What follows belongs to an exercise in optimizing a design on an open flow for small area; a production flow would make more cautious choices. At most, simulation tests tie the RTL to the original design; equivalence was not proved. Not every run is shown, and edits may drop behaviour that the tests do not exercise. For runs 10 to 12, only the layout was checked, not whether the RTL still works. No driver is modelled on the clock port, so clocking that relies on it looks cheaper here than on a real chip. Power is estimated from default activity; no workload was simulated.

`flow/run.sh`:
```
#!/bin/bash
# The standard layout (standard.sh), with these changes:
#  - synthesis: ORFS's synth.tcl run through the standard flow's own synth_recipe.tcl, with
#    only the abc call changed to use flow/abc.script (area-oriented mapping),
#    and no half/full adder cells (ADDER_MAP_FILE empty), so abc maps the
#    arithmetic too. Everything before abc (and so every register, its name
#    and its cell) is the standard synthesis's.
#  - the port buffers are sky130_fd_sc_hd__buf_1,
#  - clock tree: see CTS_ARGS below.
# Each tool's log is under orfs/logs/; make's output goes to standard_flow.log.
set -euo pipefail
WORK=$(pwd)
FLOWDIR=$WORK/flow
sed "s#log_cmd abc {\*}\$abc_args#log_cmd abc -script $FLOWDIR/abc.script {*}[lrange \$abc_args 2 end]#" \
  "$FLOW_HOME/scripts/synth.tcl" > "$WORK/own_synth.tcl"
grep -q "abc -script $FLOWDIR/abc.script" "$WORK/own_synth.tcl"
sed "s#source \$::env(SCRIPTS_DIR)/synth.tcl#source $WORK/own_synth.tcl#" "$WORK/synth_recipe.tcl" > "$WORK/own_synth_recipe.tcl"
grep -q "source $WORK/own_synth.tcl" "$WORK/own_synth_recipe.tcl"
bash standard.sh SYNTH_SCRIPT="$WORK/own_synth_recipe.tcl" ADDER_MAP_FILE= \
  "BUFFER_PORTS_ARGS=-buffer_cell sky130_fd_sc_hd__buf_1" \
  "CTS_ARGS=-sink_clustering_enable -repair_clock_nets -dont_use_dummy_load" \
  finish > standard_flow.log 2>&1
```
`flow/abc.script`:
```
strash
dch
map -a
mfs2
strash
dch
map -a
mfs2
strash
dch
map -a
topo
```
`standard.sh`:
```
#!/bin/bash
# synth_recipe.tcl (not shown) runs the flow's synth.tcl, then flattens the netlist and writes it again
# the make line also repeats each setting of config.mk as NAME=value (left out here)
make -C /OpenROAD-flow-scripts/flow DESIGN_CONFIG=/design/flow/config.mk WORK_HOME=/design/flow/orfs CLKGATE_MAP_FILE= SYNTH_SCRIPT=/design/flow/synth_recipe.tcl "${@:-finish}"
```
`config.mk`:
```
export PLATFORM = sky130hd
export DESIGN_NAME = flappy_core
export DESIGN_NICKNAME = flappy_core
export VERILOG_FILES = /design/flow/design.v
export SDC_FILE = /design/flow/constraint.sdc
export NUM_CORES = 4
export LEC_CHECK = 0
export CAP_MARGIN = 20
export CORE_MARGIN = 2
export CORE_UTILIZATION = 70
export PLACE_DENSITY = 0.8
export SLEW_MARGIN = 20
```
`constraint.sdc`:
```
create_clock -name core_clock -period 20.0 [get_ports {clk}]
set_input_delay 4.0000 -clock core_clock [delete_from_list [all_inputs] [get_ports {clk}]]
set_output_delay 4.0000 -clock core_clock [all_outputs]
set_load 0.01 [all_outputs]
```
`design.v`:
```
module flappy_core(
	input clk,
	input resetn,
	input go,
	input stop,
	input jump,
	input [1:0] sw,
	output [7:0] x,
	output [6:0] y,
	output [2:0] colour,
	output [7:0] HEX0,
	output [7:0] HEX1,
	output [7:0] HEX2,
	output [7:0] HEX3,
	output [14:0] LEDR
	);
	localparam S_READY = 2'd0, S_READY_WAIT = 2'd1, S_MOVE = 2'd2, S_STOP = 2'd3;
	reg [1:0] cur;
	reg lose;
	wire start = (cur == S_READY);
	always @(posedge clk) begin
		if (!resetn)
			cur <= S_READY;
		else case (cur)
			S_READY: cur <= go ? S_READY_WAIT : S_READY;
			S_READY_WAIT: cur <= S_MOVE;
			S_MOVE: cur <= stop ? S_STOP : (lose ? S_READY : S_MOVE);
			default: cur <= S_READY;
		endcase
	end
	localparam [10:0] TICK_STATE = 11'd1427;
	reg [10:0] timer;
	wire tick = (timer == TICK_STATE);
	wire [10:0] timer_load =
		(sw == 2'b00) ? 11'd1930 :    
		(sw == 2'b01) ? 11'd1946 :    
		(sw == 2'b10) ? 11'd1422 :    
		                11'd926;      
	always @(posedge clk) begin
		if (!resetn || start || tick)
			timer <= timer_load;
		else
			timer <= {timer[9:0], timer[10] ^ timer[8]};
	end
	reg [1:0] count2;
	reg [6:0] height;
	reg going_up;
	reg [3:0] start_falling;
	reg bird_vis;           
	reg p_neg;
	reg [3:0] p_a, p_b;
	reg [3:0] d0, d1, d2, d3;
	reg d4;                 
	wire shift = (count2 == 2'd0);
	localparam [8*8-1:0] OBST = {8'd10, 8'd35, 8'd25, 8'd45, 8'd30, 8'd20, 8'd40, 8'd35};
	function [8:0] seq_next;
		input [8:0] p;    
		begin
			if (p[7:4] == 4'd15 && p[3:0] == 4'd1)
				seq_next = 9'd0;
			else if (p[3:0] == 4'd12)
				seq_next = {p[8], (p[7:4] == 4'd4) ? 4'd8 : p[7:4] + 4'd1, 4'd0};
			else
				seq_next = {p[8:4], p[3:0] + 4'd1};
		end
	endfunction
	wire [5:0] p_h = OBST[{p_a[2:0], 3'b000} +: 6];
	wire bird_pipe_on = !p_neg && p_a[3] && (shift ? (p_b == 4'd0) : (p_b == 4'd1));
	wire hit = (height == 7'd0) || (height == 7'd80) ||
		(bird_pipe_on && (height < {1'b0, p_h} || height > {1'b0, p_h} + 7'd24));
	wire sf_zero = (start_falling == 4'd0);
	wire up_next = jump | (going_up & !sf_zero);
	always @(posedge clk) begin
		if (!resetn)
			start_falling <= 4'd0;
		else if (!start && tick) begin
			if (jump)
				start_falling <= 4'd15;
			else if (!sf_zero)
				start_falling <= start_falling - 4'd1;
		end
	end
	wire c0_9 = (d0 == 4'd9);
	wire c1_9 = c0_9 && (d1 == 4'd9);
	wire c2_9 = c1_9 && (d2 == 4'd9);
	wire c3_9 = c2_9 && (d3 == 4'd9);
	wire wrap = d4 && d3 == 4'd6 && d2 == 4'd3 && d1 == 4'd8 && d0 == 4'd3;
	always @(posedge clk) begin
		if (!resetn || start) begin
			count2 <= 2'd3;
			height <= 7'd40;
			going_up <= 1'b1;
			lose <= 1'b0;
			bird_vis <= 1'b0;
			{p_neg, p_a, p_b} <= {1'b1, 8'd0};
			d0 <= 4'd0; d1 <= 4'd0; d2 <= 4'd0; d3 <= 4'd0; d4 <= 1'b0;
		end else if (tick) begin
			count2 <= count2 - 2'd1;
			if (shift)
				{p_neg, p_a, p_b} <= seq_next({p_neg, p_a, p_b});
			if (hit)
				lose <= 1'b1;
			going_up <= up_next;
			height <= up_next ? height + 7'd1 : height - 7'd1;
			bird_vis <= 1'b1;
			d0 <= (c0_9 || wrap) ? 4'd0 : d0 + 4'd1;
			d1 <= (c1_9 || wrap) ? 4'd0 : d1 + {3'd0, c0_9};
			d2 <= (c2_9 || wrap) ? 4'd0 : d2 + {3'd0, c1_9};
			d3 <= (c3_9 || wrap) ? 4'd0 : d3 + {3'd0, c2_9};
			d4 <= !wrap && (d4 || c3_9);
		end
	end
	assign LEDR[14:8] = height;
	assign LEDR[7] = 1'b0;
	assign LEDR[6] = going_up;
	assign LEDR[5:0] = 6'b0;
	reg [7:0] xr;
	reg [6:0] yr;
	reg c0;                 
	reg fstart;             
	reg q_neg;
	reg [3:0] q_a, q_b;
	wire col_end = (yr == 7'd5);
	wire x_end = (xr == 8'd159);
	wire last = !fstart && col_end && x_end;
	wire is_bird = fstart || (xr == 8'd0) || (xr == 8'd1 && !col_end);
	wire new_col = fstart || col_end;     
	wire [5:0] q_h = OBST[{q_a[2:0], 3'b000} +: 6];
	wire [6:0] opnd = is_bird ? height : {1'b0, q_h};
	wire [7:0] sum = {1'b0, yr} + {1'b0, opnd};
	wire bird_on = !new_col && (bird_vis ? (sum >= 8'd82 && sum <= 8'd85) : (yr >= 7'd82));
	wire pipe_on = !q_neg && q_a[3] && (q_b == 4'd1) && (new_col || sum > 8'd85 || sum < 8'd61);
	wire q_step = (yr == 7'd6) && (xr[1:0] == 2'b01) && (xr[7:2] != 6'd0);
	always @(posedge clk) begin
		if (!resetn || last)
			{q_neg, q_a, q_b} <= {p_neg, p_a, p_b};
		else if (q_step)
			{q_neg, q_a, q_b} <= seq_next({q_neg, q_a, q_b});
	end
	always @(posedge clk) begin
		fstart <= !resetn || last;
		xr <= fstart ? 8'd0 : xr + {7'd0, col_end && !x_end};
		yr <= (fstart || (col_end && !x_end)) ? 7'd84 : (col_end ? 7'd5 : yr - 7'd1);
		c0 <= is_bird ? !bird_on : !pipe_on;
	end
	assign x = xr;
	assign y = yr;
	assign colour = {~c0, c0 | (xr[7:1] != 7'd0), c0};
	localparam [16*8-1:0] SEG = {
		{6{8'bxxxxxxxx}},
		8'b00011000, 8'b00000000, 8'b01111000, 8'b00000010, 8'b00010010,
		8'b00011001, 8'b00110000, 8'b00100100, 8'b01111001, 8'b01000000};
	assign HEX0 = {1'b0, SEG[{d0, 3'b000} +: 7]};
	assign HEX1 = {1'b0, SEG[{d1, 3'b000} +: 7]};
	assign HEX2 = {1'b0, SEG[{d2, 3'b000} +: 7]};
	assign HEX3 = {1'b0, SEG[{d3, 3'b000} +: 7]};
endmodule
```
==> run_1/sizing.png <==
(6 px per um)
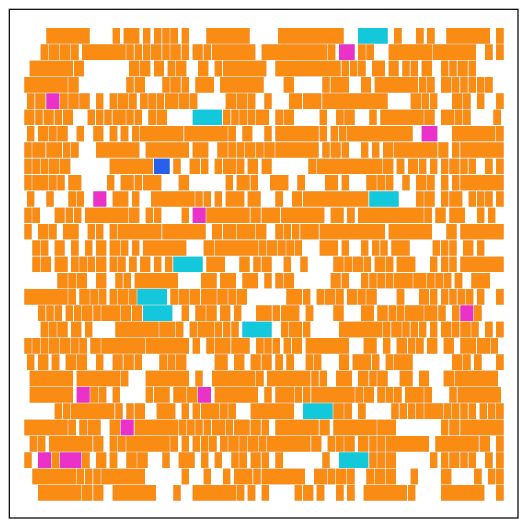
Key: orange = x1 and smaller [cells 728, share 97%]; magenta = x2 [cells 11, share 1.5%]; cyan = x6 and larger [cells 9, share 1.2%]; blue = x3 and x4 [cells 1, share 0.13%]
Plain + repair buffers: 61
final setup margin: 13.59 ns
post-route cell area: 4933 um2
Layout area overhead: 8.652%

==> run_1/port_trees.png <==
(4 px per um)
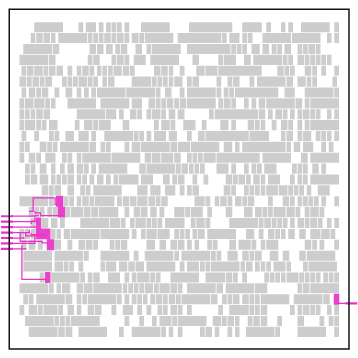
Key: magenta = HEX0 [direction output, end cells 8, buffers 7, wire 93.8 um]
port bufs: 60
io pins: 72

==> run_1/cts.png <==
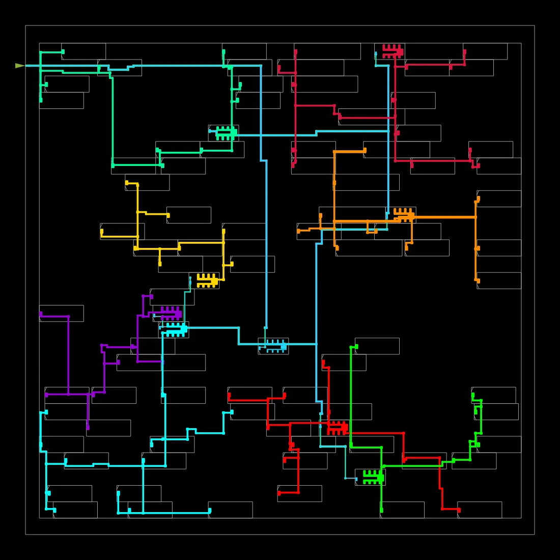
htree depth: 3
CTS buffer count: 9
CTS root buf: clkbuf_8
FFs & Latches: 81

run 1: where the power goes:
part,total [W],switching (W),internal (W)
clock,0.0000916,0.0000514,0.0000403
combinational,0.0000312,0.0000210,0.0000103
sequential,0.000173,0.00000431,0.000169
total,0.000296,0.0000767,0.000220
run 1: worst paths after layout:
path	startpoint	to	slack (ns)	cells after the start
max	resetn	timer[3]	13.59	7
min	timer[4]	timer[5]	0.43	2
max reg2reg	xr[2]	c0	16.04	21
min reg2reg	timer[4]	timer[5]	0.43	2
run 1: cell families after synthesis:
group	synth area share, %
AOI/OAI and AO/OA	20.64
DFF	37.70
xor gates and xnor gates	2.315
other	0.08259
buffers and inverters	12.65
and+or+nand+nor	26.62
run 1: cell usage in the layout, fill, tap and decap left out, drive strengths merged, types with 2 or more instances in the layout:
cell type / n
a2111oi: 2
a211oi: 9
a21oi: 50
a22oi: 5
a31oi: 3
buf: 61
clkbuf: 9
clkinv: 127
conb: 11
dfxtp: 72
edfxtp: 9
nand2: 79
nand3: 19
nand4: 5
nor2: 133
nor3: 29
nor4: 11
o21a: 3
o21ai: 61
o221ai: 2
o22ai: 10
o32ai: 8
o41ai: 2
or2: 8
xnor2: 4
xor2: 8
==> reports/metrics.yaml, run 1 <==
run_status:
  status: "timing/DRC/antenna clean"
global_routing:
  met2_usage_pct: 52.68
  grtUsageMet1_pct: 36.06
  top_usage_layer: "met2"
  grt_pass1_vias: 4272
sta:
  setup_viol: 0
  slew_violations: 0
  hold_viol: 0
worst_setup_path:
  cp_slowest_cell: "nor2_1"
  start_kind: "input port"
  crit_top_cell: "clkinv_1"
  max_stage_delay_ns: 0.59
  crit_type: "input port to register"
  crit_arrival_ns: 6.64
finish:
  clockBufferCount: 9
  largest_reg_flops: 11
  multi_input_area_share_pct: 46.46
  drive_above_1_share_pct: 2.804
  layout.nonclk_buf_share_pct: 4.717
  dominant_cells: "multi-input gates"
  multiInputCombCellCount: 471
  reg_top3: "timer: 11 flops, xr: 8 flops"
  seq_share_pct: 34.69
drt:
  met3RoutedLength_um: 663
  vias: 4765
  wl_met2_um: 5178
  drt_wl_total_um: 10450
  ant_nets: 0
  wl_met1_um: 4420
floorplanning:
  rows: 29
  start_util_pct: 71.92
clocking:
  clk_latency_ns: 0.35
  post_cts_buffers: 0
  clockBufferDepth: 2
  cts_sinks: 81
power:
  power_leakage_nw: 1.712
  cellPowerDensity_nw_per_um2: 60.04
synthesis:
  ys.flop_type: "dfxtp_1"
  synthTopCellsByArea: "dfxtp_1 32%, nor2_1 11%, clkinv_1 10%"
  syn_area_um2: 4541
  synth_edf_count: 9
==> run_1/critical_path.png <==
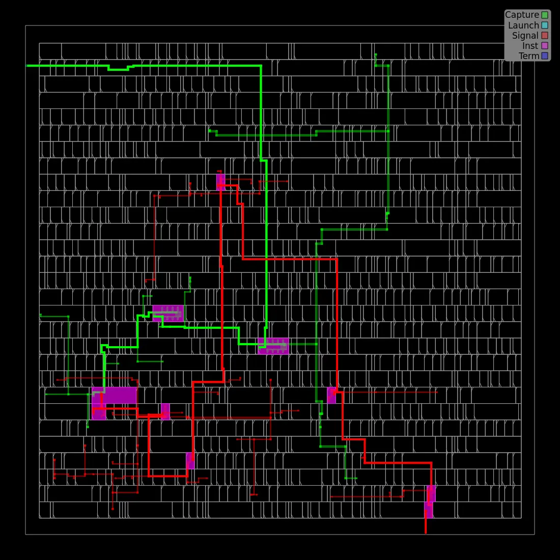

==> inputs of run 2 (changes only) <==
--- a/flow/run.sh
+++ b/flow/run.sh
@@ -20,3 +20,3 @@
   "BUFFER_PORTS_ARGS=-buffer_cell sky130_fd_sc_hd__buf_1" \
-  "CTS_ARGS=-sink_clustering_enable -repair_clock_nets -dont_use_dummy_load" \
+  "CTS_ARGS=-sink_clustering_enable -repair_clock_nets -dont_use_dummy_load -buf_list sky130_fd_sc_hd__clkbuf_4 -root_buf sky130_fd_sc_hd__clkbuf_8 -tree_buf sky130_fd_sc_hd__clkbuf_4" \
   finish > standard_flow.log 2>&1
==> flow/abc.script (replaced) <==
strash
&get -n
&deepsyn -T 60
&put
dch
amap
mfs2
strash
dch
amap
mfs2
strash
dch
amap
topo
==> run_2/critical_path.png <==
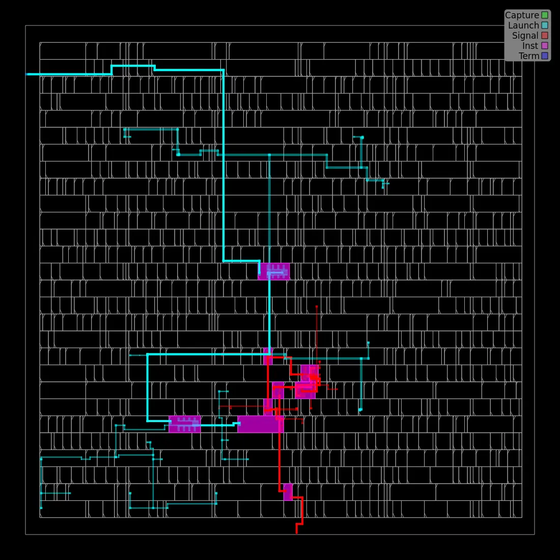
final setup margin: 14.01 ns
post-layout util: 78.25%
fin crit period: 5.992 ns
Setup TNS: 0 ns
post-route insts no fill: 716

==> run_2/layers.png <==
(10 px per um)
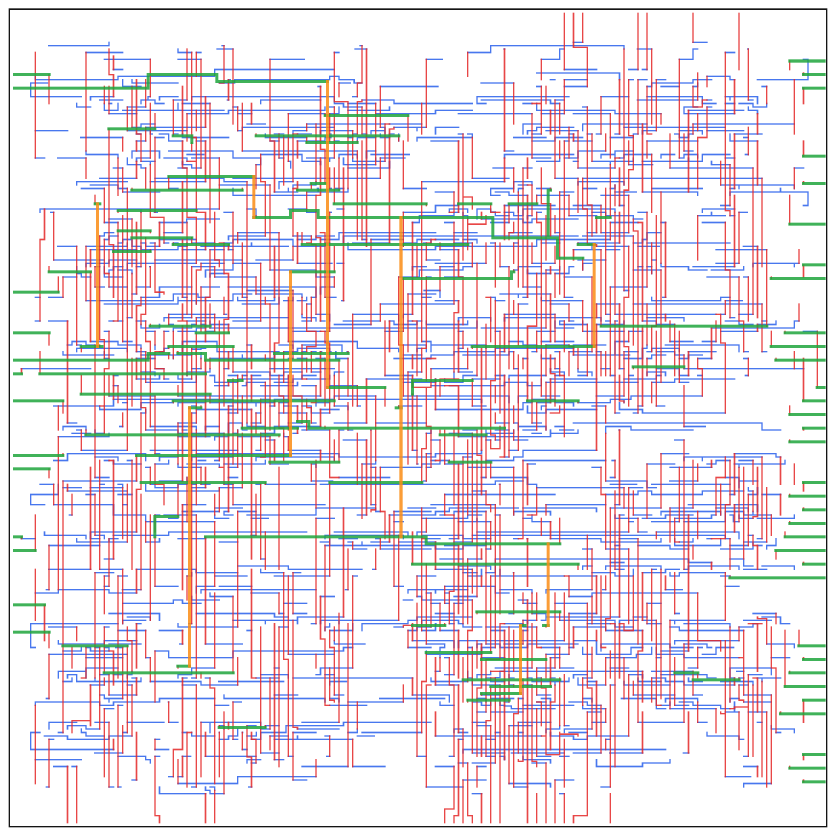
Key: red = M2 [wire length 4,570 um]; blue = M1 [wire length 4,310 um]; orange = M4 [wire length 150 um]; green = M3 [wire length 752 um]
Vias: 4,325
Avg WL per Cell: 13.66 um

==> reports/metrics.yaml, run 2 <==
drt:
  wl_met2_um: 4570
  drt_wl_total_um: 9778
  ant_nets: 0
  met3RoutedLength_um: 752
  wl_met1_um: 4305
power:
  cellPowerDensity_nw_per_um2: 62.49
  clockPowerShare_pct: 31.1
  power_leakage_nw: 1.499
  comb-power_w: 0.0000255
  power-top-group: "registers"
  p_seq_w: 0.000173
  p_sw_w: 0.00007062
  clk-power_w: 0.0000895
  swShare_pct: 24.54
  internal-power_w: 0.0002172
  p_comb_share_pct: 8.9
finish:
  drive_above_1_share_pct: 1.560
  layout_common_cells: "113 x nor2_1, 88 x clkinv_1, 72 x dfxtp_1, 60 x buf_1, 46 x nand2_1"
  fin_area_um2: 4606
  largest_reg_flops: 11
  clockBufferCount: 9
  area_growth_pct: 9.261
  nFlopsAndLatches: 81
  multiInputCombCellCount: 402
  multi_input_area_share_pct: 45.88
  reg_top3: "timer: 11 flops, xr: 8 flops"
  layout.nonclk_buf_share_pct: 5.053
clocking:
  clk_latency_ns: 0.34
  cts_sinks: 81
  clkTransAtPathRegs_ns: 0.08
  numCtsBuffers: 9
  ctsHtreeMaxLevel: 3
  post_cts_buffers: 0
  cts_root_buffer: "clkbuf_8"
  clockBufferDepth: 2
sta:
  setup_viol: 0
  hold_viol: 0
  slew_violations: 0
synthesis:
  syn_area_um2: 4215
  ys.flop_type: "dfxtp_1"
  synth_edf_count: 9
  postSynthCellCount: 574
  synthTopCellsByArea: "dfxtp_1 34%, nor2_1 10%, clkinv_1 7.8%"
floorplanning:
  rows: 28
  start_util_pct: 71.62
  pin_count: 72
place:
  io_buffers: 60
worst_setup_path:
  crit_arrival_ns: 1.99
  start_kind: "register"
  crit_type: "register to output port"
global_routing:
  grt_pass1_vias: 3675
  grt_max_degree: 28
run_status:
  status: "timing/DRC/antenna clean"
-- run 2: final timing paths --
kind             from  endpoint  slack [ns]  depth (start not counted)
max             d0[0]   HEX0[0]       14.01                          7
min          timer[4]  timer[5]        0.42                          2
max reg2reg     xr[5]        c0       15.09                         20
min reg2reg  timer[4]  timer[5]        0.42                          2
-- run 2: layer usage --
layer | GRT usage (%) | up-vias
met1 | 38.93 | 1965
met3 | 7.143 | 19
met4 | 11.50 | 0
met2 | 47.54 | 188
li1 | - | 2153
met5 | 0 | -
-- run 2: logic make-up after synthesis --
group                  share of synthesized area [%]
AND/OR/NAND/NOR                                25.41
buffers and inverters                          10.15
flip-flops                                     40.61
AO/OA/AOI/OAI                                  23.75
other                                        0.08896
-- run 2: metrics by stage --
stage	setup slack, ns	instances
finish	14.01	716
global route	13.81	716
CTS	14.01	716
detailed placement	13.96	707
global placement	14.06	707
floorplan	14.37	584
-- run 2: critical path: stages, from the launching register on --
cell and delay (ns):
dfxtp_1 0.38, clkinv_1 0.14, nor2_1 0.18, clkinv_1 0.12
o32ai_1 0.22, clkinv_1 0.22, nor3_1 0.20, buf_1 0.18
==> inputs of run 3 (changes only) <==
--- a/flow/run.sh
+++ b/flow/run.sh
@@ -21,2 +21,2 @@
   "CTS_ARGS=-sink_clustering_enable -repair_clock_nets -dont_use_dummy_load -buf_list sky130_fd_sc_hd__clkbuf_4 -root_buf sky130_fd_sc_hd__clkbuf_8 -tree_buf sky130_fd_sc_hd__clkbuf_4" \
-  finish > standard_flow.log 2>&1
+ SKIP_REPAIR_TIE_FANOUT=1 finish > standard_flow.log 2>&1
==> run_3/cts.png <==
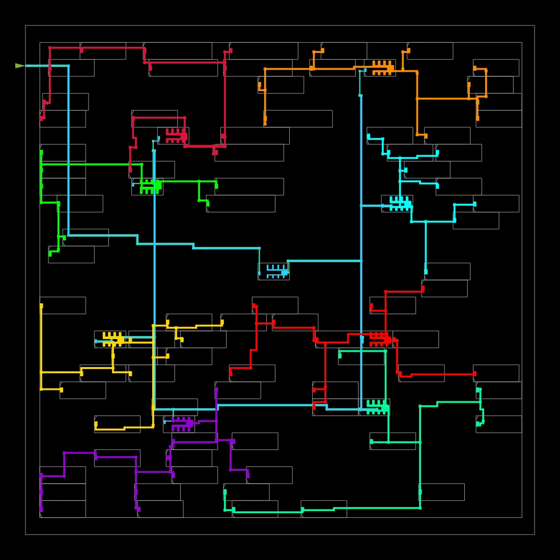
CTS sink count: 81

==> reports/metrics.yaml, run 3 <==
clocking:
  post_cts_buffers: 0
  clockBufferDepth: 2
  numCtsBuffers: 9
  cts_root_buffer: "clkbuf_8"
global_routing:
  grt_use_met3_pct: 4.615
drt:
  wl_met2_um: 4651
  routedWlPerCell_um: 14.12
  ant_nets: 0
  met3RoutedLength_um: 751
worst_setup_path:
  crit_buf_inv: 3
  startpoint: "d1[0]"
  start_kind: "register"
  cp_slowest_cell: "dfxtp_1"
  crit_chain: "clkinv_1, nor2_1, clkinv_1, nor2_1, nand2_1, o211ai_1, or2_0, buf_1"
power:
  swShare_pct: 25.08
  clockPowerShare_pct: 31.5
  clk-power_w: 0.0000913
  comb-power_w: 0.0000258
  p_seq_w: 0.000173
  cellPowerDensity_nw_per_um2: 63.46
  p_comb_share_pct: 8.9
synthesis:
  synthTopCellsByArea: "dfxtp_1 34%, nor2_1 10%, clkinv_1 7.8%"
finish:
  area_growth_pct: 8.370
  layout_commonest_cell: "nor2_1"
  largest_reg_flops: 11
sta:
  hold_viol: 0
  fin_tns_setup_ns: 0
place:
  io_buffers: 60
run_status:
  status: "timing/DRC/antenna clean"
==> run_3/critical_path.png <==
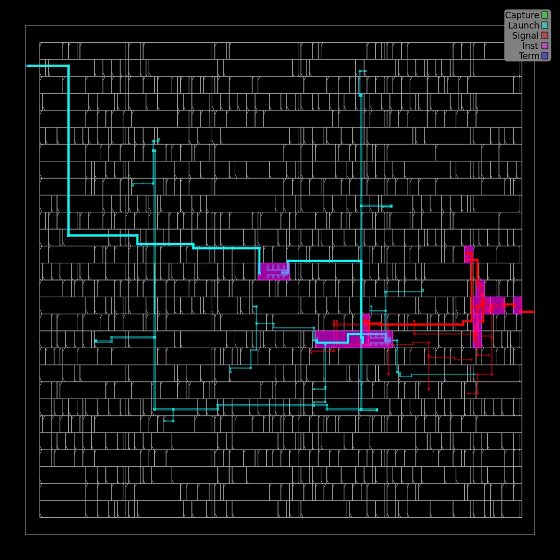
final setup margin: 14.04 ns
post-layout util: 77.61%
post-route insts no fill: 706

-- run 3: cell types whose count changed in the layout (fill, tap and decap cells not counted), sizes merged --
| cell | change |
|---|---|
| conb | -10 |
-- run 3: cell families (layout without fill, tap and decap cells) --
logic type	after synthesis	count (layout)	share of synthesized area [%]
compound gates	150	150	23.75
buf+inv	101	158	10.15
flops	81	81	40.61
other cells	1	1	0.08896
simple gates	241	241	25.41
-- run 3: final cells by class --
cell class                      count  area [um2]
Inverter                           88       330.3
Tap cell                           75       93.84
Timing Repair Buffer               61       232.7
Multi-Input combinational cell    392        2076
Sequential cell                    81        1712
Fill cell                         467        1318
Clock buffer                        9       123.9
-- run 3: per-stage QoR --
stage	hold WS (ns)	setup WS, ns	std cells	total power [W]
after floorplan	0.3974	14.37	574	0.0001960
after global placement	0.4048	14.05	697	0.0002004
after detailed placement	0.4168	14.00	697	0.0002016
after CTS	0.4263	14.05	706	0.0002900
after global routing	0.4513	13.78	706	0.0002994
final	0.4218	14.04	706	0.0002899
-- run 3: final timing paths --
path	endpoint	slack, ns	depth (start not counted)
setup / recovery	HEX1[4]	14.04	8
hold / removal	timer[5]	0.42	2
setup reg to reg	c0	14.98	20
hold reg to reg	timer[5]	0.42	2
==> inputs of run 4 (changes only) <==
--- a/flow/run.sh
+++ b/flow/run.sh
@@ -20,3 +20,3 @@
   "BUFFER_PORTS_ARGS=-buffer_cell sky130_fd_sc_hd__buf_1" \
-  "CTS_ARGS=-sink_clustering_enable -repair_clock_nets -dont_use_dummy_load -buf_list sky130_fd_sc_hd__clkbuf_4 -root_buf sky130_fd_sc_hd__clkbuf_8 -tree_buf sky130_fd_sc_hd__clkbuf_4" \
+  "CTS_ARGS=-sink_clustering_enable -repair_clock_nets -dont_use_dummy_load -buf_list sky130_fd_sc_hd__clkbuf_4 -root_buf sky130_fd_sc_hd__clkbuf_4 -tree_buf sky130_fd_sc_hd__clkbuf_4" \
  SKIP_REPAIR_TIE_FANOUT=1 finish > standard_flow.log 2>&1
==> run_4/critical_path.png <==
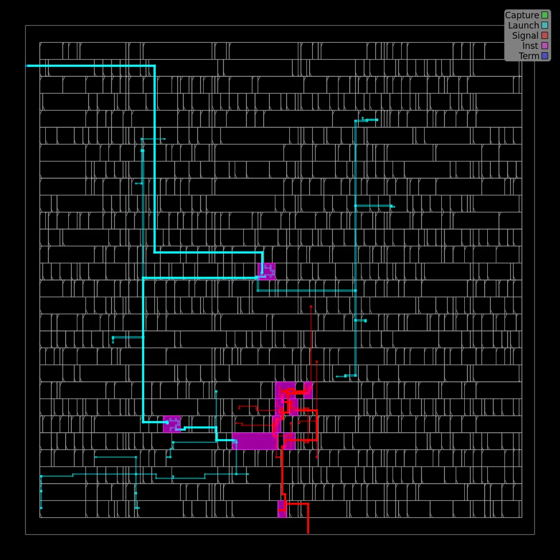
final setup margin: 13.96 ns
post-layout util: 76.66%
fin crit period: 6.043 ns

==> run_4/m1.png <==
(6 px per um) Supply wires on this layer in grey.
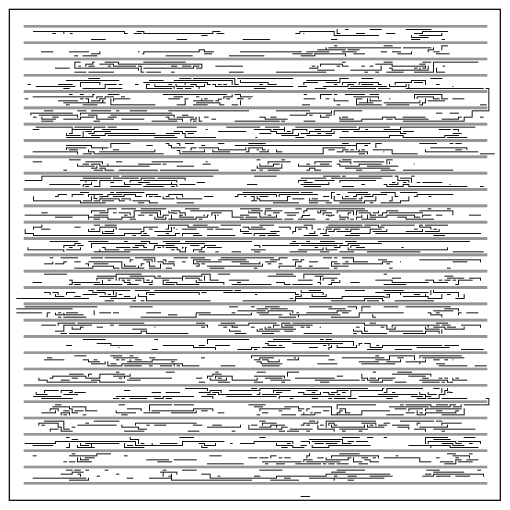
588 nets have wire on it. The layer carries 4,440 um of wire. The longest straight run is 23.9 um.
Vias: 4,352
routed wire length: 9950 um

==> reports/metrics.yaml, run 4 <==
worst_setup_path:
  crit_top_cell: "clkinv_1"
  critical-path-top-delay-family: "buffers and inverters"
  crit_chain: "clkinv_1, nor2_1, clkinv_1, o32ai_1, clkinv_1, nor3_1, buf_1"
  crit_arrival_ns: 2.04
  crit_buf_inv: 4
drt:
  met3RoutedLength_um: 727
  wl_met1_um: 4437
  wl_met2_um: 4591
global_routing:
  grt_max_degree: 28
  grt_use_met3_pct: 4.725
  grtUsageMet1_pct: 39.54
  grt_pass1_vias: 3791
sta:
  slew_violations: 0
  hold_viol: 0
  setup_viol: 0
run_status:
  status: "timing/DRC/antenna clean"
power:
  p_sw_w: 0.00006985
  swShare_pct: 26.08
  fin_total_pwr_w: 0.0002678
  p_seq_w: 0.000173
  comb-power_w: 0.0000258
  clk-power_w: 0.0000693
  power-top-group: "registers"
clocking:
  cts_root_buffer: "clkbuf_4"
  ctsHtreeMaxLevel: 3
  post_cts_buffers: 0
  clk_latency_ns: 0.42
synthesis:
  ys.flop_type: "dfxtp_1"
  synthAdderAreaFrac_pct: 0
  synth_top_family_by_area: "simple AND/OR/NAND/NOR gates"
  syn_area_um2: 4215
  synth-simple-area-share_pct: 25.41
  synth_edf_count: 9
finish:
  largest_reg_flops: 11
  layout_commonest_cell: "nor2_1"
  drive_above_1_share_pct: 1.585
floorplanning:
  pin_count: 72
  rows: 28
[run 4: cell count changes in the layout (fill, tap and decap cells not counted)]
cell / delta
clkbuf_4: +9
clkbuf_8: -9
[run 4: cell type report]
class,count,area share [%]
repair buffers,61,5.158
clock buffers,9,1.498
multi-input cells,392,46.01
flip-flops and latches,81,37.94
inverters,88,7.321
well taps,75,2.080
[run 4: final timing paths]
check | from | slack [ns] | to | depth (start not counted)
worst max-delay path | d0[0] | 13.96 | HEX0[0] | 7
worst min-delay path | timer[4] | 0.43 | timer[5] | 2
worst max register to register | xr[5] | 14.91 | c0 | 20
worst min register to register | timer[4] | 0.43 | timer[5] | 2
[run 4: worst reg2reg max path: stages, from the launching register on]
cell	delay, ns
dfxtp_1	0.35
or2_0	0.26
nor2_1	0.08
nor4b_1	0.50
nand2_1	0.14
o21ai_0	0.63
clkinv_1	0.30
and3_1	0.29
a221oi_1	0.39
nand2_1	0.14
o21a_1	0.16
nand2_1	0.09
nand2_1	0.09
nand2_1	0.08
and2_0	0.18
nor2_1	0.07
a21oi_1	0.21
o21ai_0	0.17
or4_1	0.53
o21ai_0	0.20
o41a_1	0.17
==> inputs of run 5 (changes only) <==
--- a/design.v
+++ b/design.v
@@ -44,3 +44,2 @@
 	end
-	reg [1:0] count2;
 	reg [6:0] height;
@@ -48,3 +47,2 @@
 	reg [3:0] start_falling;
-	reg bird_vis;           
 	reg p_neg;
@@ -53,3 +51,4 @@
 	reg d4;                 
-	wire shift = (count2 == 2'd0);
+	wire shift = d0[0] && (d0[1] ^ d1[0]);
+	wire bird_vis = !(p_neg && p_a == 4'd0 && p_b == 4'd0 && d0[1:0] == 2'd0);
 	localparam [8*8-1:0] OBST = {8'd10, 8'd35, 8'd25, 8'd45, 8'd30, 8'd20, 8'd40, 8'd35};
@@ -89,3 +88,2 @@
 		if (!resetn || start) begin
-			count2 <= 2'd3;
 			height <= 7'd40;
@@ -93,3 +91,2 @@
 			lose <= 1'b0;
-			bird_vis <= 1'b0;
 			{p_neg, p_a, p_b} <= {1'b1, 8'd0};
@@ -97,3 +94,2 @@
 		end else if (tick) begin
-			count2 <= count2 - 2'd1;
 			if (shift)
@@ -104,3 +100,2 @@
 			height <= up_next ? height + 7'd1 : height - 7'd1;
-			bird_vis <= 1'b1;
 			d0 <= (c0_9 || wrap) ? 4'd0 : d0 + 4'd1;
--- a/flow/run.sh
+++ b/flow/run.sh
@@ -8,3 +8,5 @@
 #  - the port buffers are sky130_fd_sc_hd__buf_1,
-#  - clock tree: see CTS_ARGS below.
+#  - the constant outputs share one tie cell (SKIP_REPAIR_TIE_FANOUT),
+#  - the clock tree is built from clkbuf_4, without dummy loads; leaves with
+#    slow clock pins are upsized afterwards (flow/post_cts.tcl).
 # Each tool's log is under orfs/logs/; make's output goes to standard_flow.log.
@@ -20,3 +22,5 @@
   "BUFFER_PORTS_ARGS=-buffer_cell sky130_fd_sc_hd__buf_1" \
+  SKIP_REPAIR_TIE_FANOUT=1 \
   "CTS_ARGS=-sink_clustering_enable -repair_clock_nets -dont_use_dummy_load -buf_list sky130_fd_sc_hd__clkbuf_4 -root_buf sky130_fd_sc_hd__clkbuf_4 -tree_buf sky130_fd_sc_hd__clkbuf_4" \
- SKIP_REPAIR_TIE_FANOUT=1 finish > standard_flow.log 2>&1
+  POST_CTS_TCL="$FLOWDIR/post_cts.tcl" \
+  finish > standard_flow.log 2>&1
==> flow/post_cts.tcl (new file) <==
set_propagated_clock [all_clocks]
estimate_parasitics -placement
set resized 0
foreach inst [get_cells clkbuf_*] {
  if { [get_property $inst ref_name] ne "sky130_fd_sc_hd__clkbuf_4" } { continue }
  set net [get_nets -of_objects [get_pins [get_full_name $inst]/X]]
  set worst 0
  foreach p [get_pins -of_objects $net -filter "direction==input"] {
    foreach k {slew_max_rise slew_max_fall} {
      set s [get_property $p $k]
      if { $s > $worst } { set worst $s }
    }
  }
  if { $worst > 0.100 } {
    puts "post_cts: [get_full_name $inst] sink slew $worst ns, clkbuf_4 -> clkbuf_8"
    replace_cell $inst sky130_fd_sc_hd__clkbuf_8
    incr resized
  }
}
if { $resized > 0 } {
  detailed_placement
  check_placement -verbose
}
==> run_5/port_trees.png <==
(4 px per um)
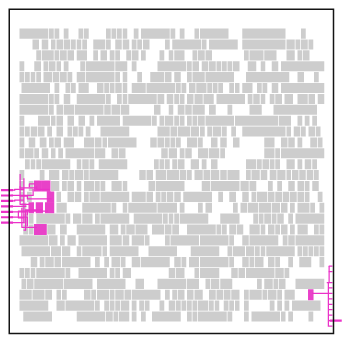
Key: magenta = HEX0 [direction output, end cells 8, buffers 7, wire 128 um]

==> reports/metrics.yaml, run 5 <==
place:
  post-place-ws_ns: 13.73
finish:
  clockBufferCount: 9
  area_growth_pct: 7.716
  seqCellArea_um2: 1652
  multi_input_area_share_pct: 46.47
  multi_input_area_um2: 2062
  buffers: 60
  nFlopsAndLatches: 78
  clk_share_pct: 2.087
  postLayoutCoreUtil_pct: 79.12
  reg_top3: "timer: 11 flops, xr: 8 flops"
  fin_area_um2: 4437
  layout.nonclk_buf_share_pct: 5.076
  n_fill_cell: 402
  inverters: 84
worst_setup_path:
  crit_arrival_ns: 6.28
  r2r_cells: 20
power:
  clk-power_w: 0.0000758
  power_leakage_nw: 1.437
  internal-power_w: 0.0001999
  cellPowerDensity_nw_per_um2: 60.21
  comb-power_w: 0.0000240
  p_seq_share_pct: 62.6
  swShare_pct: 25.18
  p_comb_share_pct: 9.0
sta:
  slew_violations: 0
  fin_tns_setup_ns: 0
  hold_viol: 0
  setup_viol: 0
floorplanning:
  tap_cells: 72
  pin_count: 72
  start_util_pct: 73.45
global_routing:
  grt_max_degree: 17
  grt_use_met3_pct: 7.191
run_status:
  status: "timing/DRC/antenna clean"
clocking:
  clkTransAtPathRegs_ns: 0.09
  clk_latency_ns: 0.35
synthesis:
  synth_edf_count: 9
min_path:
  min_path_cells: 2
drt:
  drt_wl_total_um: 10170
  met3RoutedLength_um: 755
==> run_5/critical_path.png <==
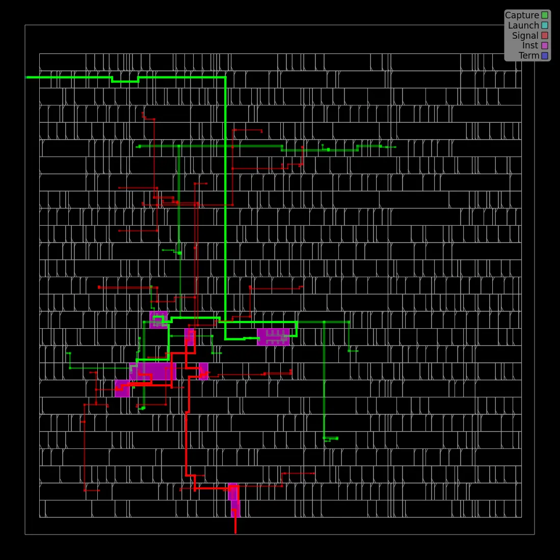
fin crit period: 6.054 ns
post-route insts no fill: 695
final setup margin: 13.95 ns

-- run 5: changes by cell type in the layout (fill, tap and decap cells not counted), moves of 5 or more --
cell and delta:
o21ai_0 +18, nand2_1 -6, a21oi_1 +5, nor2_1 -18
o211ai_1 -5, nor4_1 -7, a221oi_1 -5, nor3_1 +16
o22ai_1 +7
-- run 5: worst max-delay path, cell delays in order --
cell and delay [ns]:
buf_1 0.13, clkinv_1 0.18, nor2_1 0.80, clkinv_1 0.68, or3_1 0.49
-- run 5: worst paths after layout --
check / from / to / slack (ns)
max reg2reg: yr[3] / c0 / 15.12
max: resetn / timer[7] / 13.95
min: timer[4] / timer[5] / 0.44
min reg2reg: timer[4] / timer[5] / 0.44
-- run 5: logic make-up after synthesis --
| group | after synthesis | share of synthesized area (%) |
|---|---|---|
| buf+inv | 97 | 10.02 |
| simple gates | 232 | 25.58 |
| other cells | 1 | 0.09104 |
| compound gates | 159 | 24.21 |
| flops | 78 | 40.10 |
-- run 5: metrics by stage --
stage | total power (W) | std cells
final | 0.0002671 | 695
after detailed placement | 0.0001942 | 686
after global routing | 0.0002775 | 695
after floorplan | 0.0001887 | 567
after global placement | 0.0001928 | 686
==> inputs of run 6 (changes only) <==
--- a/flow/abc.script
+++ b/flow/abc.script
@@ -14,2 +14,10 @@
 amap
+mfs2
+strash
+dch
+amap
+mfs2
+strash
+dch
+amap
 topo
--- a/flow/post_cts.tcl
+++ b/flow/post_cts.tcl
@@ -8,2 +8,3 @@
   foreach p [get_pins -of_objects $net -filter "direction==input"] {
+    if { [get_property $p name] ne "CLK" } { continue }
     foreach k {slew_max_rise slew_max_fall} {
@@ -13,4 +14,4 @@
   }
-  if { $worst > 0.100 } {
-    puts "post_cts: [get_full_name $inst] sink slew $worst ns, clkbuf_4 -> clkbuf_8"
+  if { $worst > 0.105 } {
+    puts "post_cts: [get_full_name $inst] clock pin slew $worst ns, clkbuf_4 -> clkbuf_8"
     replace_cell $inst sky130_fd_sc_hd__clkbuf_8
==> run_6/port_trees.png <==
(4 px per um)
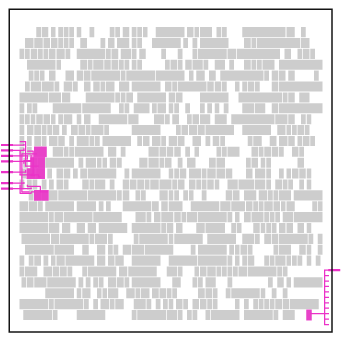

==> run_6/sizing.png <==
(6 px per um)
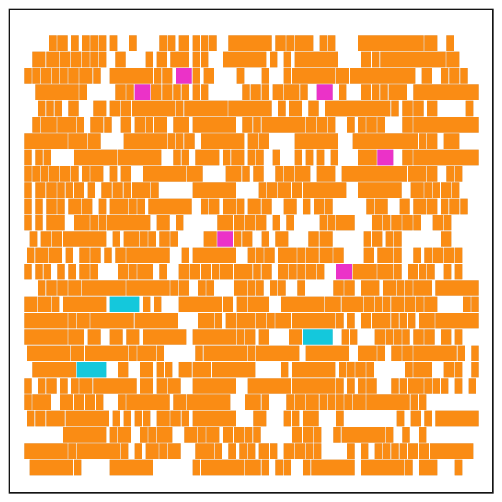
Key: orange = x1 and smaller [cells 610, share 99%]; cyan = x6 and larger [cells 3, share 0.48%]; magenta = x3 and x4 [cells 6, share 0.97%]
final setup margin: 13.55 ns
Plain + repair buffers: 60
post-route cell area: 4383 um2
Layout area overhead: 7.454%

==> reports/metrics.yaml, run 6 <==
synthesis:
  synthTopCellsByArea: "dfxtp_1 34%, nor2_1 8.9%, clkinv_1 7.6%"
  syn_area_um2: 4079
  postSynthCellCount: 563
  synth_edf_count: 9
power:
  power_leakage_nw: 1.412
  comb-power_w: 0.0000246
  fin_total_pwr_w: 0.0002682
  clockPowerShare_pct: 28.5
  cellPowerDensity_nw_per_um2: 61.19
  p_seq_w: 0.000167
  p_comb_share_pct: 9.2
  swShare_pct: 26.30
  internal-power_w: 0.0001977
  clk-power_w: 0.0000765
  power-top-group: "registers"
worst_setup_path:
  max_stage_delay_ns: 0.43
  r2r_start: "yr[5]"
  r2r_cells: 23
  crit_chain: "clkinv_1, o32ai_1, nor3_1, o21ai_0, clkinv_1, o21ai_0, nor3_1, buf_1"
  crit_arrival_ns: 2.45
  crit_type: "register to output port"
  reg2reg_setup_slack_ns: 14.75
  start_kind: "register"
  startpoint: "d1[0]"
sta:
  min_period_ns: 6.446
  setup_viol: 0
  hold_slack_ns: 0.4398
  fin_tns_setup_ns: 0
  hold_viol: 0
  slew_violations: 0
finish:
  drive_above_1_share_pct: 1.454
  seqCellArea_um2: 1652
  multi_input_area_um2: 2018
  reg_top3: "timer: 11 flops, xr: 8 flops"
  n_fill_cell: 402
  layout_common_cells: "97 x nor2_1, 83 x clkinv_1, 69 x dfxtp_1, 60 x buf_1, 52 x o21ai_0"
  postLayoutCoreUtil_pct: 78.63
  layout_commonest_cell: "nor2_1"
drt:
  drt_wl_total_um: 10280
  vias: 4274
  ant_nets: 0
clocking:
  clkTransAtPathRegs_ns: 0.10
  cts_sinks: 78
place:
  dpl.cell_count: 682
  post-place-ws_ns: 13.23
floorplanning:
  rows: 27
  pin_count: 72
  start_util_pct: 73.18
min_path:
  hold_start: "timer[4]"
global_routing:
  grt_pass1_vias: 3713
  grt_max_degree: 19
run_status:
  status: "timing/DRC/antenna clean"
-- run 6: critical path, delay by kind of cell, from the launching register on --
| kind | cells | cell delay [ns] |
|---|---|---|
| flip-flops | 1 | 0.43 |
| AO/OA/AOI/OAI | 3 | 0.82 |
| buffers and inverters | 3 | 0.53 |
| AND/OR/NAND/NOR | 2 | 0.25 |
-- run 6: logic make-up (layout without fill, tap and decap cells) --
family | after synthesis | count (layout) | share of synthesized area, %
other | 1 | 1 | 0.09194
DFF | 78 | 78 | 40.49
and+or+nand+nor | 227 | 227 | 24.69
buffers and inverters | 96 | 152 | 10.03
AOI/OAI and AO/OA | 161 | 161 | 24.69
-- run 6: final cells by class --
type	count	area share, %
Multi-Input combinational cell	389	46.05
Tap cell	72	2.055
Clock buffer	9	1.970
Sequential cell	78	37.68
Timing Repair Buffer	60	5.138
Inverter	83	7.108
-- run 6: metal layers --
layer	routed length (um)	track usage, %	vias to the layer above
met2	4925	55.50	191
met3	735	6.404	27
met5	0	0	-
li1	-	-	2119
met4	244	12.20	0
met1	4377	41.25	1937
-- run 6: worst paths after layout --
path         endpoint
max           HEX1[2]
min          timer[5]
max reg2reg        c0
min reg2reg  timer[5]
==> inputs of run 7 (changes only) <==
--- a/config.mk
+++ b/config.mk
@@ -9,4 +9,4 @@
 export CORE_MARGIN = 2
-export CORE_UTILIZATION = 70
-export PLACE_DENSITY = 0.8
+export CORE_UTILIZATION = 85
+export PLACE_DENSITY = 0.9
 export SLEW_MARGIN = 20
==> reports/metrics.yaml, run 7 <==
synthesis:
  ys.flop_type: "dfxtp_1"
  synthTopCellsByArea: "dfxtp_1 34%, nor2_1 8.9%, clkinv_1 7.6%"
  postSynthCellCount: 563
  synth_top_area_cell: "dfxtp_1"
  synth_warnings: 1
  synth_common_cells: "97 x nor2_1, 83 x clkinv_1, 69 x dfxtp_1, 52 x o21ai_0, 46 x nand2_1"
  seq_area_frac_synth_pct: 40.49
  synth.top_cell.area_share_pct: 33.87
  avgSynthCellArea_um2: 7.245
  async_flop_share_pct: 0
  synth.most_common_cell: "nor2_1"
  ys_types: 40
  synth_edf_count: 9
  synth_seq_cells: 78
  syn_area_um2: 4079
run_status:
  error: "[ERROR GPL-0301] Utilization 103.030 % exceeds 100%."
  haltStage: "3_1_place_gp_skip_io"
  status: "did not finish"
floorplanning:
  start_util_pct: 87.52
  die_w_um: 73.27
  rows: 25
  die_h_um: 73.27
[run 7: cell families after synthesis]
group                  count (synthesis)  share of synthesized area, %
and+or+nand+nor                      227                         24.69
DFF                                   78                         40.49
buffers and inverters                 96                         10.03
AOI/OAI and AO/OA                    161                         24.69
other                                  1                       0.09194
==> inputs of run 8 (changes only) <==
--- a/config.mk
+++ b/config.mk
@@ -9,3 +9,3 @@
 export CORE_MARGIN = 2
-export CORE_UTILIZATION = 85
+export CORE_UTILIZATION = 78
 export PLACE_DENSITY = 0.9
==> reports/metrics.yaml, run 8 <==
floorplanning:
  pin_count: 72
  rows: 26
  start_util_pct: 80.37
sta:
  hold_viol: 0
  setup_viol: 0
  fin_tns_setup_ns: 0
  finalWorstSetupSlack_ns: 13.66
  slew_violations: 0
worst_setup_path:
  reg2reg_setup_slack_ns: 14.55
  r2r_start: "yr[5]"
  startpoint: "d1[1]"
  start_kind: "register"
  r2r_cells: 25
  crit_type: "register to output port"
  cp-endpoint: "HEX1[2]"
  r2r-end: "c0"
  crit_arrival_ns: 2.34
global_routing:
  met2_usage_pct: 63.81
  grt_pass1_vias: 4032
  top_usage_layer: "met2"
  grt_use_met3_pct: 5.687
  grt_max_degree: 19
synthesis:
  synth.most_common_cell: "nor2_1"
  seq_area_frac_synth_pct: 40.49
  synth_top_area_cell: "dfxtp_1"
  ys_types: 40
  syn_area_um2: 4079
  synthTopCellsByArea: "dfxtp_1 34%, nor2_1 8.9%, clkinv_1 7.6%"
  avgSynthCellArea_um2: 7.245
  ys.flop_type: "dfxtp_1"
  synth_common_cells: "97 x nor2_1, 83 x clkinv_1, 69 x dfxtp_1, 52 x o21ai_0, 46 x nand2_1"
  synth_warnings: 1
finish:
  multi_input_area_um2: 2018
  seqCellArea_um2: 1652
  area_growth_pct: 7.546
  fin_area_um2: 4387
  largest_reg_flops: 11
  layout_commonest_cell: "nor2_1"
  postLayoutCoreUtil_pct: 86.44
  finalNonFillerCells: 689
  layout_common_cells: "97 x nor2_1, 83 x clkinv_1, 69 x dfxtp_1, 60 x buf_1, 52 x o21ai_0"
  reg_top3: "timer: 11 flops, xr: 8 flops"
drt:
  routed.top_layer: "met4"
  ant_nets: 0
  wl_met2_um: 5184
  wl_met1_um: 4136
min_path:
  hold_start: "timer[4]"
  min_path_cells: 2
  worstHoldEndpoint: "timer[5]"
place:
  io_buffers: 60
  post-place-ws_ns: 13.38
power:
  cellPowerDensity_nw_per_um2: 61.45
  power_leakage_nw: 1.414
run_status:
  status: "timing/DRC/antenna clean"
run 8: cell counts after synthesis:
No cell type changed its count.
run 8: layout make-up:
cell class	count	area share (%)
flip-flops and latches	78	37.65
inverters	83	7.102
repair buffers	60	5.134
clock buffers	9	2.111
well taps	70	1.997
multi-input cells	389	46.01
run 8: kinds of logic (layout without fill, tap and decap cells):
| logic type | count (synthesis) | count (layout) | synth area share, % |
|---|---|---|---|
| DFF | 78 | 78 | 40.49 |
| and+or+nand+nor | 227 | 227 | 24.69 |
| other | 1 | 1 | 0.09194 |
| buffers and inverters | 96 | 152 | 10.03 |
| AOI/OAI and AO/OA | 161 | 161 | 24.69 |
run 8: power breakdown:
| group | switching (W) | leakage [nW] | internal (W) |
|---|---|---|---|
| Clock | 0.0000489 | 0.0518 | 0.0000293 |
| Combinational | 0.0000167 | 0.713 | 0.00000764 |
| Sequential | 0.00000427 | 0.650 | 0.000163 |
| Total | 0.0000699 | 1.41 | 0.000200 |
run 8: worst max-delay path: stages (launching register included):
cell,delay (ns)
dfxtp_1,0.41
clkinv_1,0.15
o32ai_1,0.37
nor3_1,0.15
o21ai_0,0.32
clkinv_1,0.15
o21ai_0,0.12
nor3_1,0.07
buf_1,0.14
==> run_8/layers.png <==
(10 px per um)
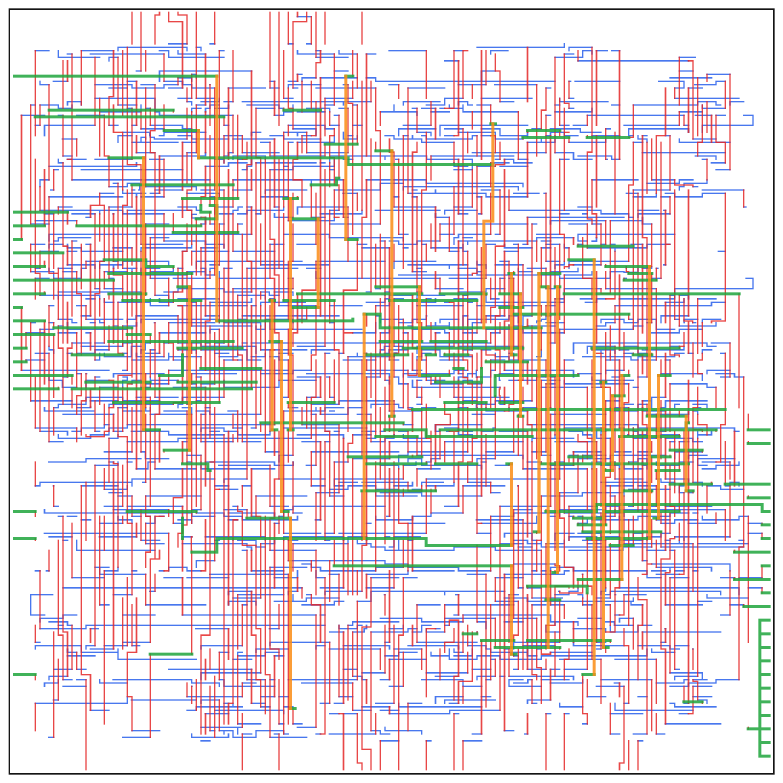
Key: green = M3 [wire length 912 um]; red = M2 [wire length 5,180 um]; blue = M1 [wire length 4,140 um]; orange = M4 [wire length 520 um]
Vias: 4,425
Avg WL per Cell: 15.61 um
routed wire length: 10,750 um
Total GRT Usage: 37.66%

==> run_8/m1.png <==
(8 px per um) Supply wires on this layer in grey.
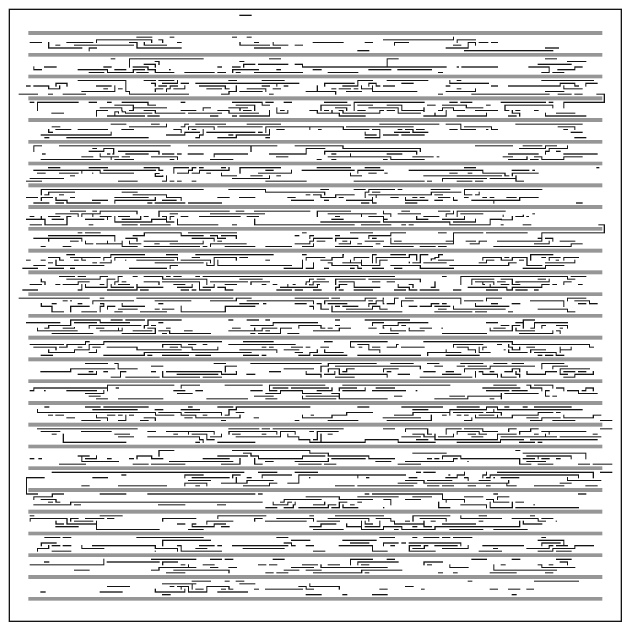
The longest straight run is 23.9 um. The layer holds 38% of the routed length. The wires run mostly horizontal. 576 nets have wire on it.
met1 Track Usage GR: 44.77%

==> inputs of run 9 (changes only) <==
--- a/design.v
+++ b/design.v
@@ -53,3 +53,23 @@
 	wire bird_vis = !(p_neg && p_a == 4'd0 && p_b == 4'd0 && d0[1:0] == 2'd0);
-	localparam [8*8-1:0] OBST = {8'd10, 8'd35, 8'd25, 8'd45, 8'd30, 8'd20, 8'd40, 8'd35};
+	localparam [16*8-1:0] PIPE = {
+		8'd0,          
+		8'd64 + 8'd35,   
+		8'd64 + 8'd40,   
+		8'd64 + 8'd35,   
+		8'd64 + 8'd45,   
+		8'd64 + 8'd20,   
+		8'bxxxxxxxx,   
+		8'd64 + 8'd10,   
+		8'd0,          
+		8'd64 + 8'd25,   
+		8'd64 + 8'd30,   
+		8'bxxxxxxxx,   
+		8'd0,          
+		8'bxxxxxxxx,   
+		8'd0,          
+		8'd0};    
+	function [3:0] step;
+		input [3:0] v;
+		step = {v[2:0], v[0] ^ v[3] ^ !(v[0] | v[1])};
+	endfunction
 	function [8:0] seq_next;
@@ -57,12 +77,11 @@
 		begin
-			if (p[7:4] == 4'd15 && p[3:0] == 4'd1)
-				seq_next = 9'd0;
-			else if (p[3:0] == 4'd12)
-				seq_next = {p[8], (p[7:4] == 4'd4) ? 4'd8 : p[7:4] + 4'd1, 4'd0};
+			if (p[7:4] == 4'd8 && p[3:0] == 4'd1)
+				seq_next = {1'b0, step(p[7:4]), 4'd0};
 			else
-				seq_next = {p[8:4], p[3:0] + 4'd1};
+				seq_next = {p[8], (p[3:0] == 4'd8) ? step(p[7:4]) : p[7:4], step(p[3:0])};
 		end
 	endfunction
-	wire [5:0] p_h = OBST[{p_a[2:0], 3'b000} +: 6];
-	wire bird_pipe_on = !p_neg && p_a[3] && (shift ? (p_b == 4'd0) : (p_b == 4'd1));
+	wire [7:0] p_pipe = PIPE[{p_a, 3'b000} +: 8];
+	wire [5:0] p_h = p_pipe[5:0];
+	wire bird_pipe_on = !p_neg && p_pipe[6] && (shift ? (p_b == 4'd0) : (p_b == 4'd1));
 	wire hit = (height == 7'd0) || (height == 7'd80) ||
@@ -122,3 +141,4 @@
 	wire new_col = fstart || col_end;     
-	wire [5:0] q_h = OBST[{q_a[2:0], 3'b000} +: 6];
+	wire [7:0] q_pipe = PIPE[{q_a, 3'b000} +: 8];
+	wire [5:0] q_h = q_pipe[5:0];
 	wire [6:0] opnd = is_bird ? height : {1'b0, q_h};
@@ -126,3 +146,3 @@
 	wire bird_on = !new_col && (bird_vis ? (sum >= 8'd82 && sum <= 8'd85) : (yr >= 7'd82));
-	wire pipe_on = !q_neg && q_a[3] && (q_b == 4'd1) && (new_col || sum > 8'd85 || sum < 8'd61);
+	wire pipe_on = !q_neg && q_pipe[6] && (q_b == 4'd1) && (new_col || sum > 8'd85 || sum < 8'd61);
 	wire q_step = (yr == 7'd6) && (xr[1:0] == 2'b01) && (xr[7:2] != 6'd0);
==> flow/abc.script (replaced) <==
strash
&get -n
&deepsyn -T 60
&put
dch
amap
mfs2
strash
dch
amap
mfs2
strash
dch
amap
topo
--- a/flow/post_cts.tcl
+++ b/flow/post_cts.tcl
@@ -8,3 +8,2 @@
   foreach p [get_pins -of_objects $net -filter "direction==input"] {
-    if { [get_property $p name] ne "CLK" } { continue }
     foreach k {slew_max_rise slew_max_fall} {
@@ -14,4 +13,4 @@
   }
-  if { $worst > 0.105 } {
-    puts "post_cts: [get_full_name $inst] clock pin slew $worst ns, clkbuf_4 -> clkbuf_8"
+  if { $worst > 0.100 } {
+    puts "post_cts: [get_full_name $inst] sink slew $worst ns, clkbuf_4 -> clkbuf_8"
     replace_cell $inst sky130_fd_sc_hd__clkbuf_8
--- a/config.mk
+++ b/config.mk
@@ -9,4 +9,4 @@
 export CORE_MARGIN = 2
-export CORE_UTILIZATION = 78
-export PLACE_DENSITY = 0.9
+export CORE_UTILIZATION = 70
+export PLACE_DENSITY = 0.8
 export SLEW_MARGIN = 20
==> run_9/layers.png <==
(10 px per um)
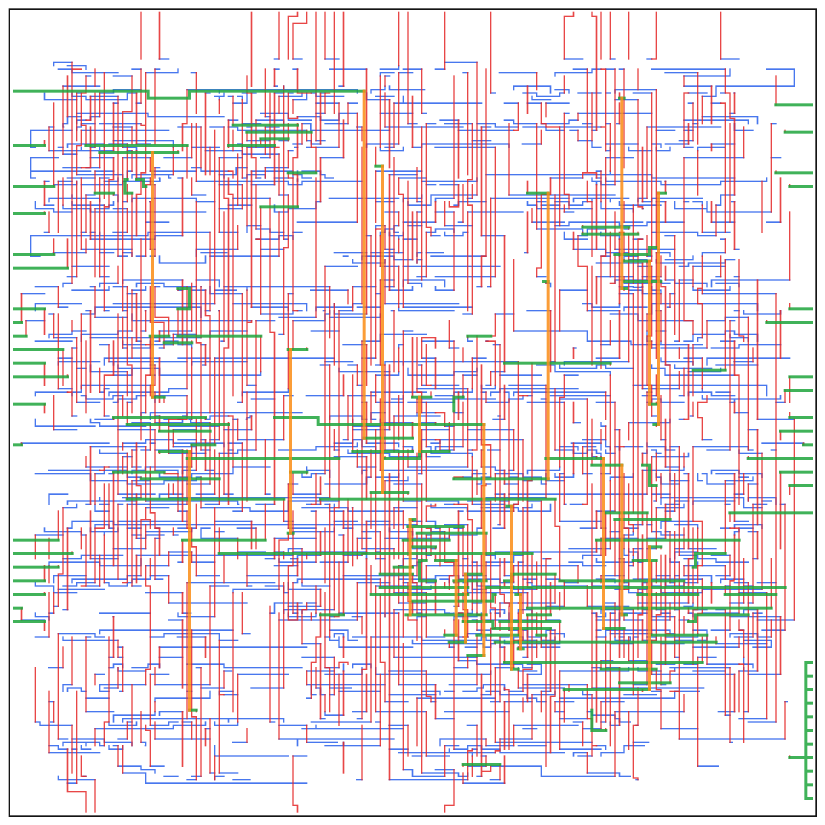
Total GRT Usage: 32.75%
Avg WL per Cell: 14.56 um

==> run_9/sizing.png <==
(6 px per um)
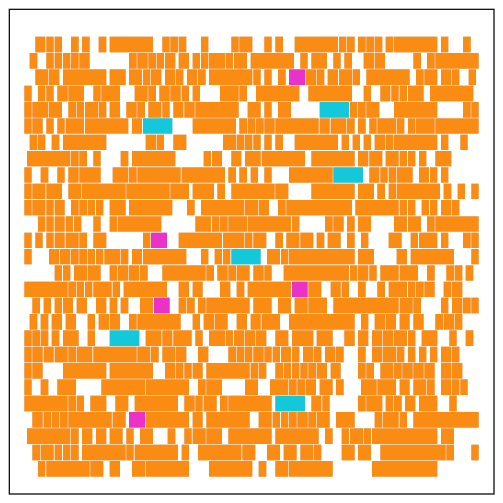
Key: orange = x1 and smaller [cells 616, share 98%]; magenta = x3 and x4 [cells 5, share 0.80%]; cyan = x6 and larger [cells 6, share 0.96%]
final setup margin: 13.80 ns
post-route cell area: 4439 um2

==> reports/metrics.yaml, run 9 <==
run_status:
  status: "timing/DRC/antenna clean"
power:
  p_seq_share_pct: 61.5
  internal-power_w: 0.0002039
  comb-power_w: 0.0000226
  clk-power_w: 0.0000820
  p_sw_w: 0.00006797
  clockPowerShare_pct: 30.2
worst_setup_path:
  reg2reg_setup_slack_ns: 14.62
  start_kind: "input port"
  cp_slowest_cell: "clkinv_1"
  r2r_start: "xr[5]"
  r2r-end: "c0"
  r2r_cells: 24
min_path:
  worstHoldEndpoint: "timer[5]"
floorplanning:
  die_w_um: 80.55
  die_h_um: 80.55
  rows: 27
  pin_count: 72
  start_util_pct: 73.58
synthesis:
  synth_seq_cells: 78
  async_flop_share_pct: 0
  synth_common_cells: "115 x nor2_1, 81 x clkinv_1, 69 x dfxtp_1, 44 x nand2_1, 37 x a21oi_1"
  seq_area_frac_synth_pct: 40.27
  avgSynthCellArea_um2: 7.208
  synthTopCellsByArea: "dfxtp_1 34%, nor2_1 11%, clkinv_1 7.4%"
  syn_area_um2: 4101
  synth_warnings: 1
  synth.top_cell.area_share_pct: 33.68
  ys.flop_type: "dfxtp_1"
  ys_types: 42
  synth_top_area_cell: "dfxtp_1"
finish:
  reg_top3: "timer: 11 flops, xr: 8 flops"
  postLayoutCoreUtil_pct: 79.64
  largest_reg_flops: 11
  layout_common_cells: "115 x nor2_1, 81 x clkinv_1, 69 x dfxtp_1, 60 x buf_1, 44 x nand2_1"
sta:
  fin_tns_setup_ns: 0
  min_period_ns: 6.200
  slew_violations: 0
  hold_viol: 0
global_routing:
  grt_max_degree: 26
  grt_pass1_vias: 3932
drt:
  vias: 4347
  ant_nets: 0
place:
  dpl.cell_count: 690
clocking:
  clk_latency_ns: 0.34
==> run 9: changes by cell type after synthesis, moves of 4 or more <==
cell     previous run  this run
o22ai_1            19        29
a21oi_1            32        37
nand4_1             3         7
o21ai_0            52        33
nor2_1             97       115
o32ai_1             6         2
nor3_1             35        29
==> run 9: cells by family after synthesis <==
family,count (synthesis),share of synthesized area (%)
other cells,1,0.09143
simple gates,239,25.75
buf+inv,94,9.792
compound gates,157,24.10
flops,78,40.27
==> run 9: how the worst max path moves through the flow <==
stage	endpoint	slack, ns	depth (start not counted)
floorplan	d2[1]	14.25	6
global placement	d2[1]	13.59	7
detailed placement	d2[1]	13.54	7
global route	d2[1]	13.57	7
finish	d2[1]	13.80	7
==> run 9: per-layer routing <==
layer | GRT usage [%] | share of wire [%] | vias to the layer above
met2 | 58.17 | 49 | 240
met1 | 37.71 | 40 | 1946
met5 | 0 | 0 | -
met4 | 18.14 | 3.4 | 0
met3 | 4.382 | 7.8 | 41
li1 | - | - | 2120
==> run 9: cell type report <==
type	count	area, um2
Fill cell	424	1135
Clock buffer	9	105.1
Sequential cell	78	1652
Inverter	81	304.0
Multi-Input combinational cell	397	2048
Tap cell	72	90.09
Timing Repair Buffer	62	240.2
--- run 10 (changed files replaced; the others as in run 9) ---
removed: flow/abc.script
removed: flow/post_cts.tcl
==> design.v <==
module flappy_core(
	input clk,
	input resetn,
	input go,
	input stop,
	input jump,
	input [1:0] sw,
	output [7:0] x,
	output [6:0] y,
	output [2:0] colour,
	output [7:0] HEX0,
	output [7:0] HEX1,
	output [7:0] HEX2,
	output [7:0] HEX3,
	output [14:0] LEDR
	);
	localparam S_READY = 2'd0, S_READY_WAIT = 2'd1, S_MOVE = 2'd2, S_STOP = 2'd3;
	reg [1:0] cur;
	reg lose;
	wire start = (cur == S_READY);
	always @(posedge clk) begin
		if (!resetn)
			cur <= S_READY;
		else case (cur)
			S_READY: cur <= go ? S_READY_WAIT : S_READY;
			S_READY_WAIT: cur <= S_MOVE;
			S_MOVE: cur <= stop ? S_STOP : (lose ? S_READY : S_MOVE);
			default: cur <= S_READY;
		endcase
	end
	localparam [10:0] TICK_STATE = 11'd1427;
	reg [10:0] timer;
	wire tick = (timer == TICK_STATE);
	wire [10:0] timer_load =
		(sw == 2'b00) ? 11'd1930 :    
		(sw == 2'b01) ? 11'd1946 :    
		(sw == 2'b10) ? 11'd1422 :    
		                11'd926;      
	reg [1:0] count2;
	reg [6:0] height;
	reg going_up;
	reg [3:0] start_falling;
	reg bird_vis;           
	reg p_neg;
	reg [3:0] p_a, p_b;
	reg [3:0] d0, d1, d2, d3;
	reg d4;                 
	wire shift = (count2 == 2'd0);
	localparam [16*8-1:0] OBST = {
		8'd0, 8'd0, 8'd0,
		8'd64 + 8'd10, 8'd64 + 8'd35, 8'd64 + 8'd25, 8'd64 + 8'd45,
		8'd64 + 8'd30, 8'd64 + 8'd20, 8'd64 + 8'd40, 8'd64 + 8'd35,
		8'd0, 8'd0, 8'd0, 8'd0, 8'd0};
	localparam [16*8-1:0] YHI = {
		8'd0, 8'd0, 8'd0,
		8'd75, 8'd50, 8'd60, 8'd40, 8'd55, 8'd65, 8'd45, 8'd50,
		8'd0, 8'd0, 8'd0, 8'd0, 8'd0};
	localparam [16*8-1:0] YLO = {
		8'd0, 8'd0, 8'd0,
		8'd51, 8'd26, 8'd36, 8'd16, 8'd31, 8'd41, 8'd21, 8'd26,
		8'd0, 8'd0, 8'd0, 8'd0, 8'd0};
	localparam [16*8-1:0] HHI = {
		8'd0, 8'd0, 8'd0,
		8'd34, 8'd59, 8'd49, 8'd69, 8'd54, 8'd44, 8'd64, 8'd59,
		8'd0, 8'd0, 8'd0, 8'd0, 8'd0};
	wire [7:0] p_obst = OBST[{p_a, 3'b000} +: 8];
	wire [7:0] p_hhi = HHI[{p_a, 3'b000} +: 8];
	wire bird_pipe_on = !p_neg && p_obst[6] && (shift ? (p_b == 4'd0) : (p_b == 4'd1));
	wire hit = (height == 7'd0) || (height == 7'd80) ||
		(bird_pipe_on && (height < {1'b0, p_obst[5:0]} || height > p_hhi[6:0]));
	wire sf_zero = (start_falling == 4'd0);
	wire up_next = jump | (going_up & !sf_zero);
	always @(posedge clk) begin
		if (!resetn)
			start_falling <= 4'd0;
		else if (!start && tick) begin
			if (jump)
				start_falling <= 4'd15;
			else if (!sf_zero)
				start_falling <= start_falling - 4'd1;
		end
	end
	always @(posedge clk) begin
		if (!resetn || start || tick)
			timer <= timer_load;
		else
			timer <= {timer[9:0], timer[10] ^ timer[8]};
	end
	always @(posedge clk) begin
		if (!resetn || start) begin
			count2 <= 2'd3;
			height <= 7'd40;
			going_up <= 1'b1;
			lose <= 1'b0;
			bird_vis <= 1'b0;
			p_neg <= 1'b1;
			p_a <= 4'd0;
			p_b <= 4'd0;
			d0 <= 4'd0; d1 <= 4'd0; d2 <= 4'd0; d3 <= 4'd0; d4 <= 1'b0;
		end else if (tick) begin
			count2 <= count2 - 2'd1;
			if (shift) begin
				if (p_a == 4'd12 && p_b == 4'd1) begin
					p_a <= 4'd0; p_b <= 4'd0; p_neg <= 1'b0;
				end else if (p_b == 4'd12) begin
					p_b <= 4'd0; p_a <= p_a + 4'd1;
				end else
					p_b <= p_b + 4'd1;
			end
			if (hit)
				lose <= 1'b1;
			going_up <= up_next;
			height <= up_next ? height + 7'd1 : height - 7'd1;
			bird_vis <= 1'b1;
			if (d4 && d3 == 4'd6 && d2 == 4'd3 && d1 == 4'd8 && d0 == 4'd3) begin
				d0 <= 4'd0; d1 <= 4'd0; d2 <= 4'd0; d3 <= 4'd0; d4 <= 1'b0;
			end else if (d0 != 4'd9)
				d0 <= d0 + 4'd1;
			else begin
				d0 <= 4'd0;
				if (d1 != 4'd9)
					d1 <= d1 + 4'd1;
				else begin
					d1 <= 4'd0;
					if (d2 != 4'd9)
						d2 <= d2 + 4'd1;
					else begin
						d2 <= 4'd0;
						if (d3 != 4'd9)
							d3 <= d3 + 4'd1;
						else begin
							d3 <= 4'd0;
							d4 <= 1'b1;
						end
					end
				end
			end
		end
	end
	assign LEDR[14:8] = height;
	assign LEDR[7] = 1'b0;
	assign LEDR[6] = going_up;
	assign LEDR[5:0] = 6'b0;
	reg [7:0] xr;
	reg [6:0] yr;
	reg c0, c1;             
	reg fstart;             
	reg q_neg;
	reg [3:0] q_a, q_b;
	wire col_end = (yr == 7'd5);
	wire last = !fstart && col_end && (xr == 8'd159);
	wire is_bird = fstart || (xr == 8'd0) || (xr == 8'd1 && !col_end);
	wire new_col = fstart || col_end;     
	wire [6:0] rh = bird_vis ? height : 7'd0;
	wire [7:0] bsum = {1'b0, yr} + {1'b0, rh};
	wire bird_on = !new_col && bsum >= 8'd82 && bsum <= 8'd85;
	wire [7:0] q_obst = OBST[{q_a, 3'b000} +: 8];
	wire [7:0] q_yhi = YHI[{q_a, 3'b000} +: 8];
	wire [7:0] q_ylo = YLO[{q_a, 3'b000} +: 8];
	wire pipe_on = !q_neg && q_obst[6] && (q_b == 4'd1) &&
		(new_col || yr > q_yhi[6:0] || yr < q_ylo[6:0]);
	wire q_step = (yr == 7'd6) && (xr[1:0] == 2'b01) && (xr[7:2] != 6'd0);
	always @(posedge clk) begin
		if (!resetn || last) begin
			q_neg <= p_neg; q_a <= p_a; q_b <= p_b;
		end else if (q_step) begin
			if (q_a == 4'd12 && q_b == 4'd1) begin
				q_a <= 4'd0; q_b <= 4'd0; q_neg <= 1'b0;
			end else if (q_b == 4'd12) begin
				q_b <= 4'd0; q_a <= q_a + 4'd1;
			end else
				q_b <= q_b + 4'd1;
		end
	end
	wire x_end = (xr == 8'd159);
	always @(posedge clk) begin
		fstart <= !resetn || last;
		xr <= fstart ? 8'd0 : xr + {7'd0, col_end && !x_end};
		yr <= (fstart || (col_end && !x_end)) ? 7'd84 : (col_end ? 7'd5 : yr - 7'd1);
		if (is_bird) begin
			c0 <= !bird_on;
			c1 <= !bird_on;
		end else begin
			c0 <= !pipe_on;
			c1 <= 1'b1;
		end
	end
	assign x = xr;
	assign y = yr;
	assign colour = {~c0, c1, c0};
	localparam [16*8-1:0] SEG = {
		{6{8'bxxxxxxxx}},
		8'b00011000, 8'b00000000, 8'b01111000, 8'b00000010, 8'b00010010,
		8'b00011001, 8'b00110000, 8'b00100100, 8'b01111001, 8'b01000000};
	assign HEX0 = {1'b0, SEG[{d0, 3'b000} +: 7]};
	assign HEX1 = {1'b0, SEG[{d1, 3'b000} +: 7]};
	assign HEX2 = {1'b0, SEG[{d2, 3'b000} +: 7]};
	assign HEX3 = {1'b0, SEG[{d3, 3'b000} +: 7]};
endmodule
==> flow/run.sh <==
#!/bin/bash
# The standard layout, with two synthesis/placement choices changed:
#  - no half/full adder cells (ADDER_MAP_FILE empty): abc maps the arithmetic,
#  - the port buffers are sky130_fd_sc_hd__buf_1.
# The registers are the standard synthesis's (same script, same names).
set -euo pipefail
bash standard.sh ADDER_MAP_FILE= "BUFFER_PORTS_ARGS=-buffer_cell sky130_fd_sc_hd__buf_1" finish > standard_flow.log 2>&1
==> config.mk <==
export PLATFORM = sky130hd
export DESIGN_NAME = flappy_core
export DESIGN_NICKNAME = flappy_core
export VERILOG_FILES = /design/flow/design.v
export SDC_FILE = /design/flow/constraint.sdc
export NUM_CORES = 4
export LEC_CHECK = 0
export ABC_AREA = 1
export CAP_MARGIN = 20
export CORE_MARGIN = 2
export CORE_UTILIZATION = 70
export PLACE_DENSITY = 0.8
export SLEW_MARGIN = 20
==> run_10/layers.png <==
(8 px per um)
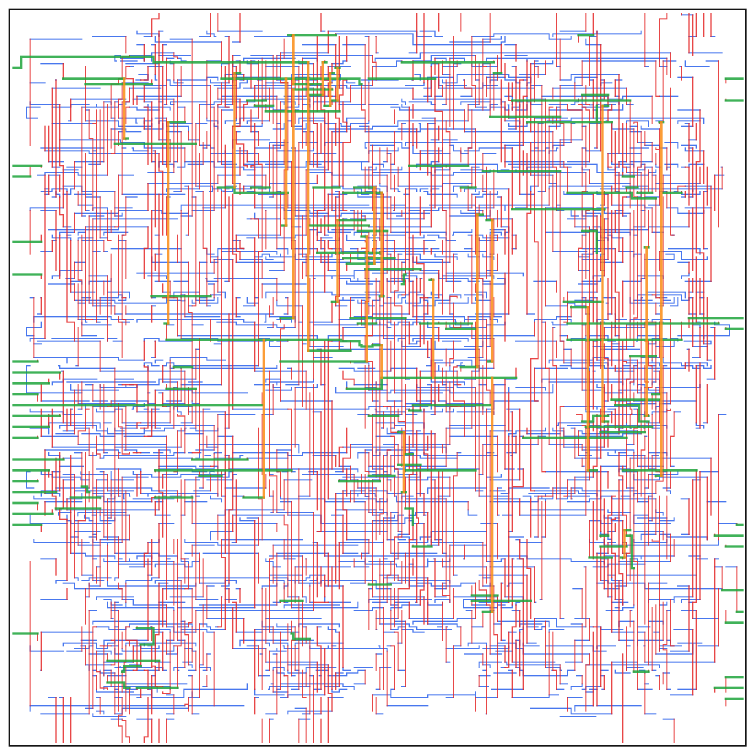
Key: green = M3 [wire length 785 um]; red = M2 [wire length 6,830 um]; orange = M4 [wire length 435 um]; blue = M1 [wire length 5,840 um]
Avg WL per Cell: 13.70 um
Vias: 5,887
routed wire length: 13,880 um
Total GRT Usage: 33.78%

==> reports/metrics.yaml, run 10 <==
run_status:
  status: "timing/DRC/antenna clean"
synthesis:
  syn_area_um2: 5406
  synthTopCellsByArea: "dfxtp_1 27%, nand2_1 16%, inv_1 7.2%"
  synth_top_family_by_area: "simple AND/OR/NAND/NOR gates"
  synth-simple-area-share_pct: 38.56
  avgSynthCellArea_um2: 6.346
global_routing:
  grt_pass1_vias: 5529
  grt_max_degree: 19
  met2_usage_pct: 59.93
  top_usage_layer: "met2"
finish:
  multi_input_area_share_pct: 53.00
  finalNonFillerCells: 1013
  layout_common_cells: "227 x nand2_1, 103 x inv_1, 95 x nor2_1, 73 x dfxtp_1, 62 x nand3_1"
  buffers: 62
  inverters: 117
drt:
  met3RoutedLength_um: 785
  ant_nets: 0
worst_setup_path:
  crit_buf_inv: 3
  path_depth: 7
  r2r_cells: 6
power:
  p_sw_w: 0.00009497
place:
  io_buffers: 60
clocking:
  cts_sinks: 82
  clk_latency_ns: 0.36
  numCtsBuffers: 9
==> run_10/m1.png <==
(6 px per um) Supply wires on this layer in grey.
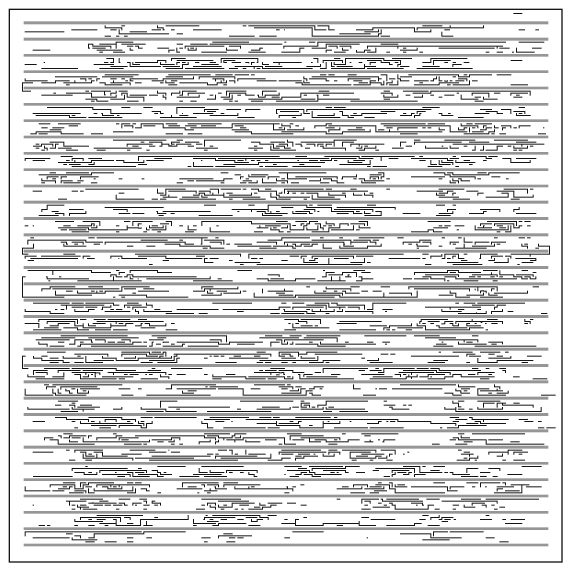
The layer carries 5,840 um of wire. The longest straight run is 31.3 um.
met1 Track Usage GR: 40.15%

==> run 10: worst paths after layout <==
kind / startpoint / endpoint / slack [ns]
worst max-delay path: d3[2] / HEX3[4] / 14.40
worst max register to register: xr[3] / q_a[3] / 17.63
worst min register to register: timer[4] / timer[5] / 0.46
worst min-delay path: timer[4] / timer[5] / 0.46
==> run 10: power by group through the flow <==
stage | sequential (W) | combinational (W) | clock (W)
2_1_floorplan | 0.000179 | 0.0000292 | 0
3_3_place_gp | 0.000180 | 0.0000330 | 0
3_5_place_dp | 0.000181 | 0.0000346 | 0
4_1_cts | 0.000177 | 0.0000349 | 0.000125
5_1_grt | 0.000178 | 0.0000400 | 0.000130
6_report | 0.000177 | 0.0000354 | 0.000124
==> run 10: stage by stage <==
stage | area (um2) | utilization (%) | total power [W]
2_1_floorplan | 5444 | - | 0.0002080
3_3_place_gp | 5633 | 74.05 | 0.0002134
3_5_place_dp | 5633 | 74.05 | 0.0002153
4_1_cts | 5833 | 76.68 | 0.0003364
5_1_grt | 5833 | 76.68 | 0.0003477
6_report | 5833 | 76.68 | 0.0003366
==> inputs of run 11 (changes only) <==
--- a/flow/run.sh
+++ b/flow/run.sh
@@ -6,2 +6,2 @@
 set -euo pipefail
-bash standard.sh ADDER_MAP_FILE= "BUFFER_PORTS_ARGS=-buffer_cell sky130_fd_sc_hd__buf_1" finish > standard_flow.log 2>&1
+bash standard.sh ADDER_MAP_FILE= "BUFFER_PORTS_ARGS=-buffer_cell sky130_fd_sc_hd__buf_1" "CTS_ARGS=-sink_clustering_enable -repair_clock_nets -dont_use_dummy_load" finish > standard_flow.log 2>&1
==> run_11/critical_path.png <==
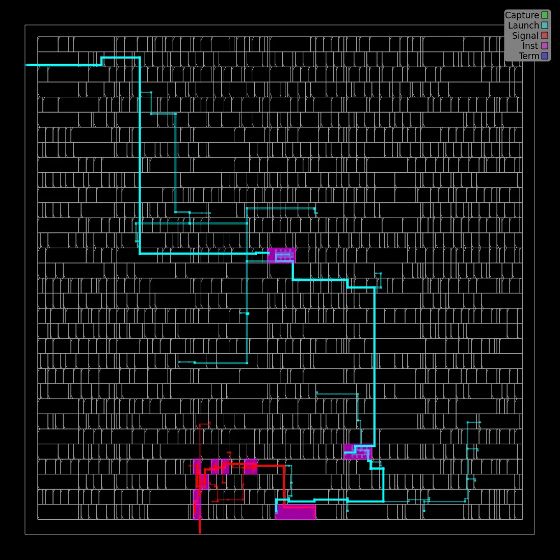
final setup margin: 14.40 ns
post-layout util: 75.67%
post-route insts no fill: 1,006
fin crit period: 5.599 ns

==> run_11/layers.png <==
(8 px per um)
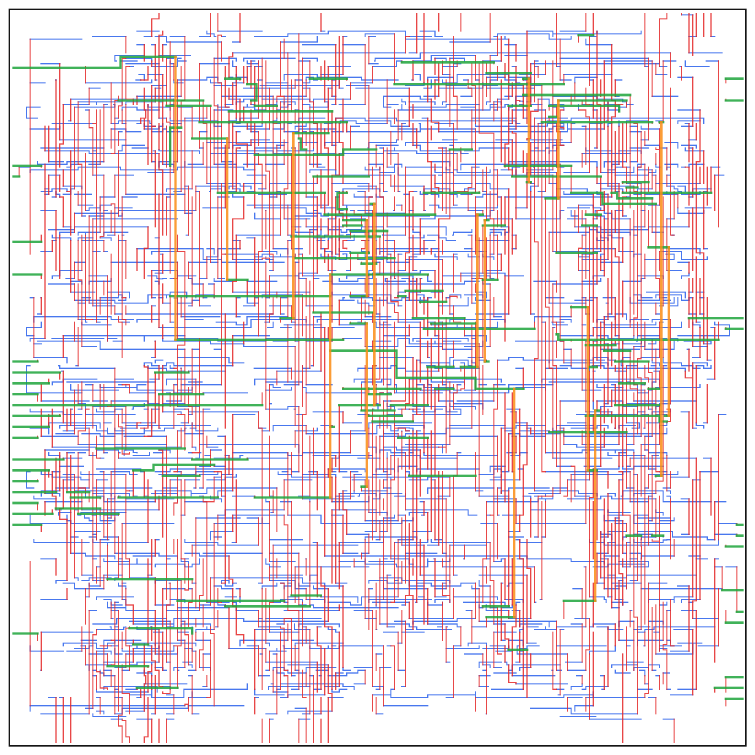
Key: red = M2 [wire length 6,780 um]; orange = M4 [wire length 359 um]; green = M3 [wire length 908 um]; blue = M1 [wire length 5,700 um]
routed wire length: 13,750 um
Avg WL per Cell: 13.67 um
Total GRT Usage: 33.83%
Vias: 5,819

==> reports/metrics.yaml, run 11 <==
power:
  internal-power_w: 0.0002226
  fin_total_pwr_w: 0.0003063
  p_seq_share_pct: 57.8
  clockPowerShare_pct: 30.7
finish:
  clk_share_pct: 2.152
  layout_common_cells: "227 x nand2_1, 103 x inv_1, 95 x nor2_1, 73 x dfxtp_1, 62 x nand3_1"
  reg_top3: "timer: 11 flops, xr: 8 flops"
  dominant_cells: "multi-input gates"
  multi_input_area_share_pct: 53.71
  largest_reg_flops: 11
  layout.nonclk_buf_share_pct: 4.173
  clockBufferCount: 9
  buffers: 62
  multi_input_area_um2: 3092
  seqCellArea_um2: 1732
  nFlopsAndLatches: 82
worst_setup_path:
  r2r-end: "q_a[3]"
  r2r_start: "xr[3]"
  crit_type: "register to output port"
  crit_buf_inv: 3
  path_depth: 7
  critical-path-top-delay-family: "simple AND/OR/NAND/NOR gates"
synthesis:
  synth_top_family_by_area: "simple AND/OR/NAND/NOR gates"
  ys.flop_type: "dfxtp_1"
  synth_edf_count: 9
  synth.most_common_cell: "nand2_1"
  avgSynthCellArea_um2: 6.346
  synthXorXnorAreaFrac_pct: 2.268
  synth_top_area_cell: "dfxtp_1"
  synth.top_cell.area_share_pct: 27.03
  synth_warnings: 1
  synth-compound-area-share_pct: 15.60
  synth_seq_cells: 82
  syn_area_um2: 5406
  synth_mux_area_share_pct: 0
  postSynthCellCount: 852
min_path:
  min_path_cells: 2
  hold_start: "timer[4]"
  worstHoldEndpoint: "timer[5]"
place:
  dpl.cell_count: 997
  io_buffers: 60
floorplanning:
  rows: 32
  die_w_um: 91.89
  pin_count: 72
sta:
  fin_tns_setup_ns: 0
  slew_violations: 0
  setup_viol: 0
clocking:
  post_cts_buffers: 0
  cts_root_buffer: "clkbuf_8"
  numCtsBuffers: 9
  clk_latency_ns: 0.36
  clkTransAtPathRegs_ns: 0.09
  ctsHtreeMaxLevel: 3
global_routing:
  grt_pass1_vias: 5490
run_status:
  status: "timing/DRC/antenna clean"
## run 11: cell counts after synthesis
Identical to the previous run, type by type.
## run 11: metal layers
layer / GRT usage [%] / vias up / routed length [um] / share of wire [%]
met5: 0 / - / 0 / 0
met4: 14.18 / 0 / 359 / 2.6
met3: 5.998 / 35 / 908 / 6.6
met2: 59.87 / 272 / 6782 / 49
met1: 40.36 / 2627 / 5702 / 41
li1: - / 2885 / - / -
## run 11: how the worst max path moves through the flow
stage	slack [ns]	start	endpoint
after detailed placement	14.29	resetn	d0[2]
after global placement	14.37	resetn	d0[2]
after floorplan	14.82	resetn	d0[2]
after global routing	14.27	d3[2]	HEX3[4]
after CTS	14.40	d3[2]	HEX3[4]
final	14.40	d3[2]	HEX3[4]
## run 11: worst min-delay path, cell delays in order, from the launching register on
cell and delay [ns]:
dfxtp_1 0.31, inv_1 0.06, nor2_1 0.04
## run 11: power by group through the flow
stage               sequential (W)  combinational (W)   clock, W
floorplan                 0.000179          0.0000292          0
global placement          0.000180          0.0000330          0
detailed placement        0.000181          0.0000346          0
CTS                       0.000177          0.0000348  0.0000938
global route              0.000178          0.0000399   0.000100
finish                    0.000177          0.0000353  0.0000939
==> inputs of run 12 (changes only) <==
--- a/flow/run.sh
+++ b/flow/run.sh
@@ -6,2 +6,2 @@
 set -euo pipefail
-bash standard.sh ADDER_MAP_FILE= "BUFFER_PORTS_ARGS=-buffer_cell sky130_fd_sc_hd__buf_1" "CTS_ARGS=-sink_clustering_enable -repair_clock_nets -dont_use_dummy_load" finish > standard_flow.log 2>&1
+bash standard.sh ADDER_MAP_FILE= "BUFFER_PORTS_ARGS=-buffer_cell sky130_fd_sc_hd__buf_1" "CTS_ARGS=-sink_clustering_enable -repair_clock_nets -dont_use_dummy_load -buf_list sky130_fd_sc_hd__clkbuf_4 -root_buf sky130_fd_sc_hd__clkbuf_8 -sink_clustering_size 10 -sink_clustering_max_diameter 40" finish > standard_flow.log 2>&1
==> run_12/sizing.png <==
(4 px per um)
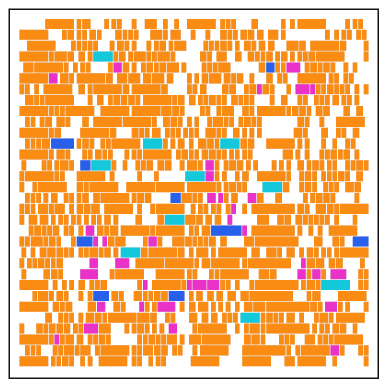
post-route cell area: 5757 um2
Layout area overhead: 6.480%
Plain + repair buffers: 62

==> run_12/m1.png <==
(6 px per um) Supply wires on this layer in grey.
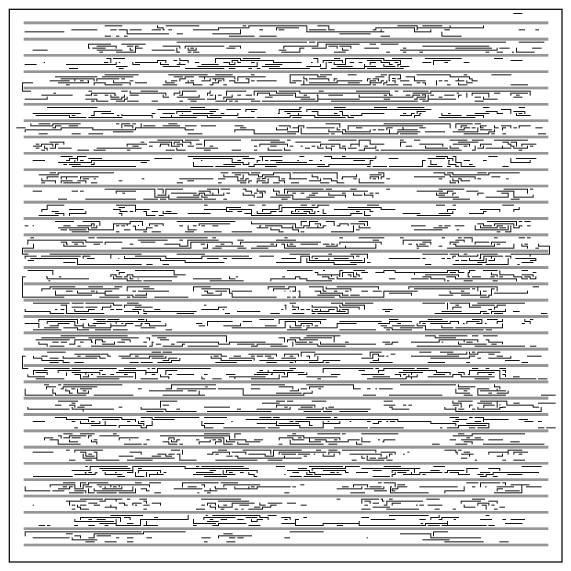
met1 Track Usage GR: 40.36%

==> reports/metrics.yaml, run 12 <==
run_status:
  status: "timing/DRC/antenna clean"
sta:
  finalWorstSetupSlack_ns: 14.40
  slew_violations: 0
power:
  cellPowerDensity_nw_per_um2: 53.20
  power_leakage_nw: 2.557
  p_comb_share_pct: 11.5
  swShare_pct: 27.32
  clk-power_w: 0.0000939
  internal-power_w: 0.0002226
  p_seq_share_pct: 57.8
clocking:
  ctsHtreeMaxLevel: 3
  cts_root_buffer: "clkbuf_8"
  cts_sinks: 82
worst_setup_path:
  crit_type: "register to output port"
  max_stage_delay_ns: 0.37
  crit_chain: "or2_2, nor2_1, inv_1, nor2_1, inv_1, nand2_1, buf_1"
  crit_arrival_ns: 1.60
synthesis:
  synth.top_cell.area_share_pct: 27.03
  synth_edf_count: 9
  avgSynthCellArea_um2: 6.346
  synthAdderAreaFrac_pct: 0
  synth_top_family_by_area: "simple AND/OR/NAND/NOR gates"
  synth_common_cells: "227 x nand2_1, 103 x inv_1, 95 x nor2_1, 73 x dfxtp_1, 62 x nand3_1"
  synth-compound-area-share_pct: 15.60
  synth.most_common_cell: "nand2_1"
  synthXorXnorAreaFrac_pct: 2.268
  ys_types: 54
global_routing:
  grt_max_degree: 19
  grt_use_met3_pct: 5.998
place:
  post-place-ws_ns: 14.29
floorplanning:
  die_h_um: 91.89
  rows: 32
drt:
  ant_nets: 0
finish:
  layout_commonest_cell: "nand2_1"
  largest_reg_flops: 11
[run 12: path summary, 6_finish.rpt]
kind	start	end	slack, ns	cells after the start
min	timer[4]	timer[5]	0.46	2
min reg2reg	timer[4]	timer[5]	0.46	2
max	d3[2]	HEX3[4]	14.40	7
max reg2reg	xr[3]	q_a[3]	17.62	6
[run 12: per-stage QoR]
| stage | instances | hold slack, ns | util, % |
|---|---|---|---|
| 6_report | 1006 | 0.4566 | 75.67 |
| 5_1_grt | 1006 | 0.4767 | 75.67 |
| 3_5_place_dp | 997 | 0.4478 | 74.05 |
| 2_1_floorplan | 862 | 0.4245 | - |
| 4_1_cts | 1006 | 0.4570 | 75.67 |
| 3_3_place_gp | 997 | 0.4431 | 74.05 |
[run 12: layout make-up]
cell class | count | area, um2
Timing Repair Buffer | 62 | 240.2
Clock buffer | 9 | 123.9
Sequential cell | 82 | 1732
Multi-Input combinational cell | 634 | 3092
Inverter | 117 | 441.7
Tap cell | 102 | 127.6
Fill cell | 622 | 1851
[run 12: per-layer routing]
metal / up-vias / wire length, um
li1: 2885 / -
met3: 35 / 908
met2: 272 / 6782
met1: 2627 / 5702
met5: - / 0
met4: 0 / 359

==> gallery <==
Sizing map.
(a)
(6 px per um)
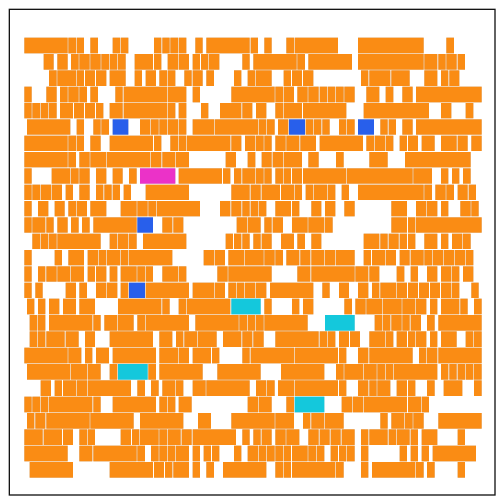
(b)
(6 px per um)
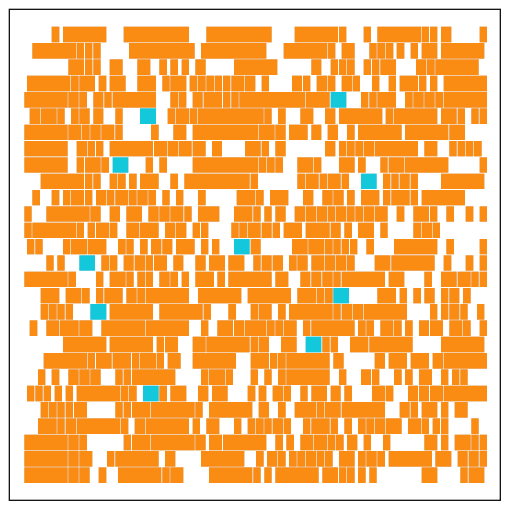
(c)
(6 px per um)
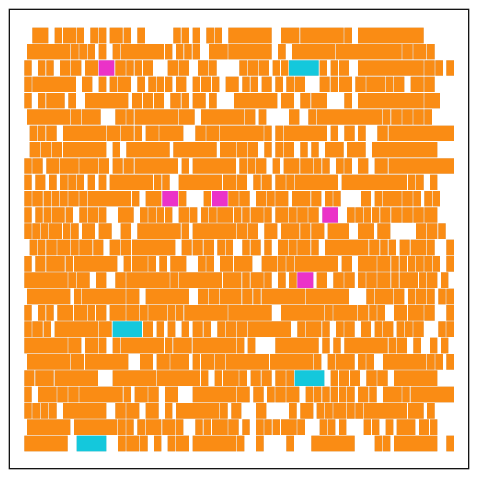
(d)
(6 px per um)
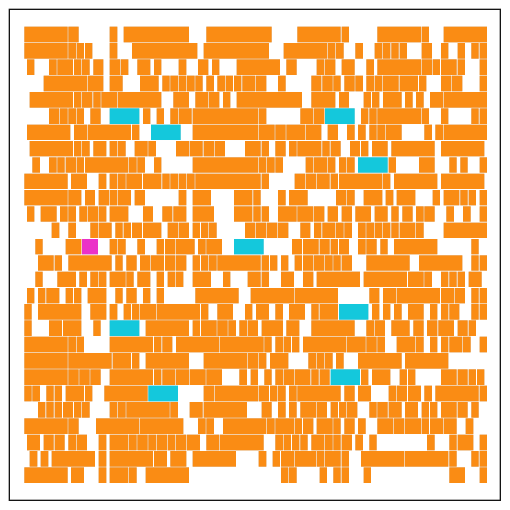
(e)
(4 px per um)
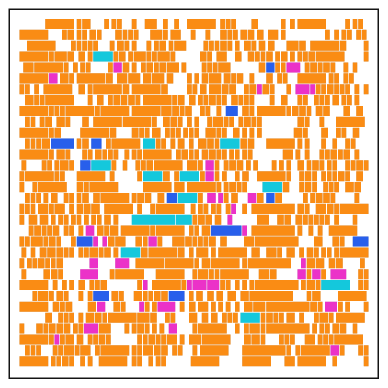
| from | picture |
|---|---|
| run 10 | (e) |
| run 5 | (a) |
| run 2 | (d) |
| run 8 | (c) |
| run 4 | (b) |
Of these, most cells: (e)
Of these, largest die: (e)

Key to (a):
Key: blue = x3 and x4 [cells 5, share 0.80%]; magenta = x2 [cells 1, share 0.16%]; cyan = x6 and larger [cells 4, share 0.64%]; orange = x1 and smaller [cells 613, share 98%]

-- port drivers added, routing unchanged --
Ports are ideal in the flow. The routed layouts listed here were re-timed in OpenROAD. Step 1 sets driving cells, clkbuf_16 on the clock port and buf_2 on the other inputs (assumed; they add their load-dependent delay and slew). Step 2 times the ports against the registers' clock, not the clock port: input delays grow and output delays shrink by t, the midpoint of the rising clock arrivals with the driver on. Slacks: ideal ports / drivers / drivers and shift; pairs: ideal ports / drivers.
| run | t (ns) | setup WS [ns] | hold slack, ns | pins driven straight from the clock port |
|---|---|---|---|---|
| run 1 | 0.376 | 13.586 / 13.598 / 13.222 | 0.433 / 0.433 / 0.433 | 1 |
| run 2 | 0.368 | 14.008 / 13.976 / 13.902 | 0.419 / 0.419 / 0.419 | 1 |
| run 3 | 0.377 | 14.037 / 14.007 / 13.925 | 0.422 / 0.422 / 0.422 | 1 |
| run 4 | 0.433 | 13.957 / 13.930 / 13.916 | 0.430 / 0.430 / 0.430 | 1 |
| run 5 | 0.367 | 13.946 / 13.926 / 13.589 | 0.437 / 0.437 / 0.437 | 1 |
| run 6 | 0.438 | 13.554 / 13.525 / 13.185 | 0.440 / 0.440 / 0.440 | 1 |
| run 8 | 0.459 | 13.664 / 13.637 / 13.247 | 0.431 / 0.431 / 0.431 | 1 |
| run 9 | 0.365 | 13.800 / 13.809 / 13.444 | 0.422 / 0.422 / 0.422 | 1 |
| run 10 | 0.388 | 14.402 / 14.370 / 14.231 | 0.459 / 0.459 / 0.459 | 1 |
| run 11 | 0.380 | 14.401 / 14.367 / 14.268 | 0.457 / 0.457 / 0.457 | 1 |
| run 12 | 0.380 | 14.401 / 14.367 / 14.268 | 0.457 / 0.457 / 0.457 | 1 |
After both steps every run listed still meets setup and hold. For run 8, which loses most, drivers alone change the setup slack by -0.027 ns; drivers and shift together by -0.417 ns.
